What follows belongs to an exercise in optimizing a design on an open flow for small area; a production flow would make more cautious choices. Function was checked by simulation only, so behaviour that the tests miss may differ from the original. Some runs may be left out. An edit can pass the tests and still lose a function that they never use. No activity file was given, so power comes from the tool's default toggle rates.

### The metal 1 layer, run 1

(4 px per um) Supply wires on this layer in grey.
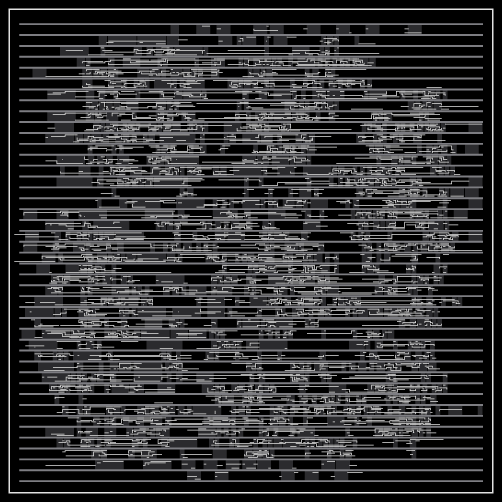
### Nets reached from selected ports, run 1

(6 px per um)
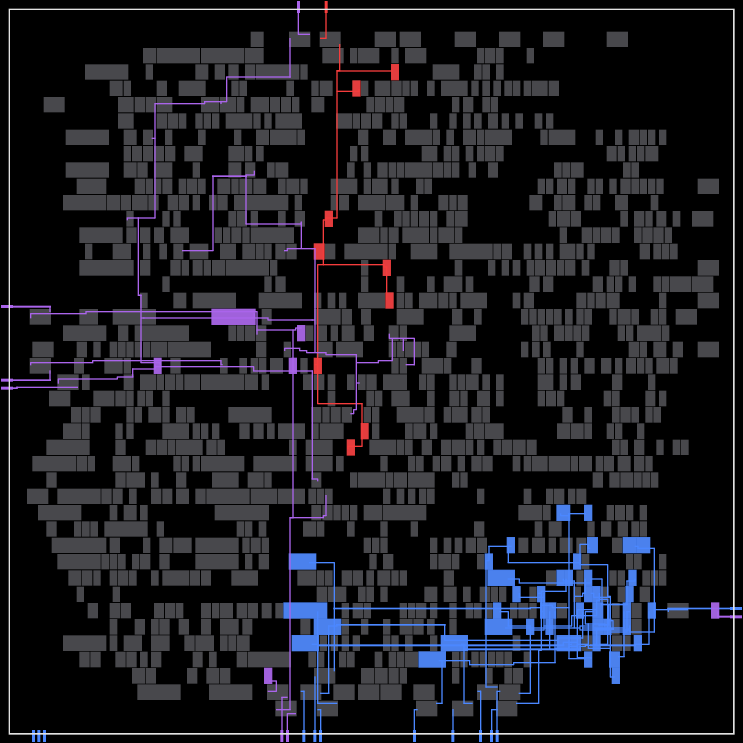
### Sequential cells grouped by signal name, run 1

(4 px per um)
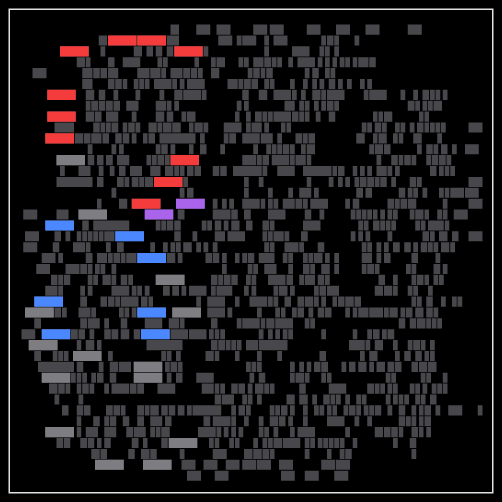
==> design.v <==
module spacekey
   (
    output logic [3:0]  VGA_RED,
    output logic [3:0]  VGA_BLUE,
    output logic [3:0]  VGA_GREEN,
    output logic [6:0]  hex0,
    input  logic [11:0] pix_x,
    input  logic [11:0] pix_y,
    input  logic        pix_v,
    input  logic        imgReturn,
    input  logic        jump, restart,
    input  logic        clk,
    input  logic        rst
    );
   logic [9:0] x;
   logic [8:0] y;
   assign x = pix_x[9:0];
   assign y = pix_y[8:0];
   logic press;
   assign press = !jump;
   logic [6:0] j1, j2;
   logic       t1, t2, jp1, jp2;
   always_ff @(posedge clk) begin
      if (!rst) begin
         j1 <= '0; t1 <= 1'b0; jp1 <= 1'b0;
         j2 <= '0; t2 <= 1'b0; jp2 <= 1'b0;
      end else begin
         if (press || j1 == 7'd0) jp1 <= press;
         if (j1 == 7'd69) t1 <= 1'b1; else if (j1 == 7'd0) t1 <= 1'b0;
         if (jp1 && imgReturn) j1 <= t1 ? ((j1 == 7'd0) ? 7'd0 : j1 - 7'd1) : j1 + 7'd1;
         if (press || j2 == 7'd0) jp2 <= press;
         if (j2 == 7'd79) t2 <= 1'b1; else if (j2 == 7'd0) t2 <= 1'b0;
         if (jp2 && imgReturn) j2 <= t2 ? ((j2 == 7'd0) ? 7'd0 : j2 - 7'd1) : j2 + 7'd1;
      end
   end
   logic [1:0] lvl, sub;
   logic [9:0] px;
   logic       onStart;
   logic       done, incS, hit, resetX;
   assign done = (sub == 2'd3);
   assign incS = sub[0] ? (px == 10'd1) : (px == 10'd620);
   always_ff @(posedge clk) begin
      if (!rst) begin
         lvl <= 2'd0; sub <= 2'd0;
      end else if (incS) begin
         if (sub == 2'd2) begin
            if (lvl == 2'd2) begin lvl <= 2'd0; sub <= 2'd3; end
            else begin lvl <= lvl + 2'd1; sub <= 2'd0; end
         end else
            sub <= sub + 2'd1;
      end
   end
   assign resetX = !rst || !restart || hit || done || (incS && sub == 2'd2);
   always_ff @(posedge clk) begin
      if (resetX) begin
         px <= '0; onStart <= 1'b0;
      end else begin
         onStart <= 1'b1;
         if (imgReturn) begin
            if (!sub[0]) px <= (px == 10'd639) ? 10'd0 : px + 10'd1;
            else         px <= (px == 10'd0) ? 10'd639 : px - 10'd1;
         end else if (!onStart && sub[0])
            px <= 10'd620;
      end
   end
   logic [10:0] dx;
   logic [9:0]  ty;
   logic        inX, inY, inP;
   assign dx  = {1'b0, x} - {1'b0, px};
   assign inX = (dx <= 11'd20);
   assign ty  = {1'b0, y} + {3'b0, (lvl == 2'd0) ? j1 : j2};
   always_comb begin
      case (sub)
         2'd0:    inY = (ty >= 10'd139) && (ty <= 10'd159);
         2'd1:    inY = (ty >= 10'd300) && (ty <= 10'd320);
         default: inY = (ty >= 10'd459) && (ty <= 10'd479);
      endcase
   end
   assign inP = pix_v && !done && inX && inY;
   function automatic logic r(input logic [9:0] xx, input logic [8:0] yy,
                              input logic [9:0] x0, input logic [9:0] x1,
                              input logic [8:0] y0, input logic [8:0] y1);
      r = (xx >= x0) && (xx <= x1) && (yy >= y0) && (yy <= y1);
   endfunction
   logic o1tb, o1m, o2tb, o2q, o2m, o3tb, o3m;
   assign o1tb = r(x,y,420,450,129,159) || r(x,y,120,140,321,361) || r(x,y,120,140,440,479)
              || r(x,y,300,320,321,381) || r(x,y,300,320,460,479);
   assign o1m  = r(x,y,400,425,295,320) || r(x,y,200,230,290,320);
   assign o2tb = r(x,y,100,170,139,159) || r(x,y,300,320,109,159) || r(x,y,100,125,321,361)
              || r(x,y,100,125,470,479);
   assign o2q  = r(x,y,300,325,321,361) || r(x,y,300,325,430,479);
   assign o2m  = r(x,y,500,525,295,320) || r(x,y,300,325,280,320) || r(x,y,100,125,270,320);
   assign o3tb = r(x,y,100,175,154,159) || r(x,y,400,475,154,159) || r(x,y,100,130,321,451)
              || r(x,y,300,330,450,479);
   assign o3m  = r(x,y,500,525,295,320) || r(x,y,350,375,295,320) || r(x,y,200,225,295,320);
   logic mid;
   assign mid = (y >= 9'd160) && (y <= 9'd320);
   logic [11:0] bg, pc;    
   logic        obst;
   always_comb begin
      case (lvl)
         2'd1: begin
            obst = o2tb || o2q || o2m;
            if (mid) bg = o2m ? 12'hF23 : 12'h69F;
            else     bg = o2tb ? 12'h69F : o2q ? 12'h699 : 12'h033;
            pc = sub[0] ? 12'h2F5 : 12'h66C;
         end
         2'd2: begin
            obst = o3tb || o3m;
            if (mid) bg = o3m ? 12'hEEE : 12'hF60;
            else     bg = o3tb ? 12'hE50 : 12'hEEE;
            pc = sub[0] ? 12'h02E : 12'h072;
         end
         default: begin
            obst = o1tb || o1m;
            if (mid) bg = o1m ? 12'h19F : 12'hDDD;
            else     bg = o1tb ? 12'hDDD : 12'h07C;
            pc = sub[0] ? 12'h4C2 : 12'hD61;
         end
      endcase
   end
   assign hit = inP && obst;
   logic [11:0] pa;
   assign pa = inP ? pc : 12'h000;
   assign VGA_RED   = pix_v ? bg[11:8] + pa[11:8] : 4'h0;
   assign VGA_GREEN = pix_v ? bg[7:4]  + pa[7:4]  : 4'h0;
   assign VGA_BLUE  = pix_v ? bg[3:0]  + pa[3:0]  : 4'h0;
   always_comb begin
      case (sub)
         2'd0: hex0 = 7'b1000000;
         2'd1: hex0 = 7'b1111001;
         2'd2: hex0 = 7'b0100100;
         2'd3: hex0 = 7'b0110000;
      endcase
   end
endmodule
==> run.sh <==
#!/bin/bash
# synth_recipe.tcl (not shown) runs the flow's synth.tcl, then flattens the netlist and writes it again
# the make line also repeats each setting of config.mk as NAME=value (left out here)
make -C /OpenROAD-flow-scripts/flow DESIGN_CONFIG=/design/flow/config.mk WORK_HOME=/design/flow/orfs CLKGATE_MAP_FILE= SYNTH_SCRIPT=/design/flow/synth_recipe.tcl finish
==> config.mk <==
export PLATFORM = sky130hd
export DESIGN_NAME = spacekey
export DESIGN_NICKNAME = spacekey
export VERILOG_FILES = /design/flow/design.v
export SDC_FILE = /design/flow/constraint.sdc
export NUM_CORES = 4
export LEC_CHECK = 0
export ABC_AREA = 1
export CAP_MARGIN = 20
export CORE_MARGIN = 2
export CORE_UTILIZATION = 40
export PLACE_DENSITY = 0.6
export SLEW_MARGIN = 20
==> constraint.sdc <==
create_clock -name core_clock -period 12.0 [get_ports {clk}]
set_input_delay 2.4000 -clock core_clock [delete_from_list [all_inputs] [get_ports {clk}]]
set_output_delay 2.4000 -clock core_clock [all_outputs]
set_load 0.01 [all_outputs]
==> out/qor.csv, run 1 <==
metric,value,unit
Synth Register Bits,33,
CORE AREA,13200,um2
Pins Over Slew Limit,0,
crit path launch type,input pin,
worst hold start,jp2$_SDFFE_PN0P_,
r2r setup slk,8.40,ns
synth cell count leaders,"261 x nand2_1, 141 x inv_1, 115 x nor2_1",
GR Util met3,1.75,%
CTS Buf Count,5,
area post-placement,5960,um2
Seq. cell area,661,um2
largest cells by area after synthesis,"nand2_1 18%, dfxtp_1 12%, inv_1 9.7%",
CP max FO,6,
share of the synthesized area in the top cell type,18.0,%
Sink Count,33,
most common cell in the netlist,nand2_1,
WHS Endpoint,jp2$_SDFFE_PN0P_,
postcts setup bufs,0,
gr ovfl total,0,
setup violators final,0,
layout cells sized above 1,5.02,%
cts repair resizes,0,
Main synth FF type,dfxtp_1,
Required @ worst endpoint,9.60,ns
Sequential Power Share,30.6,%
largest register by flop count,px,
WHS Path Cells,2,
HP Class,reg2reg,
met1 WL,7710,um
root buf cell,clkbuf_16,
Reg-to-Reg End,px[9]$_SDFFE_PN0P_,
most frequent cells in the layout,"261 x nand2_1, 141 x inv_1, 115 x nor2_1, 71 x nand3_1, 67 x o21ai_0",
Synth Area in Compound Gates,18.0,%
Net Switching,0.000141,W
Total GRT Usage,22.3,%
Post-Synth XOR/XNOR Area,2.90,%
CP Cell Sequence,clkdlybuf4s50_1 -> ha_1 -> fa_1 -> nand3_1 -> nand3_1 -> nand2_1 -> nand2_1 -> nand2_1 -> nand3_1 -> nor2_1 -> nand2_1 -> nand2_1 -> nand3_2 -> nor2_4 -> inv_2 -> a211oi_1 -> ha_1 -> a21oi_1 -> o21ai_0 -> xnor2_1 -> nor2_1 -> nor2_1 -> clkdlybuf4s50_1,
run status,timing/DRC/antenna clean,
largest family of logic cells by synthesized area,simple AND/OR/NAND/NOR gates,
crit path max-delay cell type,clkdlybuf4s50_1,
CP arrival,6.85,ns
non-clk buf share,6.89,%
Gate Count Post-Synth,988,
Final Cycle Share,77.0,%
DR top layer,met4,
CP most frequent cell,nand2_1,
Port Buffer Count,42,
worst skew pair latency,0.28,ns
combinational power,0.000143,W
"Seq/Total Area, Yosys",12.2,%
Routability Congestion,0.929,
"Distinct cells, synth",45,
DIE AREA,14500,um2
CP top delay family,simple AND/OR/NAND/NOR gates,
dominant kind of cell by area,multi-input gates,
-- 'The metal 1 layer' (at the start) --
longest straight run	58.4 um
main direction	horizontal
final wirelength: 16400 um
vias: 6314
GR met1 Demand/Resource: 30.6%

-- 'Nets reached from selected ports' (at the start) --
colour	port	direction	edge	end cells	buffers	wire
red	`pix_v`	input	top	9	1	116 um
purple	`hex0`	output	3 left, 2 bottom, 1 right, 1 top	6	6	508 um
blue	`pix_y`	input	11 bottom, 1 right	44	9	704 um

-- 'Sequential cells grouped by signal name' (at the start) --
colour	name in the netlist	flops
blue	`j1`	7
red	`px`	10
purple	`sub`	2

## Run 2: files that changed since run 1, shown whole
==> design.v <==
module spacekey
   (
    output logic [3:0]  VGA_RED,
    output logic [3:0]  VGA_BLUE,
    output logic [3:0]  VGA_GREEN,
    output logic [6:0]  hex0,
    input  logic [11:0] pix_x,
    input  logic [11:0] pix_y,
    input  logic        pix_v,
    input  logic        imgReturn,
    input  logic        jump, restart,
    input  logic        clk,
    input  logic        rst
    );
   logic [9:0] x;
   logic [8:0] y;
   assign x = pix_x[9:0];
   assign y = pix_y[8:0];
   logic press;
   assign press = !jump;
   logic [6:0] j1, j2;
   logic       t1, t2, jp1, jp2;
   logic       z1, z2, s1, s2;
   logic [6:0] g1, g2;    
   assign z1 = (j1 == 7'd0);
   assign z2 = (j2 == 7'd0);
   assign s1 = jp1 && imgReturn && !(t1 && z1);
   assign s2 = jp2 && imgReturn && !(t2 && z2);
   always_comb begin
      logic u1, d1, u2, d2;
      u1 = 1'b1; d1 = 1'b1; u2 = 1'b1; d2 = 1'b1;
      for (int i = 0; i < 7; i++) begin
         g1[i] = s1 && (t1 ? d1 : u1);
         g2[i] = s2 && (t2 ? d2 : u2);
         u1 = u1 && j1[i]; d1 = d1 && !j1[i];
         u2 = u2 && j2[i]; d2 = d2 && !j2[i];
      end
   end
   always_ff @(posedge clk) begin
      if (!rst) begin
         j1 <= '0; t1 <= 1'b0; jp1 <= 1'b0;
         j2 <= '0; t2 <= 1'b0; jp2 <= 1'b0;
      end else begin
         if (press || z1) jp1 <= press;
         if (j1 == 7'd69) t1 <= 1'b1; else if (z1) t1 <= 1'b0;
         j1 <= j1 ^ g1;
         if (press || z2) jp2 <= press;
         if (j2 == 7'd79) t2 <= 1'b1; else if (z2) t2 <= 1'b0;
         j2 <= j2 ^ g2;
      end
   end
   logic [1:0] lvl, sub;
   logic [9:0] px;
   logic       done, incS, hit, resetX, pz;
   assign done = (sub == 2'd3);
   assign pz   = (px == 10'd0);
   assign incS = sub[0] ? (px == 10'd1) : (px == 10'd620);
   always_ff @(posedge clk) begin
      if (!rst) begin
         lvl <= 2'd0; sub <= 2'd0;
      end else if (incS) begin
         if (sub == 2'd2) begin
            if (lvl == 2'd2) begin lvl <= 2'd0; sub <= 2'd3; end
            else begin lvl <= lvl + 2'd1; sub <= 2'd0; end
         end else
            sub <= sub + 2'd1;
      end
   end
   assign resetX = !rst || !restart || hit || done || (incS && sub == 2'd2);
   logic [9:0] gx;    
   always_comb begin
      logic u, d;
      u = 1'b1; d = 1'b1;
      for (int i = 0; i < 10; i++) begin
         gx[i] = sub[0] ? d : u;
         u = u && px[i]; d = d && !px[i];
      end
   end
   always_ff @(posedge clk) begin
      if (resetX)
         px <= '0;
      else if (imgReturn) begin
         if (!sub[0]) px <= (px == 10'd639) ? 10'd0 : px ^ gx;
         else         px <= pz ? 10'd639 : px ^ gx;
      end else if (pz && sub[0])
         px <= 10'd620;
   end
   logic [10:0] bx;
   logic [9:0]  dx;
   logic [9:0]  cy, ty;
   logic [6:0]  j;
   logic        inX, inY, inP;
   assign j = (lvl == 2'd0) ? j1 : j2;
   always_comb begin
      bx[0] = 1'b0;
      for (int i = 0; i < 10; i++) begin
         dx[i]   = x[i] ^ px[i] ^ bx[i];
         bx[i+1] = (!x[i] && px[i]) || (!(x[i] ^ px[i]) && bx[i]);
      end
      cy[0] = 1'b0;
      for (int i = 0; i < 9; i++) begin
         logic jb;
         jb = (i < 7) ? j[i] : 1'b0;
         ty[i]   = y[i] ^ jb ^ cy[i];
         cy[i+1] = (y[i] && jb) || ((y[i] ^ jb) && cy[i]);
      end
      ty[9] = cy[9];
   end
   assign inX = !bx[10] && (dx <= 10'd20);
   always_comb begin
      case (sub)
         2'd0:    inY = (ty >= 10'd139) && (ty <= 10'd159);
         2'd1:    inY = (ty >= 10'd300) && (ty <= 10'd320);
         default: inY = (ty >= 10'd459) && (ty <= 10'd479);
      endcase
   end
   assign inP = pix_v && !done && inX && inY;
   logic o1, o2, o2q, o3;
   wire xg100 = (x >= 10'd100);
   wire xg120 = (x >= 10'd120);
   wire xg126 = (x >= 10'd126);
   wire xg131 = (x >= 10'd131);
   wire xg141 = (x >= 10'd141);
   wire xg171 = (x >= 10'd171);
   wire xg176 = (x >= 10'd176);
   wire xg200 = (x >= 10'd200);
   wire xg226 = (x >= 10'd226);
   wire xg231 = (x >= 10'd231);
   wire xg300 = (x >= 10'd300);
   wire xg321 = (x >= 10'd321);
   wire xg326 = (x >= 10'd326);
   wire xg331 = (x >= 10'd331);
   wire xg350 = (x >= 10'd350);
   wire xg376 = (x >= 10'd376);
   wire xg400 = (x >= 10'd400);
   wire xg420 = (x >= 10'd420);
   wire xg426 = (x >= 10'd426);
   wire xg451 = (x >= 10'd451);
   wire xg476 = (x >= 10'd476);
   wire xg500 = (x >= 10'd500);
   wire xg526 = (x >= 10'd526);
   wire yg109 = (y >= 9'd109);
   wire yg129 = (y >= 9'd129);
   wire yg139 = (y >= 9'd139);
   wire yg154 = (y >= 9'd154);
   wire yg160 = (y >= 9'd160);
   wire yg270 = (y >= 9'd270);
   wire yg280 = (y >= 9'd280);
   wire yg290 = (y >= 9'd290);
   wire yg295 = (y >= 9'd295);
   wire yg321 = (y >= 9'd321);
   wire yg362 = (y >= 9'd362);
   wire yg382 = (y >= 9'd382);
   wire yg430 = (y >= 9'd430);
   wire yg440 = (y >= 9'd440);
   wire yg450 = (y >= 9'd450);
   wire yg452 = (y >= 9'd452);
   wire yg460 = (y >= 9'd460);
   wire yg470 = (y >= 9'd470);
   assign o1 = (xg420 && !xg451 && yg129 && !yg160)
        || (xg400 && !xg426 && yg295 && !yg321)
        || (xg200 && !xg231 && yg290 && !yg321)
        || (xg120 && !xg141 && yg321 && !yg362)
        || (xg120 && !xg141 && yg440)
        || (xg300 && !xg321 && yg321 && !yg382)
        || (xg300 && !xg321 && yg460);
   assign o2 = (xg100 && !xg171 && yg139 && !yg160)
        || (xg300 && !xg321 && yg109 && !yg160)
        || (xg500 && !xg526 && yg295 && !yg321)
        || (xg300 && !xg326 && yg280 && !yg321)
        || (xg100 && !xg126 && yg270 && !yg321)
        || (xg100 && !xg126 && yg321 && !yg362)
        || (xg100 && !xg126 && yg470);
   assign o2q = (xg300 && !xg326 && yg321 && !yg362)
        || (xg300 && !xg326 && yg430);
   assign o3 = (xg100 && !xg176 && yg154 && !yg160)
        || (xg400 && !xg476 && yg154 && !yg160)
        || (xg500 && !xg526 && yg295 && !yg321)
        || (xg350 && !xg376 && yg295 && !yg321)
        || (xg200 && !xg226 && yg295 && !yg321)
        || (xg100 && !xg131 && yg321 && !yg452)
        || (xg300 && !xg331 && yg450);
   logic mid;    
   assign mid = (y >= 9'd160) && (y <= 9'd320);
   logic on, oq;
   always_comb begin
      case (lvl)
         2'd1:    begin on = o2; oq = o2q; end
         2'd2:    begin on = o3; oq = 1'b0; end
         default: begin on = o1; oq = 1'b0; end
      endcase
   end
   assign hit = inP && (on || oq);
   logic [11:0] rgb;    
   always_comb begin
      case ({lvl, mid, oq, on, inP})
         6'b000000: rgb = 12'h07C;
         6'b000001: rgb = 12'hDDD;
         6'b000010: rgb = 12'hDDD;
         6'b000011: rgb = 12'hA3E;
         6'b001000: rgb = 12'hDDD;
         6'b001001: rgb = 12'h19F;
         6'b001010: rgb = 12'h19F;
         6'b001011: rgb = 12'h551;
         6'b010000: rgb = 12'h033;
         6'b010001: rgb = 12'h69F;
         6'b010010: rgb = 12'h69F;
         6'b010011: rgb = 12'hCFB;
         6'b010100: rgb = 12'h699;
         6'b010101: rgb = 12'hCF5;
         6'b011000: rgb = 12'h69F;
         6'b011001: rgb = 12'h884;
         6'b011010: rgb = 12'hF23;
         6'b011011: rgb = 12'h118;
         6'b100000: rgb = 12'hEEE;
         6'b100001: rgb = 12'hE50;
         6'b100010: rgb = 12'hE50;
         6'b100011: rgb = 12'hEC2;
         6'b101000: rgb = 12'hF60;
         6'b101001: rgb = 12'hF8E;
         6'b101010: rgb = 12'hEEE;
         6'b101011: rgb = 12'hE0C;
         default: rgb = 12'hxxx;
      endcase
   end
   assign VGA_RED   = pix_v ? rgb[11:8] : 4'h0;
   assign VGA_GREEN = pix_v ? rgb[7:4]  : 4'h0;
   assign VGA_BLUE  = pix_v ? rgb[3:0]  : 4'h0;
   always_comb begin
      case (sub)
         2'd0: hex0 = 7'b1000000;
         2'd1: hex0 = 7'b1111001;
         2'd2: hex0 = 7'b0100100;
         2'd3: hex0 = 7'b0110000;
      endcase
   end
endmodule
### Sequential cells grouped by signal name, run 2

(6 px per um)
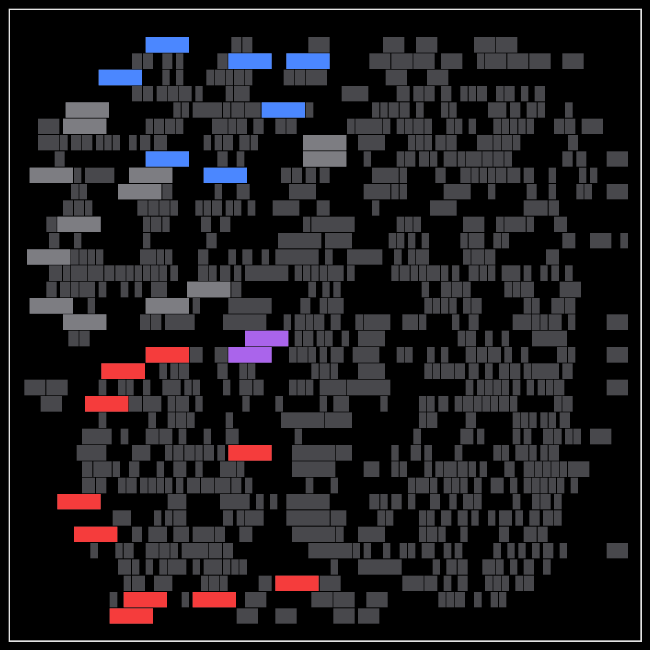
final core utilization: 47.5%
Seq. cell area: 641 um2
sequential cell power: 0.000108 W

### Nets reached from selected ports, run 2

(6 px per um)
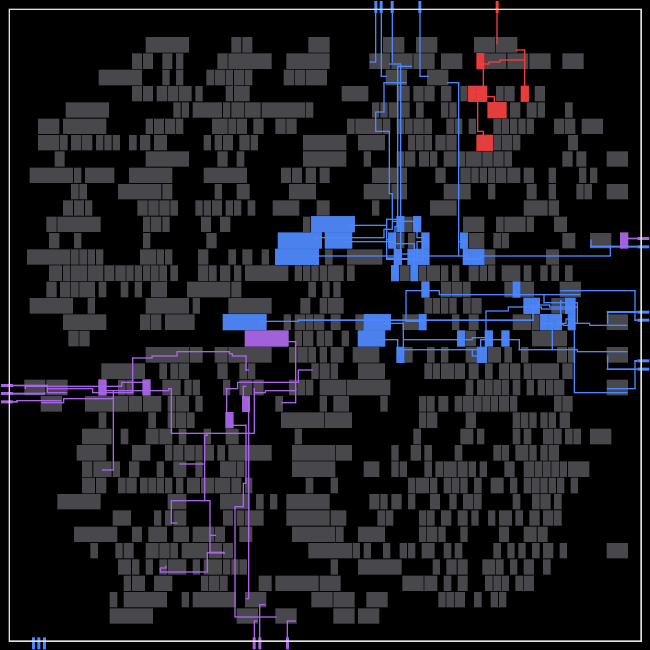
colour	port	direction	edge	end cells	buffers	wire
purple	`hex0`	output	3 bottom, 3 left, 1 right	6	6	351 um
blue	`pix_y`	input	5 right, 4 top, 3 bottom	33	9	609 um
red	`pix_v`	input	top	6	1	45.5 um

### Gate-type map, run 2

(6 px per um)
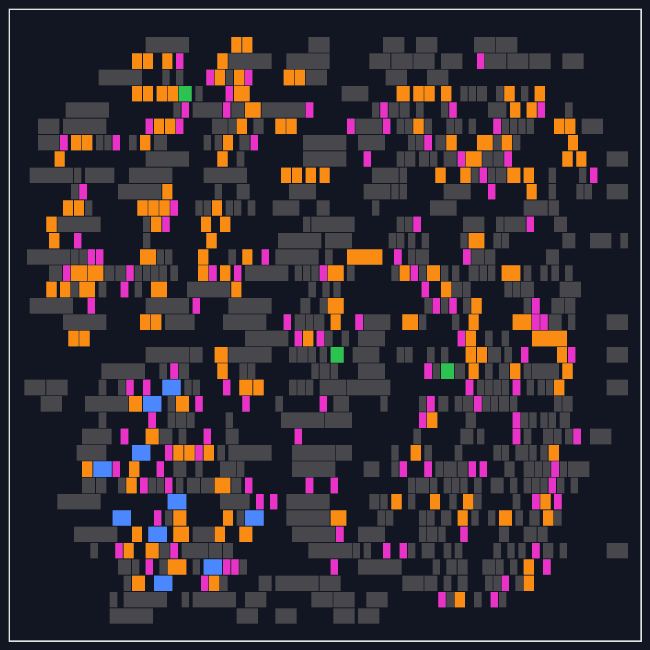
colour	family	cells
magenta	inverters	115
blue	XOR/XNOR gates	10
orange	inverting AOI/OAI gates	145
green	AND and OR gates	3

==> run 2 against run 1 <==
  * Synthesized area down 25%
  * Worst setup slack worse by 1.9 ns
  * Maximum frequency fell by 17%
  * Final cell count shrank 28%
  * Sequential share of layout area rose by 2.8 points
  * Global-route usage down 0.90 points
  * Cell area decreased by 23%
  * Largest power group is now registers
  * Total power is 26% lower
  * Highest routed layer unchanged
==> out/qor.csv, run 2 <==
metric,value,unit,change
run status,timing/DRC/antenna clean,,unchanged
CORE AREA,9860,um2,was 13200 um2
Final Cycle Share,93.0,%,was 77.0%
Final WS setup,0.835,ns,was 2.75 ns
worst skew pair latency,0.30,ns,was 0.28 ns
CP top delay family,adder cells,,was simple AND/OR/NAND/NOR gates
Stages on worst setup path,26,,was 23
final wirelength,11500,um,was 16400 um
Required @ worst endpoint,9.60,ns,about the same
CP arrival,8.77,ns,was 6.85 ns
GR met1 Demand/Resource,29.2,%,was 30.6%
synth cell count leaders,"163 x nand2_1, 103 x inv_1, 82 x nor2_1",,"was 261 x nand2_1, 141 x inv_1, 115 x nor2_1"
largest register by flop count,px,,unchanged
postcts setup bufs,0,,unchanged
CP most frequent cell,fa_1,,was nand2_1
"Distinct cells, synth",49,,was 45
FFs & Latches,32,,was 33
setup violators final,0,,unchanged
Total GRT Usage,21.4,%,was 22.3%
Main synth FF type,dfxtp_1,,unchanged
root buf cell,clkbuf_8,,was clkbuf_16
asr flop ratio synth,0,%,unchanged
dominant kind of cell by area,multi-input gates,,unchanged
Pins Over Slew Limit,0,,unchanged
layout cells sized above 1,6.17,%,was 5.02%
area post-placement,4590,um2,was 5960 um2
Reg-to-Reg End,px[7]$_SDFFE_PP0P_,,was px[9]$_SDFFE_PN0P_
gr ovfl total,0,,unchanged
met1 WL,5420,um,was 7710 um
non-clk buf share,8.97,%,was 6.89%
CP max FO,8,,was 6
HP Class,reg2reg,,unchanged
most common cell in the netlist,nand2_1,,unchanged
drt first pass iters,5,,unchanged
initial antenna violation count,0,,unchanged
setup TNS,0,ns,unchanged
WHS Endpoint,jp2$_SDFFE_PN0P_,,unchanged
r2r setup slk,6.29,ns,was 8.40 ns
Port Buffer Count,42,,unchanged
cts repair resizes,0,,unchanged
worst hold start,jp2$_SDFFE_PN0P_,,unchanged
DR top layer,met4,,unchanged
Routability Congestion,0.955,,was 0.929
Synth Register Bits,32,,was 33
crit path launch type,input pin,,unchanged
Net Switching,0.0000990,W,was 0.000141 W
Gate Count Post-Synth,694,,was 988
Sink Count,32,,was 33
combinational power,0.0000870,W,was 0.000143 W
Post-Synth XOR/XNOR Area,2.14,%,was 2.90%
share of the synthesized area in the top cell type,15.7,%,was 18.0%
largest area contributor in the netlist,dfxtp_1,,was nand2_1
--- run 3: outline of the changes from run 2 ---
design.v: 237 -> 2565 lines; modules unchanged: 0
  spacekey: edited, 237 -> 2565 lines
--- a/config.mk
+++ b/config.mk
@@ -10,4 +10,6 @@
 export CORE_MARGIN = 2
 export CORE_UTILIZATION = 40
+export CTS_BUF_LIST = sky130_fd_sc_hd__clkbuf_4
+export CTS_CLUSTER_SIZE = 20
 export PLACE_DENSITY = 0.6
 export SLEW_MARGIN = 20
### Clock nets, run 3

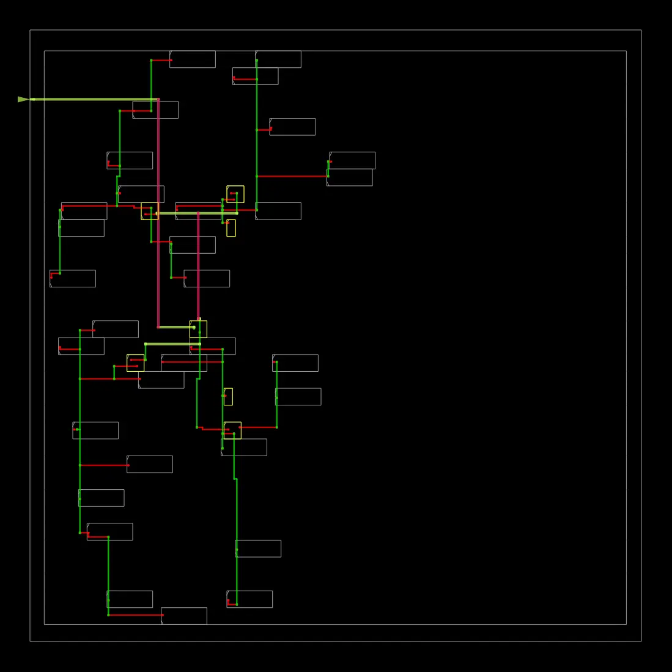
FFs & Latches: 32
CTS Buf Count: 5

### Sequential cells grouped by signal name, run 3

(6 px per um)
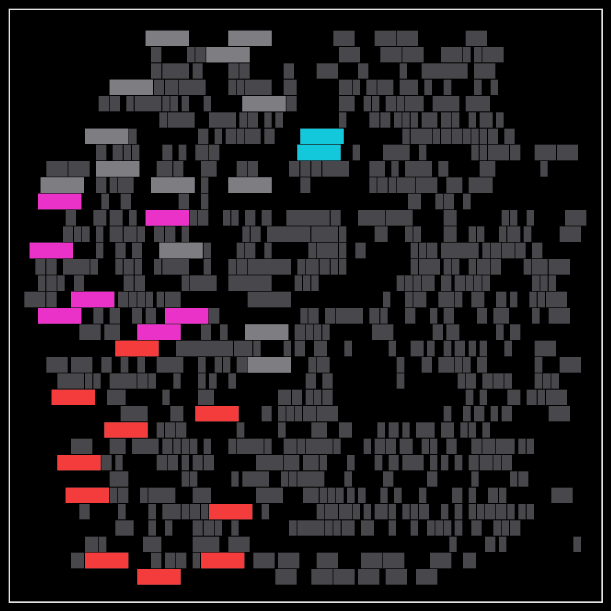
final core utilization: 47.3%
sequential cell area share: 15.6%

### The metal 1 layer, run 3

(4 px per um) Supply wires on this layer in grey.
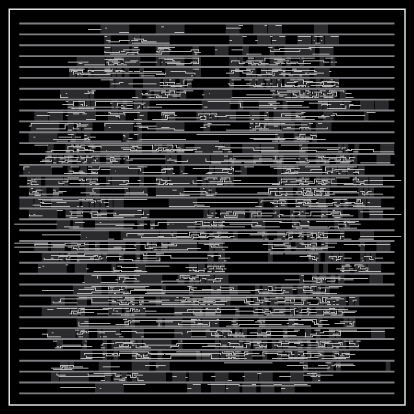
main direction	horizontal
share of all routed wire	50%
wire length on this layer	4830 um
final wirelength: 9700 um
GR met1 Demand/Resource: 29.3%
vias: 3803

==> run 3 against run 2 <==
  * Synthesized area fell by 12%
  * Register-to-register slack improved by 0.59 ns
  * Largest cell class unchanged
  * Worst setup slack improved by 0.66 ns
  * Global-route usage fell by 0.55 points
  * Utilization fell by 0.23 points
  * Clock skew barely moved
  * Cell area fell by 12%
  * Largest power group unchanged
  * Total power fell by 20%
  * Maximum frequency rose by 6.3%
  * Die area fell by 12%
  * Count of clock-buffer cells in the layout fell by 2
  * Still clean on timing, DRC and antenna
==> out/qor.csv, run 3 <==
metric,value,unit,change
WHS Endpoint,jp2$_DFF_P_,,was jp2$_SDFFE_PN0P_
Final WS setup,1.50,ns,was 0.835 ns
Synth Register Bits,32,,unchanged
Sink Count,32,,unchanged
most frequent cells in the layout,"120 x nand2_1, 78 x inv_1, 57 x nor2_1, 46 x o21ai_0, 43 x a21oi_1",,"was 163 x nand2_1, 103 x inv_1, 82 x nor2_1, 56 x o21ai_0, 51 x a21oi_1"
largest family of logic cells by synthesized area,simple AND/OR/NAND/NOR gates,,unchanged
asr flop ratio synth,0,%,unchanged
worst hold start,jp2$_DFF_P_,,was jp2$_SDFFE_PN0P_
CP most frequent cell,fa_1,,unchanged
DR top layer,met4,,unchanged
setup violators final,0,,unchanged
r2r setup slk,6.88,ns,was 6.29 ns
DIE AREA,9720,um2,was 11000 um2
CP top delay family,adder cells,,unchanged
area post-placement,4060,um2,was 4590 um2
Post-Synth XOR/XNOR Area,1.71,%,was 2.14%
sequential cell power,0.000109,W,was 0.000108 W
GR Util met3,2.06,%,was 2.18%
Gate Count Post-Synth,569,,was 694
Pins Over Slew Limit,0,,unchanged
met1 WL,4830,um,was 5420 um
CP arrival,8.10,ns,was 8.77 ns
dominant kind of cell by area,multi-input gates,,unchanged
most common cell in the netlist,nand2_1,,unchanged
CP max FO,7,,was 8
HP Class,reg2reg,,unchanged
Sequential Power Share,47.6,%,was 38.0%
synth cell count leaders,"120 x nand2_1, 78 x inv_1, 57 x nor2_1",,"was 163 x nand2_1, 103 x inv_1, 82 x nor2_1"
setup TNS,0,ns,unchanged
layout cells sized above 1,7.41,%,was 6.17%
run status,timing/DRC/antenna clean,,unchanged
Routability Congestion,0.960,,was 0.955
gr ovfl total,0,,unchanged
"Seq/Total Area, Yosys",17.9,%,was 15.7%
Total GRT Usage,20.8,%,was 21.4%
postcts setup bufs,0,,unchanged
Final Cycle Share,87.5,%,was 93.0%
largest register by flop count,px,,unchanged
root buf cell,clkbuf_4,,was clkbuf_8
Synth Area in Compound Gates,20.5,%,was 20.4%
drt first pass iters,4,,was 5
initial antenna violation count,0,,unchanged
Net Switching,0.0000752,W,was 0.0000990 W
Seq. cell area,641,um2,unchanged
==> run 3 -> run 4 <==
--- a/config.mk
+++ b/config.mk
@@ -9,7 +9,5 @@
 export CAP_MARGIN = 20
 export CORE_MARGIN = 2
 export CORE_UTILIZATION = 40
-export CTS_BUF_LIST = sky130_fd_sc_hd__clkbuf_4
-export CTS_CLUSTER_SIZE = 20
 export PLACE_DENSITY = 0.6
 export SLEW_MARGIN = 20
### The metal 1 layer, run 4

(4 px per um) Supply wires on this layer in grey.
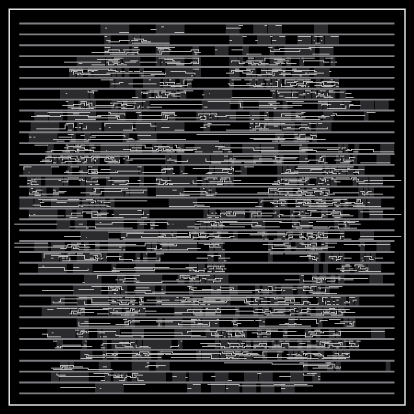
GR met1 Demand/Resource: 29.5%
vias: 3821
final wirelength: 9700 um

### Clock nets, run 4

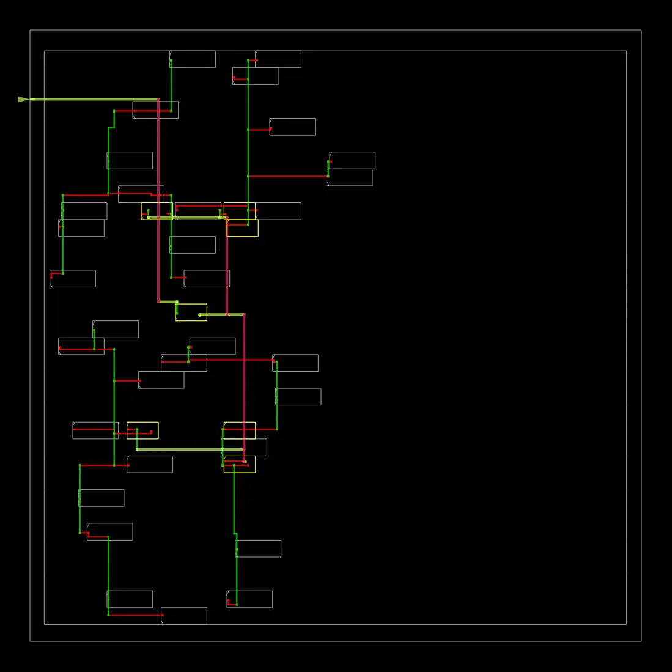
Layout Skew: 0.00293 ns
Sink Count: 32
Clock Power: 0.0000891 W
layout clock buffer count: 7
worst skew pair latency: 0.28 ns

### Sequential cells grouped by signal name, run 4

(6 px per um)
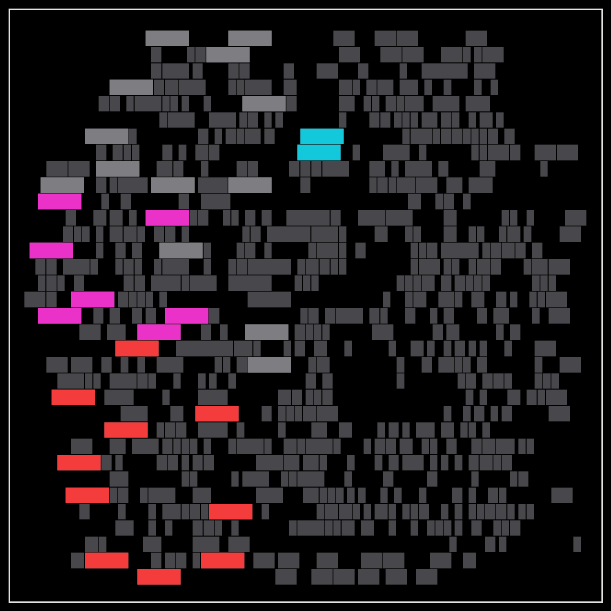
sequential cell power: 0.000109 W
sequential cell area share: 15.4%
final core utilization: 47.9%

==> run 4 against run 3 <==
  * Still clean on timing, DRC and antenna
  * Non-clock buffer count unchanged
  * Routed wire length about the same
  * Sequential share of layout area down 0.19 points
  * First-iteration DRC count up 15%
  * Clock power up 61%
  * Via count up 0.47%
  * Cell area up 1.3%
  * Critical endpoint unchanged
==> out/qor.csv, run 4 <==
metric,value,unit,change
run status,timing/DRC/antenna clean,,unchanged
Routability Congestion,0.960,,unchanged
gr ovfl total,0,,unchanged
largest cells by area after synthesis,"dfxtp_1 18%, nand2_1 13%, ha_1 9.8%",,unchanged
Reg-to-Reg End,px[7]$_DFF_P_,,unchanged
largest register by flop count,px,,unchanged
Net Switching,0.0000784,W,was 0.0000752 W
postcts setup bufs,0,,unchanged
combinational power,0.0000644,W,was 0.0000643 W
CP most frequent cell,fa_1,,unchanged
crit path max-delay cell type,clkdlybuf4s50_1,,unchanged
crit path launch type,input pin,,unchanged
Synth Area in Compound Gates,20.5,%,unchanged
Post-Synth XOR/XNOR Area,1.71,%,unchanged
setup TNS,0,ns,unchanged
"Distinct cells, synth",51,,unchanged
CORE AREA,8680,um2,unchanged
Stages on worst setup path,30,,unchanged
Main synth FF type,dfxtp_1,,unchanged
most common cell in the netlist,nand2_1,,unchanged
r2r setup slk,6.90,ns,was 6.88 ns
WHS Endpoint,jp2$_DFF_P_,,unchanged
Final Cycle Share,87.5,%,about the same
DR top layer,met4,,unchanged
HP Class,reg2reg,,unchanged
root buf cell,clkbuf_8,,was clkbuf_4
worst hold start,jp2$_DFF_P_,,unchanged
drt first pass iters,4,,unchanged
FFs & Latches,32,,unchanged
area post-placement,4060,um2,unchanged
cts repair resizes,0,,unchanged
Pins Over Slew Limit,0,,unchanged
dominant kind of cell by area,multi-input gates,,unchanged
non-clk buf share,10.1,%,was 10.3%
Required @ worst endpoint,9.60,ns,about the same
"Seq/Total Area, Yosys",17.9,%,unchanged
CP top delay family,adder cells,,unchanged
Synth Area in Adders,12.6,%,unchanged
Total GRT Usage,20.9,%,was 20.8%
Sequential Power Share,41.5,%,was 47.6%
share of the synthesized area in the top cell type,17.9,%,unchanged
met1 WL,4710,um,was 4830 um
asr flop ratio synth,0,%,unchanged
RSZ-0062 raised after global routing,no,,unchanged
largest family of logic cells by synthesized area,simple AND/OR/NAND/NOR gates,,unchanged
GR Util met3,2.27,%,was 2.06%
setup violators final,0,,unchanged
largest area contributor in the netlist,dfxtp_1,,unchanged
initial antenna violation count,0,,unchanged
layout cells sized above 1,7.74,%,was 7.41%
CP max FO,7,,unchanged
Port Buffer Count,42,,unchanged
Largest regs,"px (10), j1 (7), j2 (7)",,unchanged
DIE AREA,9720,um2,unchanged
==> run 4 -> run 5 <==
==> flow/run.sh (new file) <==
#!/bin/bash
# Standard layout, except that the port buffers are the smallest buffer cell.
set -e
echo 'export BUFFER_PORTS_ARGS = -buffer_cell sky130_fd_sc_hd__buf_1' >> config.mk
bash standard.sh > standard.log 2>&1
==> standard.sh (new file) <==
#!/bin/bash
# synth_recipe.tcl (not shown) runs the flow's synth.tcl, then flattens the netlist and writes it again
# the make line also repeats each setting of config.mk as NAME=value (left out here)
make -C /OpenROAD-flow-scripts/flow DESIGN_CONFIG=/design/flow/config.mk WORK_HOME=/design/flow/orfs CLKGATE_MAP_FILE= SYNTH_SCRIPT=/design/flow/synth_recipe.tcl "${@:-finish}"
--- a/config.mk
+++ b/config.mk
@@ -9,5 +9,7 @@
 export CAP_MARGIN = 20
 export CORE_MARGIN = 2
 export CORE_UTILIZATION = 40
+export CTS_BUF_LIST = sky130_fd_sc_hd__clkbuf_4
 export PLACE_DENSITY = 0.6
 export SLEW_MARGIN = 20
+export BUFFER_PORTS_ARGS = -buffer_cell sky130_fd_sc_hd__buf_1
removed: run.sh
### The metal 1 layer, run 5

(4 px per um) Supply wires on this layer in grey.
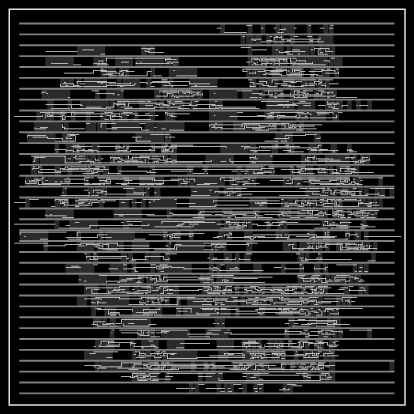
longest straight run	32.2 um
main direction	horizontal
wire length on this layer	4500 um
share of all routed wire	49%
nets with wire on the layer	608
final wirelength: 9230 um
GR met1 Demand/Resource: 26.4%
vias: 3794

### Nets reached from selected ports, run 5

(6 px per um)
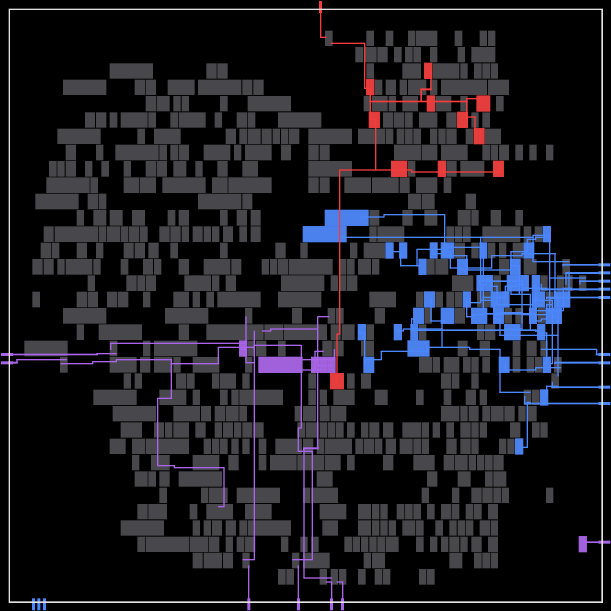
colour	port	direction	edge	end cells	buffers	wire
purple	`hex0`	output	4 bottom, 2 left, 1 right	6	6	321 um
red	`pix_v`	input	top	11	1	132 um
blue	`pix_y`	input	9 right, 3 bottom	41	9	546 um

### Clock nets, run 5

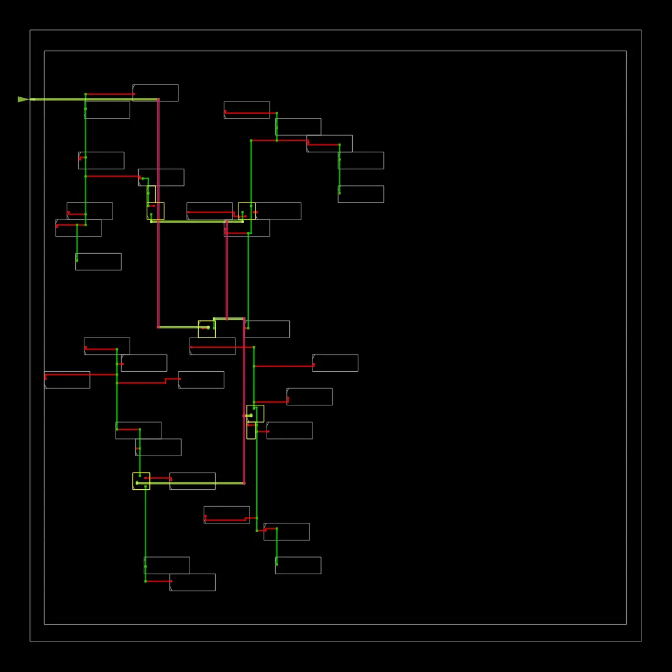
worst skew pair latency: 0.33 ns
Clock Power: 0.0000554 W
layout clock buffer count: 5

==> run 5 against run 4 <==
  * Sequential share of layout area up 1.3 points
  * Clock skew increased by 0.0073 ns
  * Count of clock-buffer cells in the layout fell by 2
  * Critical path depth is 1 higher
  * Maximum frequency up 8.5%
  * Synthesized area unchanged
  * Via count is 0.71% lower
  * Combinational power fell by 14%
  * Sequential power is essentially flat
  * Die area is the same
  * Synthesized cell count unchanged
  * Worst setup slack improved by 0.82 ns
  * Critical path type unchanged
==> out/qor.csv, run 5 <==
metric,value,unit,change
setup TNS,0,ns,unchanged
Seq. cell area,641,um2,unchanged
worst hold start,jp2$_DFF_P_,,unchanged
CTS Buf Count,5,,unchanged
Largest regs,"px (10), j1 (7), j2 (7)",,unchanged
Required @ worst endpoint,9.60,ns,about the same
CP most frequent cell,fa_1,,unchanged
dominant kind of cell by area,multi-input gates,,unchanged
run status,timing/DRC/antenna clean,,unchanged
"Seq/Total Area, Yosys",17.9,%,unchanged
RSZ-0062 raised after global routing,no,,unchanged
most common cell in the netlist,nand2_1,,unchanged
Sink Count,32,,unchanged
setup violators final,0,,unchanged
Post-Synth XOR/XNOR Area,1.71,%,unchanged
Gate Count Post-Synth,569,,unchanged
CP arrival,7.28,ns,was 8.11 ns
largest cells by area after synthesis,"dfxtp_1 18%, nand2_1 13%, ha_1 9.8%",,unchanged
drt first pass iters,5,,was 4
Synth Area in Compound Gates,20.5,%,unchanged
DIE AREA,9720,um2,unchanged
asr flop ratio synth,0,%,unchanged
sequential cell power,0.000109,W,about the same
GR Util met3,2.55,%,was 2.27%
FFs & Latches,32,,unchanged
cts repair resizes,0,,unchanged
most frequent cells in the layout,"120 x nand2_1, 78 x inv_1, 57 x nor2_1, 46 x o21ai_0, 43 x a21oi_1",,unchanged
met1 WL,4500,um,was 4710 um
share of the synthesized area in the top cell type,17.9,%,unchanged
CP top delay family,adder cells,,unchanged
Synth Register Bits,32,,unchanged
synth cell count leaders,"120 x nand2_1, 78 x inv_1, 57 x nor2_1",,unchanged
final core utilization,44.2,%,was 47.9%
r2r setup slk,6.86,ns,was 6.90 ns
layout cells sized above 1,7.41,%,was 7.74%
non-clk buf share,4.11,%,was 10.1%
Final WS setup,2.32,ns,was 1.49 ns
==> run 6: too many edits to list; what changed since run 5 <==
design.v: 2565 -> 3917 lines; modules unchanged: 0
  spacekey: edited, 2565 -> 3917 lines
### Clock nets, run 6

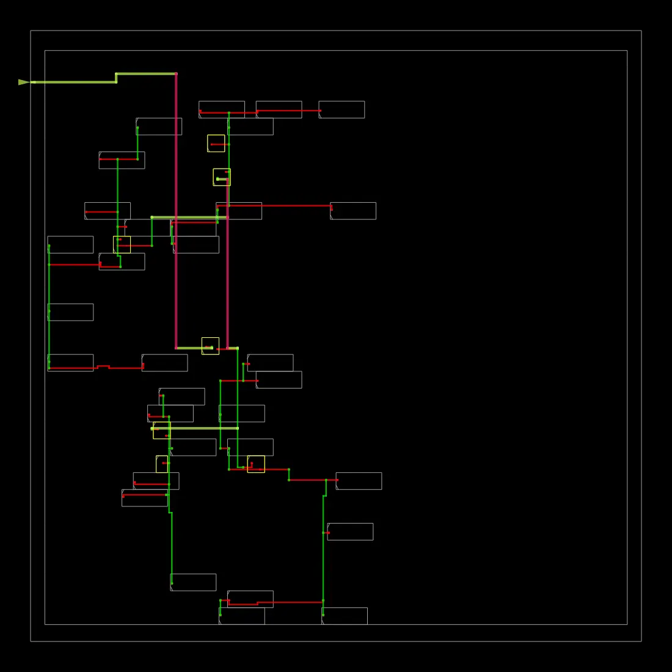
Clock Power: 0.0000603 W
Layout Skew: 0.0150 ns
layout clock buffer count: 6
worst skew pair latency: 0.34 ns

### Gate-type map, run 6

(6 px per um)
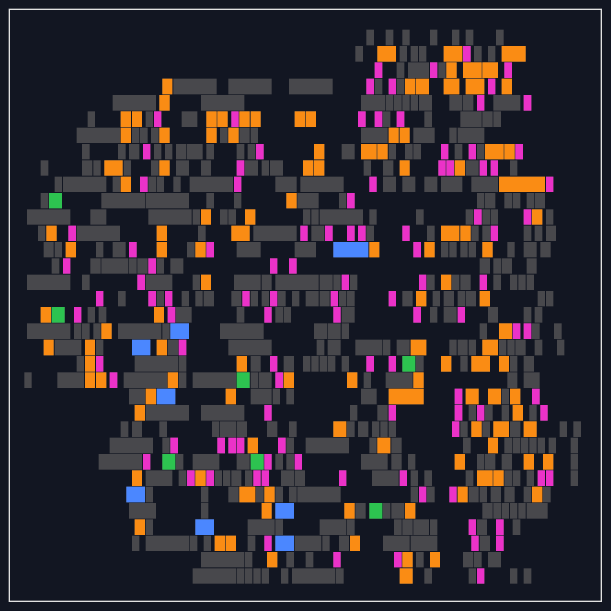
fraction of area in multi-input gates: 64.3%
most common cell after layout, fill and taps aside: nand2_1
Layout Cells excl Fill: 752

### The metal 1 layer, run 6

(4 px per um) Supply wires on this layer in grey.
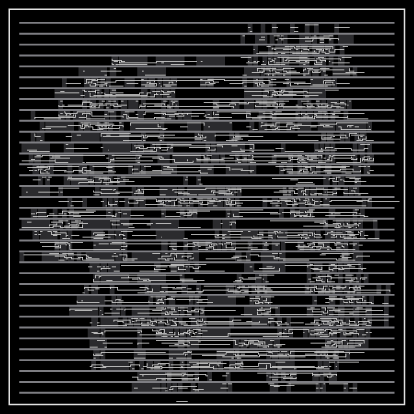
GR met1 Demand/Resource: 27.7%
final wirelength: 10200 um

==> run 6 against run 5 <==
  * Sequential power up 13%
  * Combinational power increased by 52%
  * Global-route usage grew 2.1 points
  * Via count rose by 7.0%
  * Total power grew 22%
  * Largest cell class unchanged
  * Highest routed layer unchanged
==> out/qor.csv, run 6 <==
metric,value,unit,change
cts repair resizes,0,,unchanged
GR Util met3,2.70,%,was 2.55%
sequential cell area share,16.6,%,was 16.7%
area post-placement,3810,um2,was 3790 um2
synth cell count leaders,"126 x nand2_1, 95 x inv_1, 79 x nor2_1",,"was 120 x nand2_1, 78 x inv_1, 57 x nor2_1"
FFs & Latches,32,,unchanged
RSZ-0062 raised after global routing,no,,unchanged
share of the synthesized area in the top cell type,18.0,%,was 17.9%
CP arrival,7.25,ns,was 7.28 ns
Worst Setup SP,pix_y[1],,unchanged
most common cell in the netlist,nand2_1,,unchanged
CTS Buf Count,5,,unchanged
Pins Over Slew Limit,0,,unchanged
Total GRT Usage,21.3,%,was 19.3%
initial antenna violation count,0,,unchanged
layout cells sized above 1,8.07,%,was 7.41%
Port Buffer Count,42,,unchanged
HP Class,reg2reg,,unchanged
max FFs per register,10,,unchanged
asr flop ratio synth,0,%,unchanged
Final WS setup,2.35,ns,was 2.32 ns
"Distinct cells, synth",49,,was 51
largest register by flop count,px,,unchanged
run status,timing/DRC/antenna clean,,unchanged
most frequent cells in the layout,"126 x nand2_1, 95 x inv_1, 79 x nor2_1, 46 x a21oi_1, 42 x buf_1",,"was 120 x nand2_1, 78 x inv_1, 57 x nor2_1, 46 x o21ai_0, 43 x a21oi_1"
worst hold start,j2[2]$_SDFFE_PN0P_,,was jp2$_DFF_P_
vias,4061,,was 3794
root buf cell,clkbuf_4,,unchanged
CP top delay family,adder cells,,unchanged
gr ovfl total,0,,unchanged
Sink Count,32,,unchanged
r2r setup slk,6.92,ns,was 6.86 ns
DR top layer,met4,,unchanged
drt first pass iters,5,,unchanged
setup TNS,0,ns,unchanged
WHS Endpoint,j2[2]$_SDFFE_PN0P_,,was jp2$_DFF_P_
final core utilization,44.4,%,was 44.2%
Final Cycle Share,80.4,%,was 80.7%
Seq. cell area,641,um2,unchanged
non-clk buf share,4.09,%,was 4.11%
Synth Area in Compound Gates,19.7,%,was 20.5%
WHS Path Cells,1,,was 2
Routability Congestion,0.902,,was 1.02
Post-Synth XOR/XNOR Area,2.18,%,was 1.71%
nets@finish,698,,was 670
Synth Area in Adders,9.05,%,was 12.6%
largest area contributor in the netlist,dfxtp_1,,unchanged
CORE AREA,8680,um2,unchanged
Gate Count Post-Synth,603,,was 569
met1 WL,4640,um,was 4500 um
Reg-to-Reg End,px[3]$_SDFF_PP0_,,was px[9]$_DFF_P_
Stages on worst setup path,28,,was 31
largest cells by area after synthesis,"dfxtp_1 18%, nand2_1 13%, inv_1 10%",,"was dfxtp_1 18%, nand2_1 13%, ha_1 9.8%"
Required @ worst endpoint,9.60,ns,about the same
crit path max-delay cell type,fa_1,,unchanged
"Seq/Total Area, Yosys",18.0,%,was 17.9%
CP max FO,4,,was 7
setup violators final,0,,unchanged
Main synth FF type,dfxtp_1,,unchanged
==> run 6 -> run 7 <==
==> run.sh (new file) <==
#!/bin/bash
# synth_recipe.tcl (not shown) runs the flow's synth.tcl, then flattens the netlist and writes it again
# the make line also repeats each setting of config.mk as NAME=value (left out here)
make -C /OpenROAD-flow-scripts/flow DESIGN_CONFIG=/design/flow/config.mk WORK_HOME=/design/flow/orfs CLKGATE_MAP_FILE= SYNTH_SCRIPT=/design/flow/synth_recipe.tcl finish
--- a/config.mk
+++ b/config.mk
@@ -12,4 +12,3 @@
 export CTS_BUF_LIST = sky130_fd_sc_hd__clkbuf_4
 export PLACE_DENSITY = 0.6
 export SLEW_MARGIN = 20
-export BUFFER_PORTS_ARGS = -buffer_cell sky130_fd_sc_hd__buf_1
removed: flow/run.sh
removed: standard.sh
### The metal 1 layer, run 7

(4 px per um) Supply wires on this layer in grey.
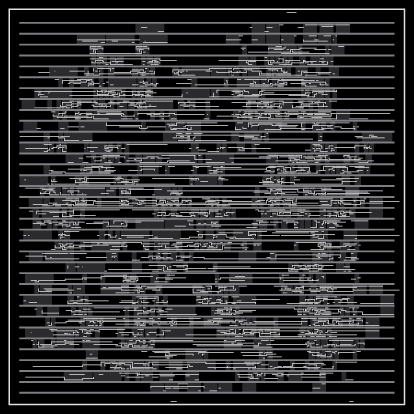
vias: 3902
final wirelength: 10100 um
GR met1 Demand/Resource: 29.4%

### Gate-type map, run 7

(6 px per um)
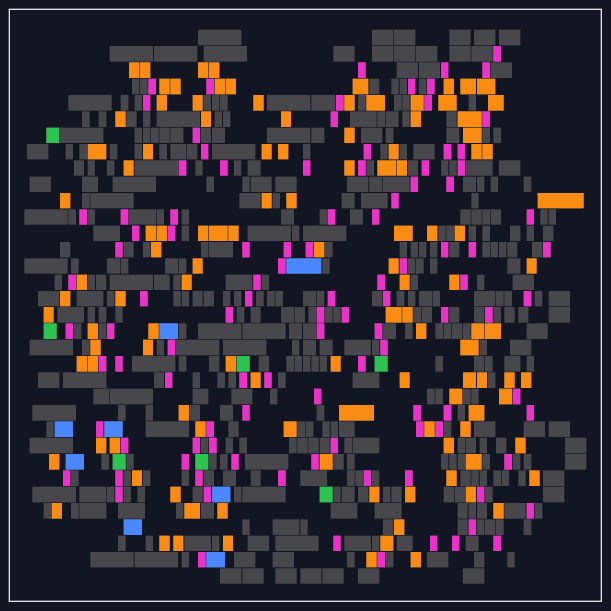
colour	family	cells	most used
blue	XOR/XNOR gates	8	xor2_1
green	AND and OR gates	7	or2_2
orange	inverting AOI/OAI gates	116	a21oi_1
magenta	inverters	105	inv_1
fraction of area in multi-input gates: 60.3%

### Nets reached from selected ports, run 7

(6 px per um)
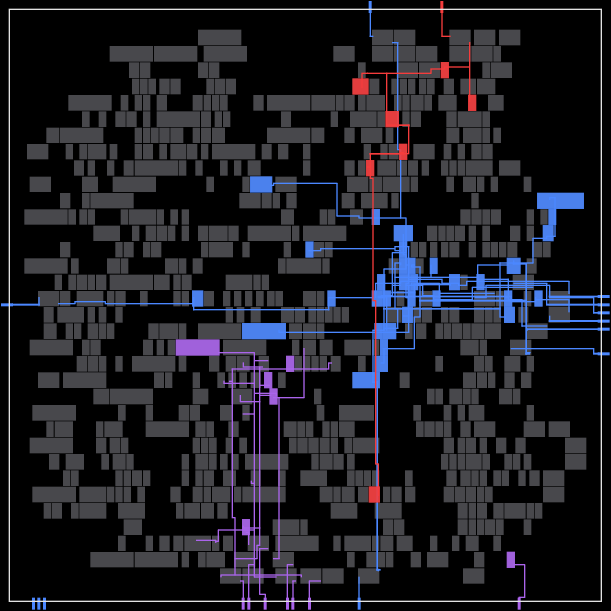
IO Count: 49
Port Buffer Count: 42

==> run 7 against run 6 <==
  * Still clean
  * Routed wire length down 0.95%
  * Cell area grew 6.7%
  * Via count shrank 3.9%
  * Utilization is 3.0 points higher
  * Worst setup slack lost 0.73 ns
  * Synthesized area stayed put
  * Largest power group unchanged
  * Highest routed layer unchanged
==> out/qor.csv, run 7 <==
metric,value,unit,change
run status,timing/DRC/antenna clean,,unchanged
WHS Endpoint,jp2$_SDFF_PN0_,,was j2[2]$_SDFFE_PN0P_
worst skew pair latency,0.32,ns,was 0.34 ns
layout clock buffer count,5,,was 6
CTS Buf Count,5,,unchanged
Post-Synth XOR/XNOR Area,2.18,%,unchanged
"most common cell after layout, fill and taps aside",nand2_1,,unchanged
Largest regs,"px (10), j1 (7), j2 (7)",,unchanged
CP max FO,4,,unchanged
synth cell count leaders,"126 x nand2_1, 95 x inv_1, 79 x nor2_1",,unchanged
HP Class,reg2reg,,unchanged
initial antenna violation count,0,,unchanged
combinational power,0.0000917,W,was 0.0000842 W
Total GRT Usage,21.2,%,was 21.3%
DR top layer,met4,,unchanged
largest family of logic cells by synthesized area,simple AND/OR/NAND/NOR gates,,unchanged
largest register by flop count,px,,unchanged
worst hold start,jp2$_SDFF_PN0_,,was j2[2]$_SDFFE_PN0P_
area post-placement,4070,um2,was 3810 um2
"Seq/Total Area, Yosys",18.0,%,unchanged
nets@finish,698,,unchanged
crit path max-delay cell type,clkdlybuf4s50_1,,was fa_1
final core utilization,47.4,%,was 44.4%
met1 WL,4820,um,was 4640 um
"Distinct cells, synth",49,,unchanged
DIE AREA,9690,um2,unchanged
Sink Count,32,,unchanged
crit path launch type,input pin,,unchanged
cts repair resizes,0,,unchanged
RSZ-0062 raised after global routing,no,,unchanged
sequential cell power,0.000123,W,about the same
CP top delay family,adder cells,,unchanged
most common cell in the netlist,nand2_1,,unchanged
asr flop ratio synth,0,%,unchanged
Clock Power,0.0000544,W,was 0.0000603 W
share of the synthesized area in the top cell type,18.0,%,unchanged
CP arrival,7.98,ns,was 7.25 ns
postcts setup bufs,0,,unchanged
gr ovfl total,0,,unchanged
Synth Area in Adders,9.05,%,unchanged
layout cells sized above 1,7.76,%,was 8.07%
drt first pass iters,5,,unchanged
setup violators final,0,,unchanged
Synth Area in Compound Gates,19.7,%,unchanged
==> run 7 -> run 8 <==
==> flow/run.sh (new file) <==
#!/bin/bash
# Standard layout, except that
#  - after the standard synthesis, the logic between the registers is re-mapped
#    for area (flow/resynth.tcl); the registers are kept as they are;
#  - the port buffers are the smallest buffer cell.
set -euo pipefail
HERE=$(pwd)
R=$HERE/orfs/results/$FLOW_PLATFORM/spacekey/base
echo 'export BUFFER_PORTS_ARGS = -buffer_cell sky130_fd_sc_hd__buf_1' >> config.mk

bash standard.sh synth > synth.log 2>&1

cp $R/1_2_yosys.v $HERE/std_synth.v
YOSYS=$(command -v yosys || echo $FLOW_HOME/../tools/install/yosys/bin/yosys)
LIB=$FLOW_HOME/platforms/$FLOW_PLATFORM/lib/sky130_fd_sc_hd__tt_025C_1v80.lib \
IN_NET=$HERE/std_synth.v OUT_NET=$HERE/resynth.v TOP=$FLOW_TOP \
STAT_BEFORE=$HERE/resynth_before.txt STAT_AFTER=$HERE/resynth_after.txt \
DONT_USE="$(cat $HERE/flow/dont_use.txt)" ABC_SCRIPT=$HERE/flow/abc_area.scr \
  $YOSYS -c $HERE/flow/resynth.tcl > resynth.log 2>&1

cp $HERE/resynth.v $R/1_2_yosys.v
rm -f $R/1_synth.odb $R/1_synth.sdc
bash standard.sh finish > finish.log 2>&1
==> flow/abc_area.scr (new file) <==
strash
dch -f
amap
topo
==> flow/dont_use.txt (new file) <==
sky130_fd_sc_hd__probe_p_8 sky130_fd_sc_hd__probec_p_8 sky130_fd_sc_hd__lpflow_bleeder_1 sky130_fd_sc_hd__lpflow_clkbufkapwr_1 sky130_fd_sc_hd__lpflow_clkbufkapwr_16 sky130_fd_sc_hd__lpflow_clkbufkapwr_2 sky130_fd_sc_hd__lpflow_clkbufkapwr_4 sky130_fd_sc_hd__lpflow_clkbufkapwr_8 sky130_fd_sc_hd__lpflow_clkinvkapwr_1 sky130_fd_sc_hd__lpflow_clkinvkapwr_16 sky130_fd_sc_hd__lpflow_clkinvkapwr_2 sky130_fd_sc_hd__lpflow_clkinvkapwr_4 sky130_fd_sc_hd__lpflow_clkinvkapwr_8 sky130_fd_sc_hd__lpflow_decapkapwr_12 sky130_fd_sc_hd__lpflow_decapkapwr_3 sky130_fd_sc_hd__lpflow_decapkapwr_4 sky130_fd_sc_hd__lpflow_decapkapwr_6 sky130_fd_sc_hd__lpflow_decapkapwr_8 sky130_fd_sc_hd__lpflow_inputiso0n_1 sky130_fd_sc_hd__lpflow_inputiso0p_1 sky130_fd_sc_hd__lpflow_inputiso1n_1 sky130_fd_sc_hd__lpflow_inputiso1p_1 sky130_fd_sc_hd__lpflow_inputisolatch_1 sky130_fd_sc_hd__lpflow_isobufsrc_1 sky130_fd_sc_hd__lpflow_isobufsrc_16 sky130_fd_sc_hd__lpflow_isobufsrc_2 sky130_fd_sc_hd__lpflow_isobufsrc_4 sky130_fd_sc_hd__lpflow_isobufsrc_8 sky130_fd_sc_hd__lpflow_isobufsrckapwr_16 sky130_fd_sc_hd__lpflow_lsbuf_lh_hl_isowell_tap_1 sky130_fd_sc_hd__lpflow_lsbuf_lh_hl_isowell_tap_2 sky130_fd_sc_hd__lpflow_lsbuf_lh_hl_isowell_tap_4 sky130_fd_sc_hd__lpflow_lsbuf_lh_isowell_4 sky130_fd_sc_hd__lpflow_lsbuf_lh_isowell_tap_1 sky130_fd_sc_hd__lpflow_lsbuf_lh_isowell_tap_2 sky130_fd_sc_hd__lpflow_lsbuf_lh_isowell_tap_4
==> flow/resynth.tcl (new file) <==
# Re-map the combinational logic of the standard synthesis for area: every
# register stays the same cell under the same name; the logic between them is
# re-mapped by ABC's area mapper (amap).
set lib $::env(LIB)
yosys read_liberty -ignore_miss_func $lib
yosys read_verilog $::env(IN_NET)
yosys hierarchy -top $::env(TOP)
yosys setattr -mod -set keep_hierarchy 1 sky130_fd_sc_hd__dfxtp_1
yosys flatten
yosys opt_clean -purge
yosys tee -o $::env(STAT_BEFORE) stat -liberty $lib
set du {}
foreach c $::env(DONT_USE) { lappend du -dont_use $c }
yosys abc -script $::env(ABC_SCRIPT) -liberty $lib {*}$du
yosys opt_clean -purge
yosys hilomap -singleton -hicell sky130_fd_sc_hd__conb_1 HI -locell sky130_fd_sc_hd__conb_1 LO
yosys tee -o $::env(STAT_AFTER) stat -liberty $lib
yosys select $::env(TOP)
yosys write_verilog -selected -noattr -noexpr -nohex -nodec $::env(OUT_NET)
==> standard.sh (new file) <==
#!/bin/bash
# synth_recipe.tcl (not shown) runs the flow's synth.tcl, then flattens the netlist and writes it again
# the make line also repeats each setting of config.mk as NAME=value (left out here)
make -C /OpenROAD-flow-scripts/flow DESIGN_CONFIG=/design/flow/config.mk WORK_HOME=/design/flow/orfs CLKGATE_MAP_FILE= SYNTH_SCRIPT=/design/flow/synth_recipe.tcl "${@:-finish}"
--- a/config.mk
+++ b/config.mk
@@ -9,6 +9,9 @@
 export CAP_MARGIN = 20
 export CORE_MARGIN = 2
 export CORE_UTILIZATION = 40
-export CTS_BUF_LIST = sky130_fd_sc_hd__clkbuf_4
+export CTS_BUF_LIST = sky130_fd_sc_hd__clkbuf_8
+export CTS_CLUSTER_DIAMETER = 200
+export CTS_CLUSTER_SIZE = 32
 export PLACE_DENSITY = 0.6
 export SLEW_MARGIN = 20
+export BUFFER_PORTS_ARGS = -buffer_cell sky130_fd_sc_hd__buf_1
removed: run.sh
### Gate-type map, run 8

(8 px per um)
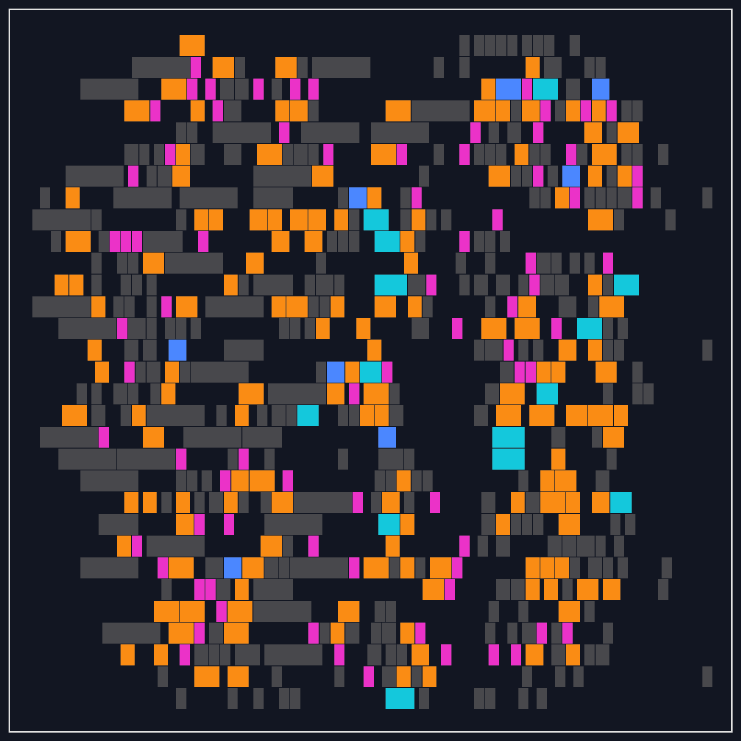
colour	family	cells	most used
cyan	AND-OR and OR-AND gates	14	o21a_1
magenta	inverters	77	clkinv_1
blue	AND and OR gates	8	or2_0
orange	inverting AOI/OAI gates	146	o21ai_0

### The metal 1 layer, run 8

(4 px per um) Supply wires on this layer in grey.
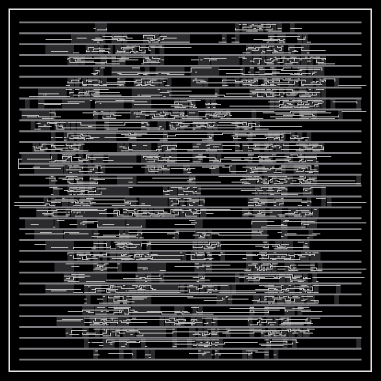
wire length on this layer	4350 um
longest straight run	28.1 um
share of all routed wire	47%
nets with wire on the layer	539

### Nets reached from selected ports, run 8

(8 px per um)
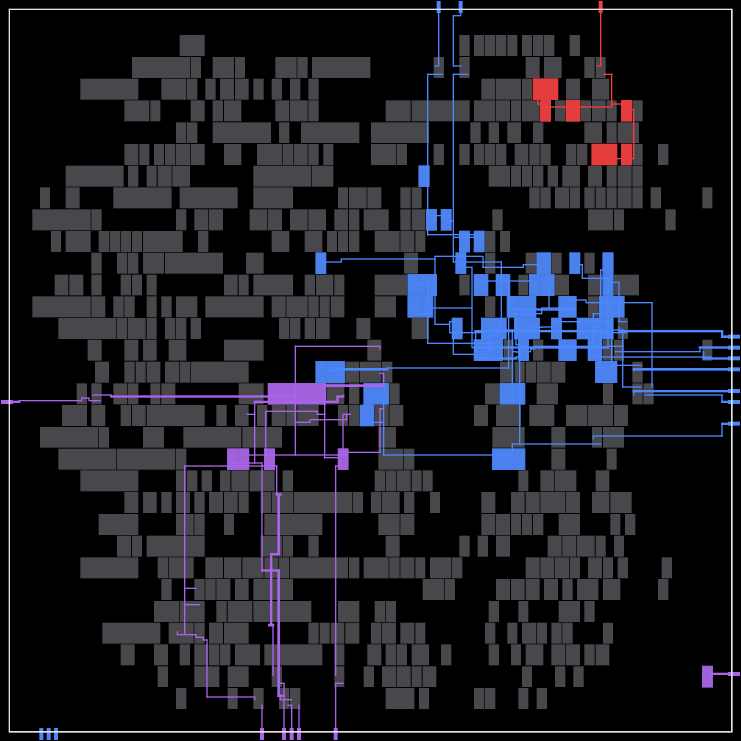
colour	port	direction	edge	end cells	buffers	wire
red	`pix_v`	input	top	6	1	40.7 um
purple	`hex0`	output	5 bottom, 1 right, 1 left	6	6	323 um
blue	`pix_y`	input	7 right, 3 bottom, 2 top	41	9	578 um

==> run 8 against run 7 <==
  * Still clean
  * Register-to-register slack worse by 1.3 ns
  * Non-clock buffer count unchanged
  * Routed wire length is 8.1% lower
  * Sequential power down 7%
  * Hold slack got worse by 0.013 ns
  * Critical endpoint is now VGA_BLUE[3]
  * Largest power group unchanged
==> out/qor.csv, run 8 <==
metric,value,unit,change
Sequential Power Share,42.8,%,was 45.7%
Worst Setup SP,pix_y[0],,was pix_y[1]
final core utilization,46.4,%,was 47.4%
crit path max-delay cell type,nor3_1,,was clkdlybuf4s50_1
initial antenna violation count,0,,unchanged
Required @ worst endpoint,9.60,ns,about the same
CTS Buf Count,5,,unchanged
DR top layer,met4,,unchanged
sequential cell area share,19.1,%,was 15.6%
CP most frequent cell,nor2_1,,
postcts setup bufs,0,,unchanged
RSZ-0062 raised after global routing,no,,unchanged
Port Buffer Count,42,,unchanged
drt first pass iters,7,,was 5
met1 WL,4350,um,was 4820 um
Gate Count Post-Synth,500,,was 603
crit path launch type,input pin,,unchanged
r2r setup slk,5.62,ns,was 6.89 ns
dominant kind of cell by area,multi-input gates,,unchanged
vias,3770,,was 3902
worst skew pair latency,0.28,ns,was 0.32 ns
Final WS setup,1.78,ns,was 1.62 ns
GR Util met3,3.02,%,was 1.99%
cts repair resizes,0,,unchanged
GR met1 Demand/Resource,32.1,%,was 29.4%
run status,timing/DRC/antenna clean,,unchanged
==> run 8 -> run 9 <==
--- a/config.mk
+++ b/config.mk
@@ -9,9 +9,7 @@
 export CAP_MARGIN = 20
 export CORE_MARGIN = 2
 export CORE_UTILIZATION = 40
-export CTS_BUF_LIST = sky130_fd_sc_hd__clkbuf_8
-export CTS_CLUSTER_DIAMETER = 200
-export CTS_CLUSTER_SIZE = 32
+export CTS_BUF_LIST = sky130_fd_sc_hd__clkbuf_4
 export PLACE_DENSITY = 0.6
 export SLEW_MARGIN = 20
 export BUFFER_PORTS_ARGS = -buffer_cell sky130_fd_sc_hd__buf_1
### Gate-type map, run 9

(8 px per um)
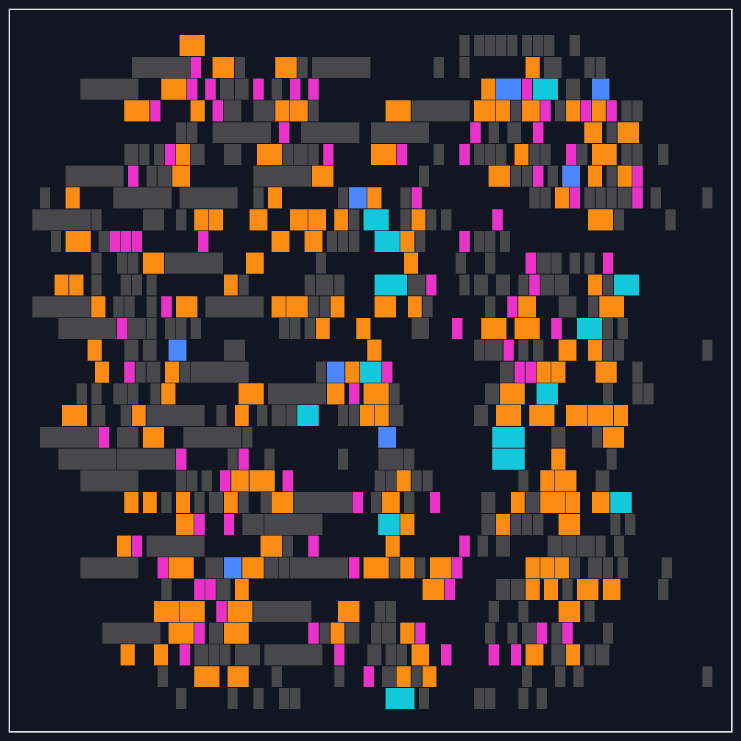
Layout Cells excl Fill: 648
most common cell after layout, fill and taps aside: nor2_1

### Nets reached from selected ports, run 9

(8 px per um)
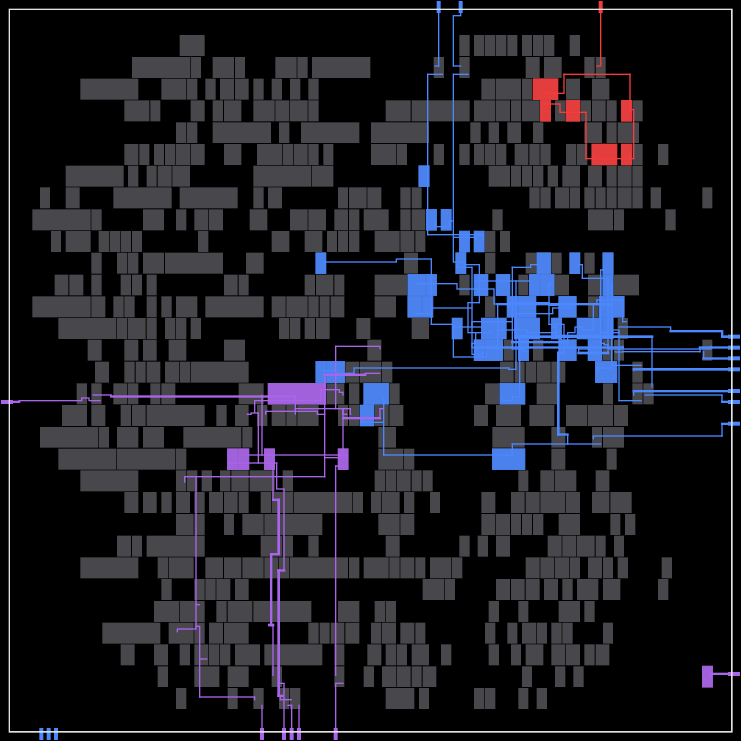

### Sequential cells grouped by signal name, run 9

(6 px per um)
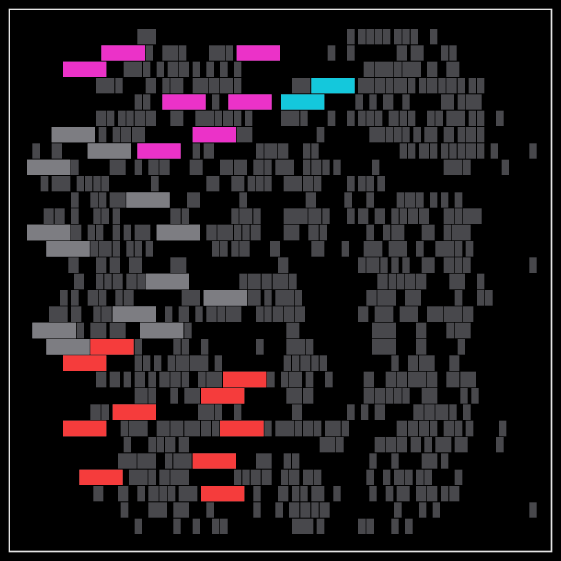
colour	name in the netlist	flops
cyan	`lvl`	2
magenta	`j1`	7
red	`px`	10
not coloured	13

==> run 9 against run 8 <==
  * Via count up 0.64%
  * First-iteration DRC count down 10%
  * Sequential share of layout area up 0.30 points
  * Critical path type unchanged
  * Critical endpoint unchanged
==> out/qor.csv, run 9 <==
metric,value,unit,change
most frequent cells in the layout,"114 x nor2_1, 79 x clkinv_1, 48 x nand2_1, 42 x buf_1, 37 x o21ai_0",,"was 114 x nor2_1, 77 x clkinv_1, 48 x nand2_1, 42 x buf_1, 37 x o21ai_0"
DIE AREA,8120,um2,unchanged
CP arrival,7.81,ns,was 7.82 ns
final core utilization,45.7,%,was 46.4%
fraction of area in multi-input gates,61.9,%,was 60.9%
Net Switching,0.0000844,W,was 0.0000867 W
Worst Setup SP,pix_y[0],,unchanged
RSZ-0062 raised after global routing,no,,unchanged
gr ovfl total,0,,unchanged
Reg-to-Reg End,px[8]$_SDFF_PP0_,,unchanged
drt first pass iters,5,,was 7
HP Class,reg2reg,,unchanged
WHS Endpoint,jp2$_SDFF_PN0_,,unchanged
sequential cell area share,19.4,%,was 19.1%
worst hold start,jp2$_SDFF_PN0_,,unchanged
GR met1 Demand/Resource,32.2,%,was 32.1%
CORE AREA,7210,um2,unchanged
met1 WL,4410,um,was 4350 um
CTS Buf Count,5,,unchanged
setup violators final,0,,unchanged
max FFs per register,10,,unchanged
postcts setup bufs,0,,unchanged
Final WS setup,1.79,ns,was 1.78 ns
Sequential Power Share,48.7,%,was 42.8%
run status,timing/DRC/antenna clean,,unchanged
dominant kind of cell by area,multi-input gates,,unchanged
GR Util met3,2.77,%,was 3.02%
Gate Count Post-Synth,500,,unchanged
setup TNS,0,ns,unchanged
IO Count,49,,unchanged
Seq. cell area,641,um2,unchanged
==> run 9 -> run 10 <==
==> flow/abc_area.scr (replaced) <==
strash
dch -f
amap
strash
dch -f
amap -m
topo
### Clock nets, run 10

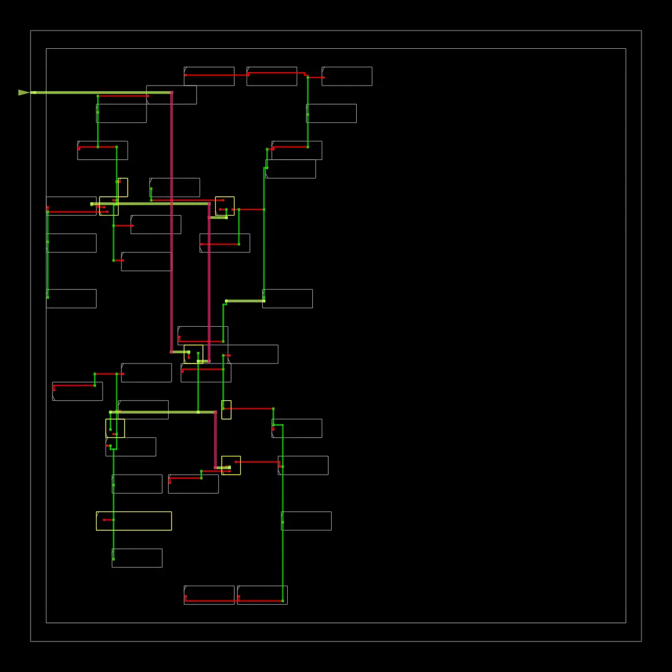
layout clock buffer count: 5
Clock Power: 0.0000806 W

### Gate-type map, run 10

(8 px per um)
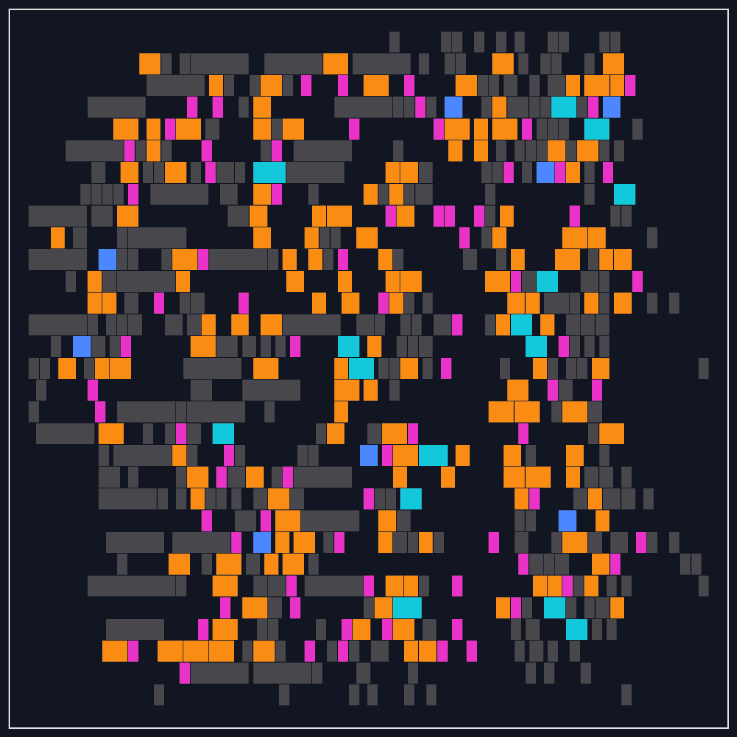
colour	family	cells	most used
magenta	inverters	77	clkinv_1
blue	AND and OR gates	8	or2_0
cyan	AND-OR and OR-AND gates	15	o21a_1
orange	inverting AOI/OAI gates	146	o21ai_0

### The metal 1 layer, run 10

(6 px per um) Supply wires on this layer in grey.
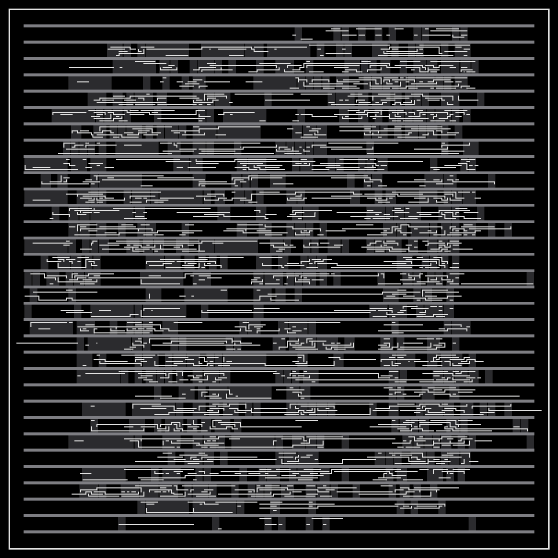
final wirelength: 9180 um
vias: 3732
GR met1 Demand/Resource: 33.8%

==> run 10 against run 9 <==
  * Routed wire length decreased by 2.2%
  * Count of clock-buffer cells in the layout did not move
  * Non-clock buffer count did not move
  * Worst setup slack better by 0.27 ns
  * Sequential share of layout area about the same
  * Global-route usage rose by 0.96 points
  * Largest cell class unchanged
  * Highest routed layer unchanged
==> out/qor.csv, run 10 <==
metric,value,unit,change
GR Util met3,3.29,%,was 2.77%
Required @ worst endpoint,9.60,ns,about the same
area post-placement,3220,um2,was 3250 um2
CTS Buf Count,5,,unchanged
fraction of area in multi-input gates,60.9,%,was 61.9%
CP most frequent cell,nor2_1,,unchanged
root buf cell,clkbuf_4,,unchanged
WHS Path Cells,2,,unchanged
setup TNS,0,ns,unchanged
"most common cell after layout, fill and taps aside",nor2_1,,unchanged
r2r setup slk,6.01,ns,was 5.62 ns
max FFs per register,10,,unchanged
postcts setup bufs,0,,unchanged
RSZ-0062 raised after global routing,no,,unchanged
sequential cell area share,19.5,%,was 19.4%
Pins Over Slew Limit,0,,unchanged
Net Switching,0.0000858,W,was 0.0000844 W
Largest regs,"px (10), j1 (7), j2 (7)",,unchanged
gr ovfl total,0,,unchanged
Layout Cells excl Fill,637,,was 648
nets@finish,567,,was 579
met1 WL,4320,um,was 4410 um
Worst Setup SP,pix_y[1],,was pix_y[0]
CP top delay family,compound AO/OA/AOI/OAI gates,,was simple AND/OR/NAND/NOR gates
most frequent cells in the layout,"110 x nor2_1, 79 x clkinv_1, 42 x buf_1, 41 x nand2_1, 35 x nor3_1",,"was 114 x nor2_1, 79 x clkinv_1, 48 x nand2_1, 42 x buf_1, 37 x o21ai_0"
largest register by flop count,px,,unchanged
WHS Endpoint,jp2$_SDFF_PN0_,,unchanged
Final WS setup,2.06,ns,was 1.79 ns
run status,timing/DRC/antenna clean,,unchanged
Stages on worst setup path,30,,was 34
non-clk buf share,4.79,%,about the same
drt first pass iters,5,,unchanged
Port Buffer Count,42,,unchanged
CP max FO,6,,was 5
CORE AREA,7180,um2,was 7210 um2
==> run 10 -> run 11 <==
--- a/flow/run.sh
+++ b/flow/run.sh
@@ -6,6 +6,7 @@
 set -euo pipefail
 HERE=$(pwd)
 R=$HERE/orfs/results/$FLOW_PLATFORM/spacekey/base
+echo 'export CTS_ARGS = -sink_clustering_enable -repair_clock_nets -buf_list sky130_fd_sc_hd__clkbuf_8 -sink_clustering_size 32 -sink_clustering_max_diameter 500 -dont_use_dummy_load' >> config.mk
 echo 'export BUFFER_PORTS_ARGS = -buffer_cell sky130_fd_sc_hd__buf_1' >> config.mk
 
 bash standard.sh synth > synth.log 2>&1
--- a/config.mk
+++ b/config.mk
@@ -12,4 +12,5 @@
 export CTS_BUF_LIST = sky130_fd_sc_hd__clkbuf_4
 export PLACE_DENSITY = 0.6
 export SLEW_MARGIN = 20
+export CTS_ARGS = -sink_clustering_enable -repair_clock_nets -buf_list sky130_fd_sc_hd__clkbuf_8 -sink_clustering_size 32 -sink_clustering_max_diameter 500 -dont_use_dummy_load
 export BUFFER_PORTS_ARGS = -buffer_cell sky130_fd_sc_hd__buf_1
### The metal 1 layer, run 11

(6 px per um) Supply wires on this layer in grey.
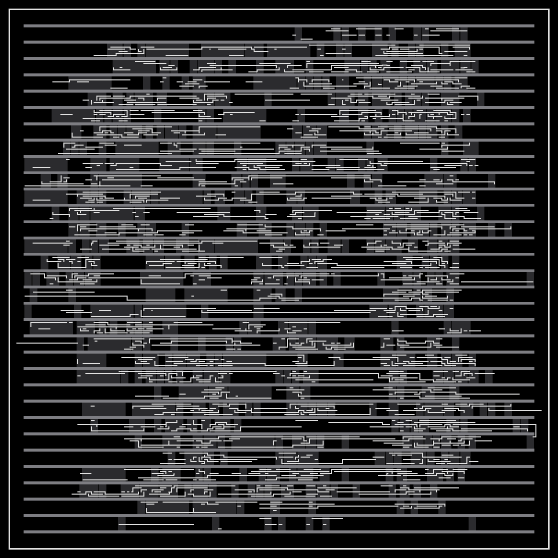
wire length on this layer	4400 um
longest straight run	28.1 um
share of all routed wire	48%
main direction	horizontal
nets with wire on the layer	520

### Nets reached from selected ports, run 11

(8 px per um)
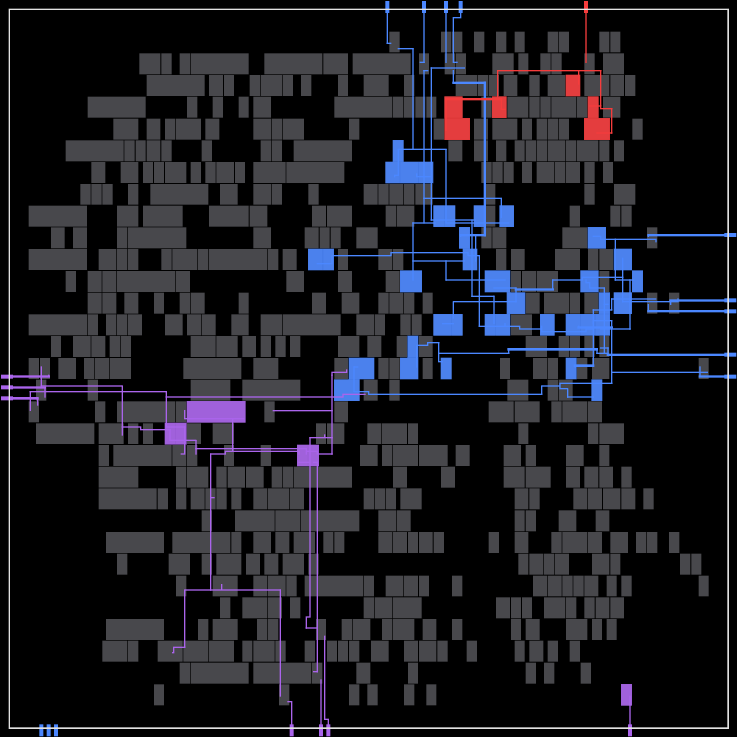
colour	port	direction	edge	end cells	buffers	wire
purple	`hex0`	output	4 bottom, 3 left	6	6	296 um
red	`pix_v`	input	top	6	1	49.9 um
blue	`pix_y`	input	5 right, 4 top, 3 bottom	36	9	496 um

### Sequential cells grouped by signal name, run 11

(6 px per um)
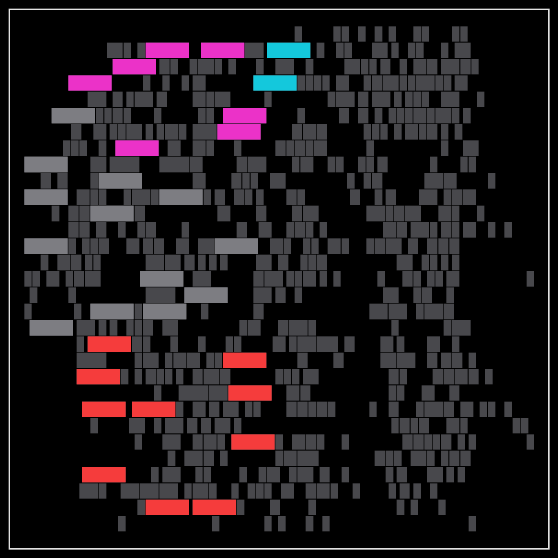
sequential cell area share: 19.5%
sequential cell power: 0.000115 W
final core utilization: 45.8%

==> run 11 against run 10 <==
  * Still clean
  * Critical path depth did not move
  * Total power is 2.7% lower
  * First-iteration DRC count fell by 1.6%
  * Die area unchanged
  * Maximum frequency fell by 0.20%
  * Global-route usage is essentially flat
  * Utilization shrank 0.087 points
  * Non-clock buffer count unchanged
  * Cell area shrank 0.19%
  * Final cell count fell by 0.47%
  * Flip-flop and latch count unchanged
  * Via count is 0.19% higher
  * Largest cell class unchanged
  * Largest power group unchanged
==> out/qor.csv, run 11 <==
metric,value,unit,change
most frequent cells in the layout,"110 x nor2_1, 77 x clkinv_1, 42 x buf_1, 41 x nand2_1, 35 x nor3_1",,"was 110 x nor2_1, 79 x clkinv_1, 42 x buf_1, 41 x nand2_1, 35 x nor3_1"
setup violators final,0,,unchanged
IO Count,49,,unchanged
WHS Endpoint,jp2$_SDFF_PN0_,,unchanged
gr ovfl total,0,,unchanged
Final Cycle Share,83.0,%,was 82.8%
drt first pass iters,4,,was 5
Layout Cells excl Fill,634,,was 637
combinational power,0.0000646,W,was 0.0000644 W
Clock Power,0.0000733,W,was 0.0000806 W
Sequential Power Share,45.4,%,was 44.2%
worst skew pair latency,0.28,ns,was 0.34 ns
Pins Over Slew Limit,0,,unchanged
Port Buffer Count,42,,unchanged
GR met1 Demand/Resource,33.7,%,was 33.8%
"most common cell after layout, fill and taps aside",nor2_1,,unchanged
Worst Setup SP,pix_y[1],,unchanged
run status,timing/DRC/antenna clean,,unchanged
root buf cell,clkbuf_8,,was clkbuf_4
Stages on worst setup path,30,,unchanged
met1 WL,4400,um,was 4320 um
layout clock buffer count,5,,unchanged
r2r setup slk,5.97,ns,was 6.01 ns
largest register by flop count,px,,unchanged
final wirelength,9250,um,was 9180 um
CP top delay family,compound AO/OA/AOI/OAI gates,,unchanged
nets@finish,567,,unchanged
max FFs per register,10,,unchanged
CTS Buf Count,5,,unchanged
CORE AREA,7180,um2,unchanged
Sink Count,32,,unchanged
WHS Path Cells,2,,unchanged
FFs & Latches,32,,unchanged
==> run 11 -> run 12 <==
--- a/flow/run.sh
+++ b/flow/run.sh
@@ -6,7 +6,7 @@
 set -euo pipefail
 HERE=$(pwd)
 R=$HERE/orfs/results/$FLOW_PLATFORM/spacekey/base
-echo 'export CTS_ARGS = -sink_clustering_enable -repair_clock_nets -buf_list sky130_fd_sc_hd__clkbuf_8 -sink_clustering_size 32 -sink_clustering_max_diameter 500 -dont_use_dummy_load' >> config.mk
+echo 'export CTS_ARGS = -repair_clock_nets -buf_list sky130_fd_sc_hd__clkbuf_8 -root_buf sky130_fd_sc_hd__clkbuf_8 -distance_between_buffers 1000 -dont_use_dummy_load' >> config.mk
 echo 'export BUFFER_PORTS_ARGS = -buffer_cell sky130_fd_sc_hd__buf_1' >> config.mk
 
 bash standard.sh synth > synth.log 2>&1
--- a/config.mk
+++ b/config.mk
@@ -12,5 +12,5 @@
 export CTS_BUF_LIST = sky130_fd_sc_hd__clkbuf_4
 export PLACE_DENSITY = 0.6
 export SLEW_MARGIN = 20
-export CTS_ARGS = -sink_clustering_enable -repair_clock_nets -buf_list sky130_fd_sc_hd__clkbuf_8 -sink_clustering_size 32 -sink_clustering_max_diameter 500 -dont_use_dummy_load
+export CTS_ARGS = -repair_clock_nets -buf_list sky130_fd_sc_hd__clkbuf_8 -root_buf sky130_fd_sc_hd__clkbuf_8 -distance_between_buffers 1000 -dont_use_dummy_load
 export BUFFER_PORTS_ARGS = -buffer_cell sky130_fd_sc_hd__buf_1
### Clock nets, run 12

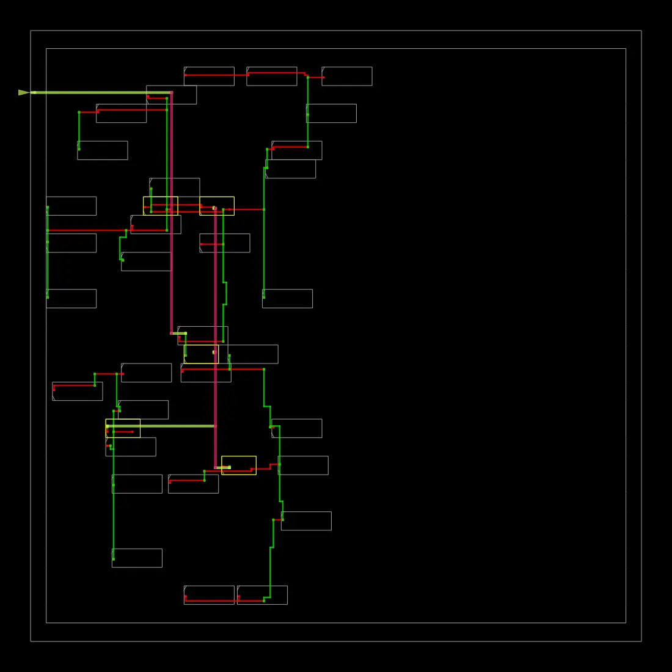
worst skew pair latency: 0.28 ns
Layout Skew: 0.0232 ns
Clock Power: 0.0000733 W

### Gate-type map, run 12

(8 px per um)
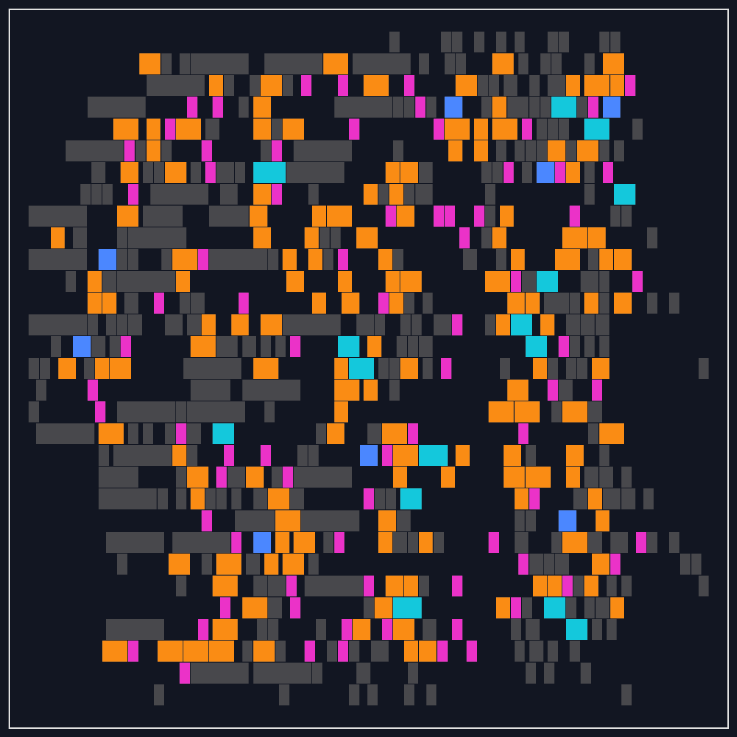
colour	family	cells	most used
blue	AND and OR gates	8	or2_0
cyan	AND-OR and OR-AND gates	15	o21a_1
magenta	inverters	77	clkinv_1
orange	inverting AOI/OAI gates	146	o21ai_0

==> run 12 against run 11 <==
  * First-iteration DRC count unchanged
  * Still clean
  * Sequential share of layout area unchanged
  * Hold slack stayed put
  * Largest power group unchanged
  * Combinational power about the same
  * Highest routed layer unchanged
==> out/qor.csv, run 12 <==
metric,value,unit,change
worst hold start,jp2$_SDFF_PN0_,,unchanged
Gate Count Post-Synth,488,,unchanged
Final Cycle Share,83.0,%,unchanged
Layout Cells excl Fill,634,,unchanged
largest register by flop count,px,,unchanged
Total GRT Usage,23.9,%,unchanged
max FFs per register,10,,unchanged
Reg-to-Reg End,px[8]$_SDFF_PP0_,,unchanged
WHS Endpoint,jp2$_SDFF_PN0_,,unchanged
IO Count,49,,unchanged
FFs & Latches,32,,unchanged
"most common cell after layout, fill and taps aside",nor2_1,,unchanged
layout clock buffer count,5,,unchanged
CP arrival,7.56,ns,about the same
layout cells sized above 1,0.935,%,unchanged
Sequential Power Share,45.4,%,about the same
crit path launch type,input pin,,unchanged
CP top delay family,compound AO/OA/AOI/OAI gates,,unchanged
root buf cell,clkbuf_8,,unchanged
GR met1 Demand/Resource,33.7,%,unchanged
CP most frequent cell,nor2_1,,unchanged
run status,timing/DRC/antenna clean,,unchanged
gr ovfl total,0,,unchanged
area post-placement,3220,um2,unchanged
Final WS setup,2.04,ns,unchanged
WHS Path Cells,2,,unchanged
setup TNS,0,ns,unchanged
HP Class,reg2reg,,unchanged
GR Util met3,2.74,%,unchanged
Pins Over Slew Limit,0,,unchanged
final wirelength,9250,um,unchanged
non-clk buf share,4.80,%,unchanged
vias,3739,,unchanged
crit path max-delay cell type,nor3_1,,unchanged
Required @ worst endpoint,9.60,ns,about the same
sequential cell area share,19.5,%,unchanged
postcts setup bufs,0,,unchanged
DIE AREA,8040,um2,unchanged
CP max FO,6,,unchanged
combinational power,0.0000646,W,about the same
setup violators final,0,,unchanged
Largest regs,"px (10), j1 (7), j2 (7)",,unchanged
Net Switching,0.0000841,W,unchanged
drt first pass iters,4,,unchanged
most frequent cells in the layout,"110 x nor2_1, 77 x clkinv_1, 42 x buf_1, 41 x nand2_1, 35 x nor3_1",,unchanged
final core utilization,45.8,%,unchanged
met1 WL,4400,um,unchanged
dominant kind of cell by area,multi-input gates,,unchanged
==> run 12 -> run 13 <==
--- a/flow/run.sh
+++ b/flow/run.sh
@@ -6,7 +6,7 @@
 set -euo pipefail
 HERE=$(pwd)
 R=$HERE/orfs/results/$FLOW_PLATFORM/spacekey/base
-echo 'export CTS_ARGS = -repair_clock_nets -buf_list sky130_fd_sc_hd__clkbuf_8 -root_buf sky130_fd_sc_hd__clkbuf_8 -distance_between_buffers 1000 -dont_use_dummy_load' >> config.mk
+echo 'export CTS_ARGS = -sink_clustering_enable -repair_clock_nets -buf_list sky130_fd_sc_hd__clkbuf_8 -sink_clustering_size 32 -sink_clustering_max_diameter 1000 -sink_clustering_levels 1 -dont_use_dummy_load' >> config.mk
 echo 'export BUFFER_PORTS_ARGS = -buffer_cell sky130_fd_sc_hd__buf_1' >> config.mk
 
 bash standard.sh synth > synth.log 2>&1
--- a/config.mk
+++ b/config.mk
@@ -12,5 +12,5 @@
 export CTS_BUF_LIST = sky130_fd_sc_hd__clkbuf_4
 export PLACE_DENSITY = 0.6
 export SLEW_MARGIN = 20
-export CTS_ARGS = -repair_clock_nets -buf_list sky130_fd_sc_hd__clkbuf_8 -root_buf sky130_fd_sc_hd__clkbuf_8 -distance_between_buffers 1000 -dont_use_dummy_load
+export CTS_ARGS = -sink_clustering_enable -repair_clock_nets -buf_list sky130_fd_sc_hd__clkbuf_8 -sink_clustering_size 32 -sink_clustering_max_diameter 1000 -sink_clustering_levels 1 -dont_use_dummy_load
 export BUFFER_PORTS_ARGS = -buffer_cell sky130_fd_sc_hd__buf_1
==> run 13 against run 12 <==
  * Utilization unchanged
  * Still clean on timing, DRC and antenna
  * Maximum frequency did not move
  * Combinational power is essentially flat
  * Hold slack unchanged
  * Total power stayed put
==> out/qor.csv, run 13 <==
metric,value,unit,change
sequential cell power,0.000115,W,about the same
postcts setup bufs,0,,unchanged
layout cells sized above 1,0.935,%,unchanged
Port Buffer Count,42,,unchanged
setup TNS,0,ns,unchanged
DR top layer,met4,,unchanged
dominant kind of cell by area,multi-input gates,,unchanged
largest register by flop count,px,,unchanged
CP max FO,6,,unchanged
"most common cell after layout, fill and taps aside",nor2_1,,unchanged
CP arrival,7.56,ns,about the same
max FFs per register,10,,unchanged
GR Util met3,2.74,%,unchanged
FFs & Latches,32,,unchanged
Gate Count Post-Synth,488,,unchanged
Final WS setup,2.04,ns,unchanged
Sink Count,32,,unchanged
cts repair resizes,0,,unchanged
final core utilization,45.8,%,unchanged
drt first pass iters,4,,unchanged
CP top delay family,compound AO/OA/AOI/OAI gates,,unchanged
Layout Cells excl Fill,634,,unchanged
GR met1 Demand/Resource,33.7,%,unchanged
r2r setup slk,5.97,ns,about the same
most frequent cells in the layout,"110 x nor2_1, 77 x clkinv_1, 42 x buf_1, 41 x nand2_1, 35 x nor3_1",,unchanged
combinational power,0.0000646,W,about the same
run status,timing/DRC/antenna clean,,unchanged
WHS Endpoint,jp2$_SDFF_PN0_,,unchanged
vias,3739,,unchanged
gr ovfl total,0,,unchanged
worst hold start,jp2$_SDFF_PN0_,,unchanged
CP most frequent cell,nor2_1,,unchanged
WHS Path Cells,2,,unchanged
crit path launch type,input pin,,unchanged
DIE AREA,8040,um2,unchanged
CTS Buf Count,5,,unchanged
crit path max-delay cell type,nor3_1,,unchanged
initial antenna violation count,0,,unchanged
worst skew pair latency,0.28,ns,about the same
==> run 13 -> run 14 <==
--- a/flow/run.sh
+++ b/flow/run.sh
@@ -2,11 +2,12 @@
 # Standard layout, except that
 #  - after the standard synthesis, the logic between the registers is re-mapped
 #    for area (flow/resynth.tcl); the registers are kept as they are;
-#  - the port buffers are the smallest buffer cell.
+#  - the port buffers are the smallest buffer cell;
+#  - the clock tree is built of clkbuf_4 cells, without dummy loads.
 set -euo pipefail
 HERE=$(pwd)
 R=$HERE/orfs/results/$FLOW_PLATFORM/spacekey/base
-echo 'export CTS_ARGS = -sink_clustering_enable -repair_clock_nets -buf_list sky130_fd_sc_hd__clkbuf_8 -sink_clustering_size 32 -sink_clustering_max_diameter 1000 -sink_clustering_levels 1 -dont_use_dummy_load' >> config.mk
+echo 'export CTS_ARGS = -sink_clustering_enable -repair_clock_nets -buf_list sky130_fd_sc_hd__clkbuf_1 -root_buf sky130_fd_sc_hd__clkbuf_4 -dont_use_dummy_load' >> config.mk
 echo 'export BUFFER_PORTS_ARGS = -buffer_cell sky130_fd_sc_hd__buf_1' >> config.mk
 
 bash standard.sh synth > synth.log 2>&1
--- a/config.mk
+++ b/config.mk
@@ -12,5 +12,5 @@
 export CTS_BUF_LIST = sky130_fd_sc_hd__clkbuf_4
 export PLACE_DENSITY = 0.6
 export SLEW_MARGIN = 20
-export CTS_ARGS = -sink_clustering_enable -repair_clock_nets -buf_list sky130_fd_sc_hd__clkbuf_8 -sink_clustering_size 32 -sink_clustering_max_diameter 1000 -sink_clustering_levels 1 -dont_use_dummy_load
+export CTS_ARGS = -sink_clustering_enable -repair_clock_nets -buf_list sky130_fd_sc_hd__clkbuf_1 -root_buf sky130_fd_sc_hd__clkbuf_4 -dont_use_dummy_load
 export BUFFER_PORTS_ARGS = -buffer_cell sky130_fd_sc_hd__buf_1
### Nets reached from selected ports, run 14

(8 px per um)
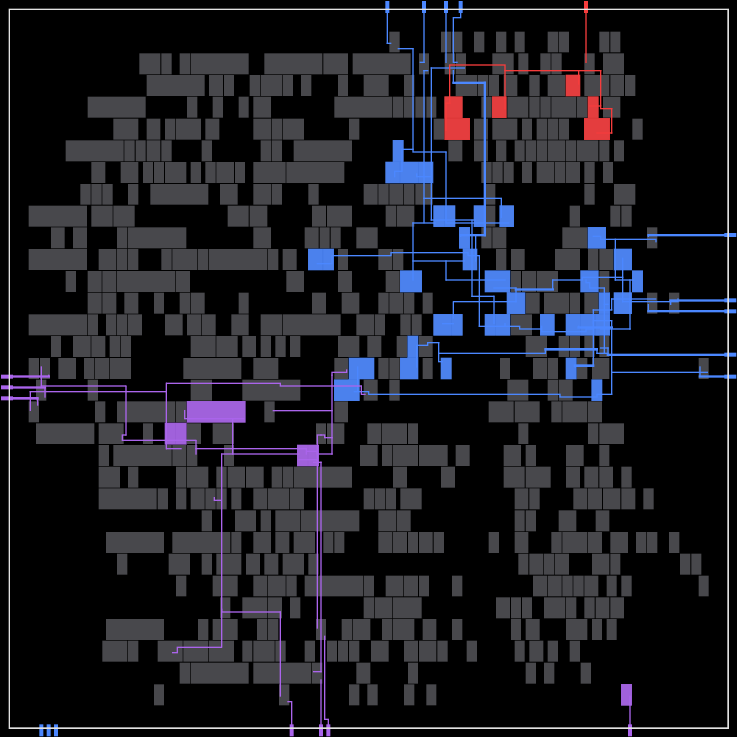
colour	port	direction	edge	end cells	buffers	wire
purple	`hex0`	output	4 bottom, 3 left	6	6	292 um
blue	`pix_y`	input	5 right, 4 top, 3 bottom	36	9	491 um
red	`pix_v`	input	top	6	1	53.8 um

### The metal 1 layer, run 14

(6 px per um) Supply wires on this layer in grey.
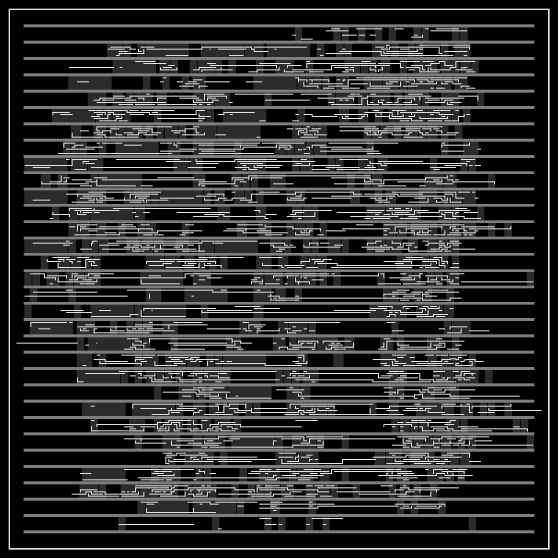
longest straight run	28.1 um
share of all routed wire	48%
GR met1 Demand/Resource: 33.6%
final wirelength: 9220 um

### Sequential cells grouped by signal name, run 14

(6 px per um)
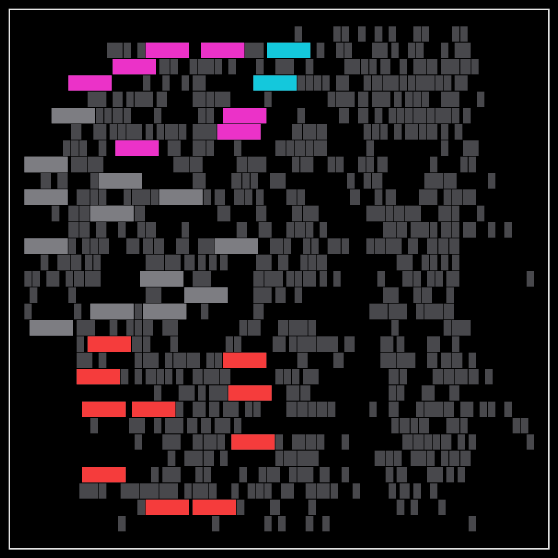
colour	name in the netlist	flops
cyan	`lvl`	2
red	`px`	10
magenta	`j1`	7
sequential cell area share: 19.7%
final core utilization: 45.4%

==> run 14 against run 13 <==
  * Sequential share of layout area increased by 0.19 points
  * Via count shrank 0.21%
  * Worst setup slack better by 0.0099 ns
  * Combinational power is essentially flat
  * Register-to-register slack gained 0.02 ns
  * Utilization decreased by 0.44 points
  * Synthesized cell count is the same
  * Highest routed layer unchanged
  * Clock skew is 0.013 ns higher
  * Synthesized area stayed put
==> out/qor.csv, run 14 <==
metric,value,unit,change
area post-placement,3220,um2,unchanged
Gate Count Post-Synth,488,,unchanged
dominant kind of cell by area,multi-input gates,,unchanged
Final WS setup,2.05,ns,was 2.04 ns
layout clock buffer count,5,,unchanged
IO Count,49,,unchanged
setup TNS,0,ns,unchanged
most frequent cells in the layout,"110 x nor2_1, 77 x clkinv_1, 42 x buf_1, 41 x nand2_1, 35 x nor3_1",,unchanged
Worst Setup SP,pix_y[1],,unchanged
gr ovfl total,0,,unchanged
RSZ-0062 raised after global routing,no,,unchanged
Pins Over Slew Limit,0,,unchanged
crit path max-delay cell type,nor3_1,,unchanged
vias,3731,,was 3739
Layout Skew,0.0367,ns,was 0.0232 ns
Seq. cell area,641,um2,unchanged
CP most frequent cell,nor2_1,,unchanged
worst hold start,jp2$_SDFF_PN0_,,unchanged
setup violators final,0,,unchanged
Final Cycle Share,82.9,%,was 83.0%
cts repair resizes,0,,unchanged
FFs & Latches,32,,unchanged
Clock Power,0.0000530,W,was 0.0000733 W
postcts setup bufs,0,,unchanged
CP max FO,6,,unchanged
Sequential Power Share,49.4,%,was 45.4%
WHS Path Cells,2,,unchanged
Total GRT Usage,23.9,%,about the same
layout cells sized above 1,0.935,%,unchanged
Port Buffer Count,42,,unchanged
combinational power,0.0000646,W,about the same
CTS Buf Count,5,,unchanged
largest register by flop count,px,,unchanged
WHS Endpoint,jp2$_SDFF_PN0_,,unchanged
Net Switching,0.0000814,W,was 0.0000841 W
GR Util met3,3.29,%,was 2.74%
run status,timing/DRC/antenna clean,,unchanged
sequential cell power,0.000115,W,about the same
r2r setup slk,5.99,ns,was 5.97 ns
max FFs per register,10,,unchanged
DR top layer,met4,,unchanged
CP top delay family,compound AO/OA/AOI/OAI gates,,unchanged
HP Class,reg2reg,,unchanged
root buf cell,clkbuf_4,,was clkbuf_8
CORE AREA,7180,um2,unchanged
==> run 14 -> run 15 <==
--- a/flow/run.sh
+++ b/flow/run.sh
@@ -7,7 +7,7 @@
 set -euo pipefail
 HERE=$(pwd)
 R=$HERE/orfs/results/$FLOW_PLATFORM/spacekey/base
-echo 'export CTS_ARGS = -sink_clustering_enable -repair_clock_nets -buf_list sky130_fd_sc_hd__clkbuf_1 -root_buf sky130_fd_sc_hd__clkbuf_4 -dont_use_dummy_load' >> config.mk
+echo 'export CTS_ARGS = -sink_clustering_enable -repair_clock_nets -buf_list sky130_fd_sc_hd__clkbuf_2 -root_buf sky130_fd_sc_hd__clkbuf_4 -dont_use_dummy_load' >> config.mk
 echo 'export BUFFER_PORTS_ARGS = -buffer_cell sky130_fd_sc_hd__buf_1' >> config.mk
 
 bash standard.sh synth > synth.log 2>&1
--- a/config.mk
+++ b/config.mk
@@ -12,5 +12,5 @@
 export CTS_BUF_LIST = sky130_fd_sc_hd__clkbuf_4
 export PLACE_DENSITY = 0.6
 export SLEW_MARGIN = 20
-export CTS_ARGS = -sink_clustering_enable -repair_clock_nets -buf_list sky130_fd_sc_hd__clkbuf_1 -root_buf sky130_fd_sc_hd__clkbuf_4 -dont_use_dummy_load
+export CTS_ARGS = -sink_clustering_enable -repair_clock_nets -buf_list sky130_fd_sc_hd__clkbuf_2 -root_buf sky130_fd_sc_hd__clkbuf_4 -dont_use_dummy_load
 export BUFFER_PORTS_ARGS = -buffer_cell sky130_fd_sc_hd__buf_1
### Clock nets, run 15

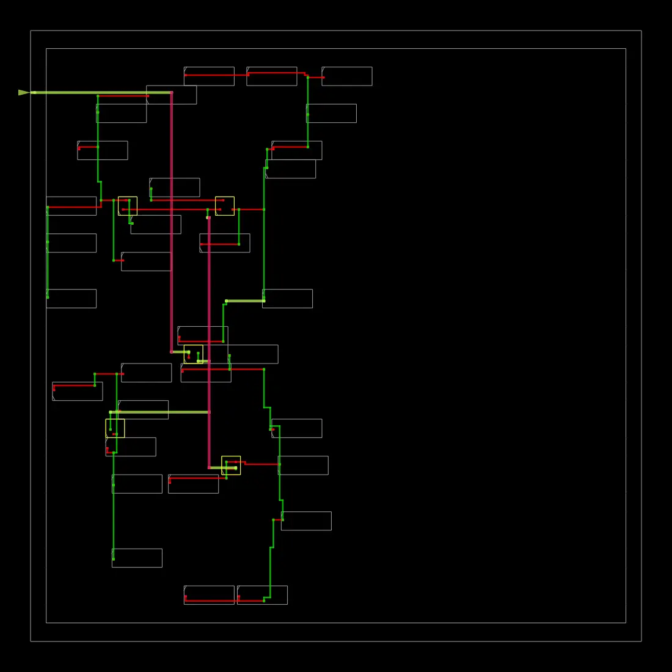
worst skew pair latency: 0.34 ns
Clock Power: 0.0000530 W

### Gate-type map, run 15

(8 px per um)
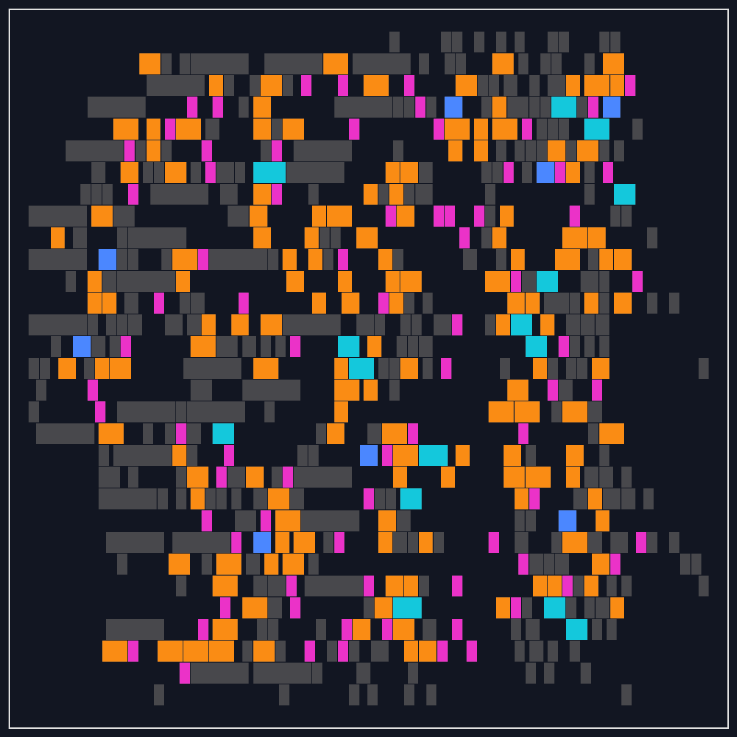
colour	family	cells	most used
blue	AND and OR gates	8	or2_0
cyan	AND-OR and OR-AND gates	15	o21a_1
orange	inverting AOI/OAI gates	146	o21ai_0
magenta	inverters	77	clkinv_1

==> run 15 against run 14 <==
  * Still clean on timing, DRC and antenna
  * Synthesized area is the same
  * Count of clock-buffer cells in the layout is the same
  * Register-to-register slack is essentially flat
  * Routed wire length is the same
  * Combinational power is essentially flat
==> out/qor.csv, run 15 <==
metric,value,unit,change
r2r setup slk,5.99,ns,about the same
Port Buffer Count,42,,unchanged
DIE AREA,8040,um2,unchanged
Worst Setup SP,pix_y[1],,unchanged
crit path max-delay cell type,nor3_1,,unchanged
area post-placement,3220,um2,unchanged
GR met1 Demand/Resource,33.6,%,unchanged
sequential cell power,0.000115,W,about the same
initial antenna violation count,0,,unchanged
worst hold start,jp2$_SDFF_PN0_,,unchanged
drt first pass iters,5,,unchanged
CP top delay family,compound AO/OA/AOI/OAI gates,,unchanged
setup TNS,0,ns,unchanged
nets@finish,567,,unchanged
Largest regs,"px (10), j1 (7), j2 (7)",,unchanged
cts repair resizes,0,,unchanged
met1 WL,4380,um,unchanged
HP Class,reg2reg,,unchanged
WHS Endpoint,jp2$_SDFF_PN0_,,unchanged
layout clock buffer count,5,,unchanged
CORE AREA,7180,um2,unchanged
"most common cell after layout, fill and taps aside",nor2_1,,unchanged
Required @ worst endpoint,9.60,ns,about the same
sequential cell area share,19.7,%,unchanged
run status,timing/DRC/antenna clean,,unchanged
Net Switching,0.0000814,W,unchanged
WHS Path Cells,2,,unchanged
final wirelength,9220,um,unchanged
CP most frequent cell,nor2_1,,unchanged
final core utilization,45.4,%,unchanged
Layout Skew,0.0367,ns,unchanged
==> run 15 -> run 16 <==
--- a/flow/run.sh
+++ b/flow/run.sh
@@ -7,7 +7,7 @@
 set -euo pipefail
 HERE=$(pwd)
 R=$HERE/orfs/results/$FLOW_PLATFORM/spacekey/base
-echo 'export CTS_ARGS = -sink_clustering_enable -repair_clock_nets -buf_list sky130_fd_sc_hd__clkbuf_2 -root_buf sky130_fd_sc_hd__clkbuf_4 -dont_use_dummy_load' >> config.mk
+echo 'export CTS_ARGS = -sink_clustering_enable -repair_clock_nets -buf_list sky130_fd_sc_hd__clkbuf_4 -dont_use_dummy_load' >> config.mk
 echo 'export BUFFER_PORTS_ARGS = -buffer_cell sky130_fd_sc_hd__buf_1' >> config.mk
 
 bash standard.sh synth > synth.log 2>&1
--- a/config.mk
+++ b/config.mk
@@ -12,5 +12,5 @@
 export CTS_BUF_LIST = sky130_fd_sc_hd__clkbuf_4
 export PLACE_DENSITY = 0.6
 export SLEW_MARGIN = 20
-export CTS_ARGS = -sink_clustering_enable -repair_clock_nets -buf_list sky130_fd_sc_hd__clkbuf_2 -root_buf sky130_fd_sc_hd__clkbuf_4 -dont_use_dummy_load
+export CTS_ARGS = -sink_clustering_enable -repair_clock_nets -buf_list sky130_fd_sc_hd__clkbuf_4 -dont_use_dummy_load
 export BUFFER_PORTS_ARGS = -buffer_cell sky130_fd_sc_hd__buf_1
==> run 16 against run 15 <==
  * Hold slack is the same
  * Maximum frequency stayed put
  * Critical path depth unchanged
  * First-iteration DRC count stayed put
  * Critical path type unchanged
  * Sequential power about the same
  * Still clean
  * Die area is the same
  * Global-route usage is the same
  * Highest routed layer unchanged
  * Register-to-register slack about the same
==> out/qor.csv, run 16 <==
metric,value,unit,change
initial antenna violation count,0,,unchanged
final core utilization,45.4,%,unchanged
"most common cell after layout, fill and taps aside",nor2_1,,unchanged
Clock Power,0.0000530,W,about the same
setup violators final,0,,unchanged
final wirelength,9220,um,unchanged
drt first pass iters,5,,unchanged
Worst Setup SP,pix_y[1],,unchanged
sequential cell power,0.000115,W,about the same
CORE AREA,7180,um2,unchanged
run status,timing/DRC/antenna clean,,unchanged
HP Class,reg2reg,,unchanged
dominant kind of cell by area,multi-input gates,,unchanged
RSZ-0062 raised after global routing,no,,unchanged
DR top layer,met4,,unchanged
Port Buffer Count,42,,unchanged
combinational power,0.0000646,W,about the same
CTS Buf Count,5,,unchanged
layout clock buffer count,5,,unchanged
Sequential Power Share,49.4,%,about the same
CP top delay family,compound AO/OA/AOI/OAI gates,,unchanged
WHS Endpoint,jp2$_SDFF_PN0_,,unchanged
crit path max-delay cell type,nor3_1,,unchanged
Total GRT Usage,23.9,%,unchanged
Gate Count Post-Synth,488,,unchanged
Stages on worst setup path,30,,unchanged
root buf cell,clkbuf_4,,unchanged
CP arrival,7.55,ns,about the same
crit path launch type,input pin,,unchanged
vias,3731,,unchanged
max FFs per register,10,,unchanged
fraction of area in multi-input gates,61.6,%,unchanged
Final Cycle Share,82.9,%,unchanged

## Gallery

Nets reached from selected ports.
(6 px per um)
Plate I
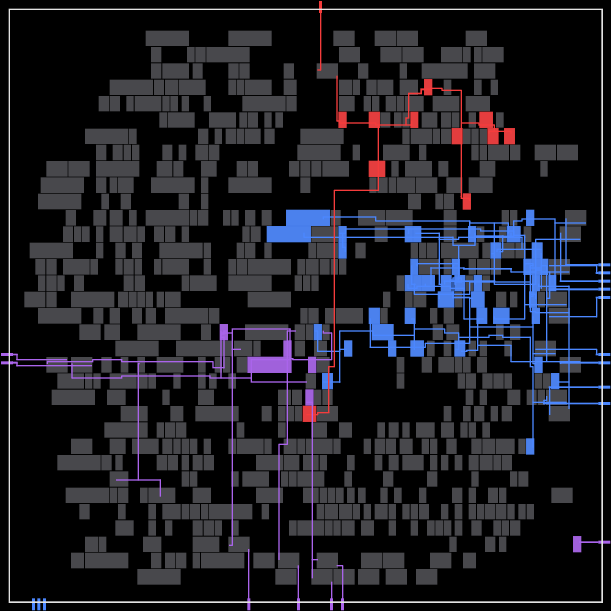
Plate II
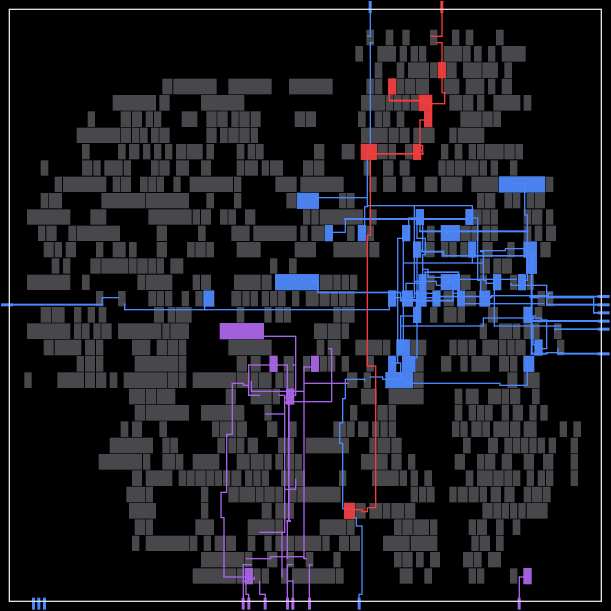
| picture | from |
|---|---|
| Plate II | run 6 |
| Plate I | run 3 |

Key to Plate II:
colour	port	direction	edge	end cells	buffers	wire
purple	`hex0`	output	bottom	6	6	263 um
blue	`pix_y`	input	6 right, 4 bottom, 1 left, 1 top	33	9	728 um
red	`pix_v`	input	top	7	1	119 um


==> layout pictures side by side <==
Gate-type map.
(6 px per um)
image #1
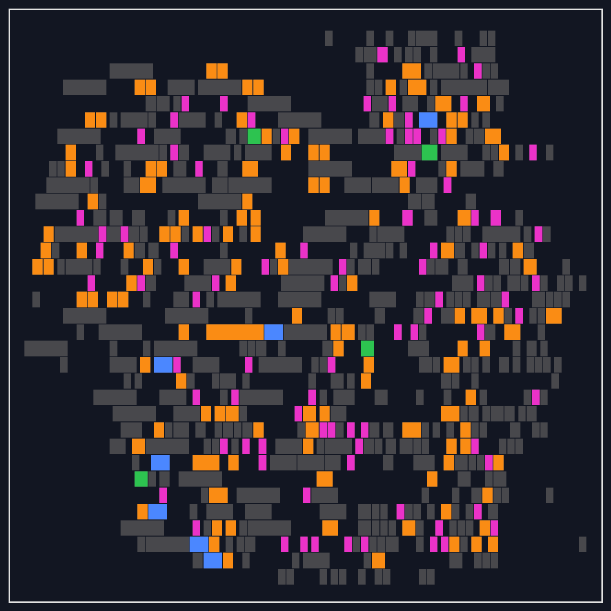
image #2
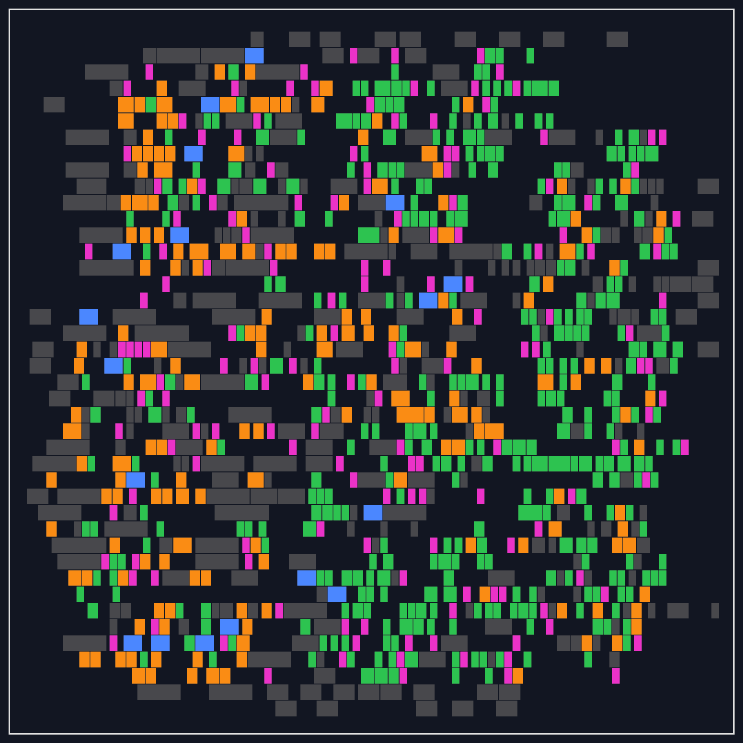
image #3
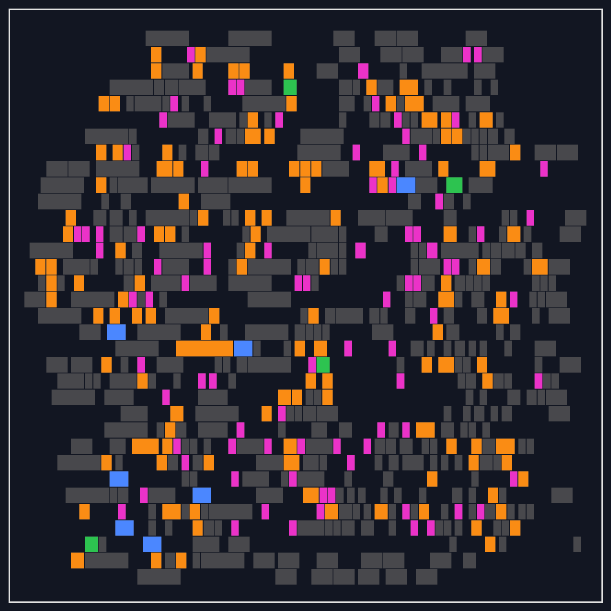
| picture | from |
|---|---|
| image #2 | run 1 |
| image #1 | run 5 |
| image #3 | run 4 |

[what the ideal ports hide]
Ports are ideal in the flow. The routed layouts listed here were re-timed in OpenROAD.
Step 1 assumes that a clkbuf_16 drives the clock port and a buf_2 every other input.
Step 2 also shifts input and output timing later by t, the mid clock arrival at the registers, as if the neighbouring blocks saw the same clock.
a / b / c = no drivers / after step 1 / after step 2; a / b = the first two.
run | t, ns | setup WS [ns] | worst setup path after step 2 | worst register clock-pin slew, ns | cell pins on the clock port's net
run 1 | 0.311 | 2.754 / 2.731 / 2.731 | input to output | 0.05 / 0.05 | 1
run 2 | 0.325 | 0.835 / 0.814 / 0.814 | input to output | 0.07 / 0.07 | 1
run 3 | 0.343 | 1.496 / 1.467 / 1.467 | input to output | 0.10 / 0.10 | 1
run 4 | 0.308 | 1.495 / 1.466 / 1.466 | input to output | 0.06 / 0.06 | 1
run 5 | 0.352 | 2.319 / 2.294 / 2.294 | input to output | 0.10 / 0.10 | 1
run 6 | 0.358 | 2.347 / 2.316 / 2.316 | input to output | 0.10 / 0.10 | 1
run 7 | 0.346 | 1.621 / 1.578 / 1.578 | input to output | 0.10 / 0.10 | 1
run 8 | 0.307 | 1.777 / 1.747 / 1.747 | input to output | 0.06 / 0.06 | 1
run 9 | 0.363 | 1.787 / 1.758 / 1.758 | input to output | 0.10 / 0.10 | 1
run 10 | 0.356 | 2.062 / 2.038 / 2.038 | input to output | 0.11 / 0.11 | 1
run 11 | 0.298 | 2.042 / 2.018 / 2.018 | input to output | 0.07 / 0.07 | 1
run 12 | 0.298 | 2.042 / 2.018 / 2.018 | input to output | 0.07 / 0.07 | 1
run 13 | 0.298 | 2.042 / 2.018 / 2.018 | input to output | 0.07 / 0.07 | 1
run 14 | 0.344 | 2.052 / 2.028 / 2.028 | input to output | 0.11 / 0.11 | 1
run 15 | 0.344 | 2.052 / 2.028 / 2.028 | input to output | 0.11 / 0.11 | 1
run 16 | 0.344 | 2.052 / 2.028 / 2.028 | input to output | 0.11 / 0.11 | 1
After both steps every run listed still meets setup and hold. For run 7, which loses most, drivers alone change the setup slack by -0.043 ns; drivers and shift together by -0.043 ns.
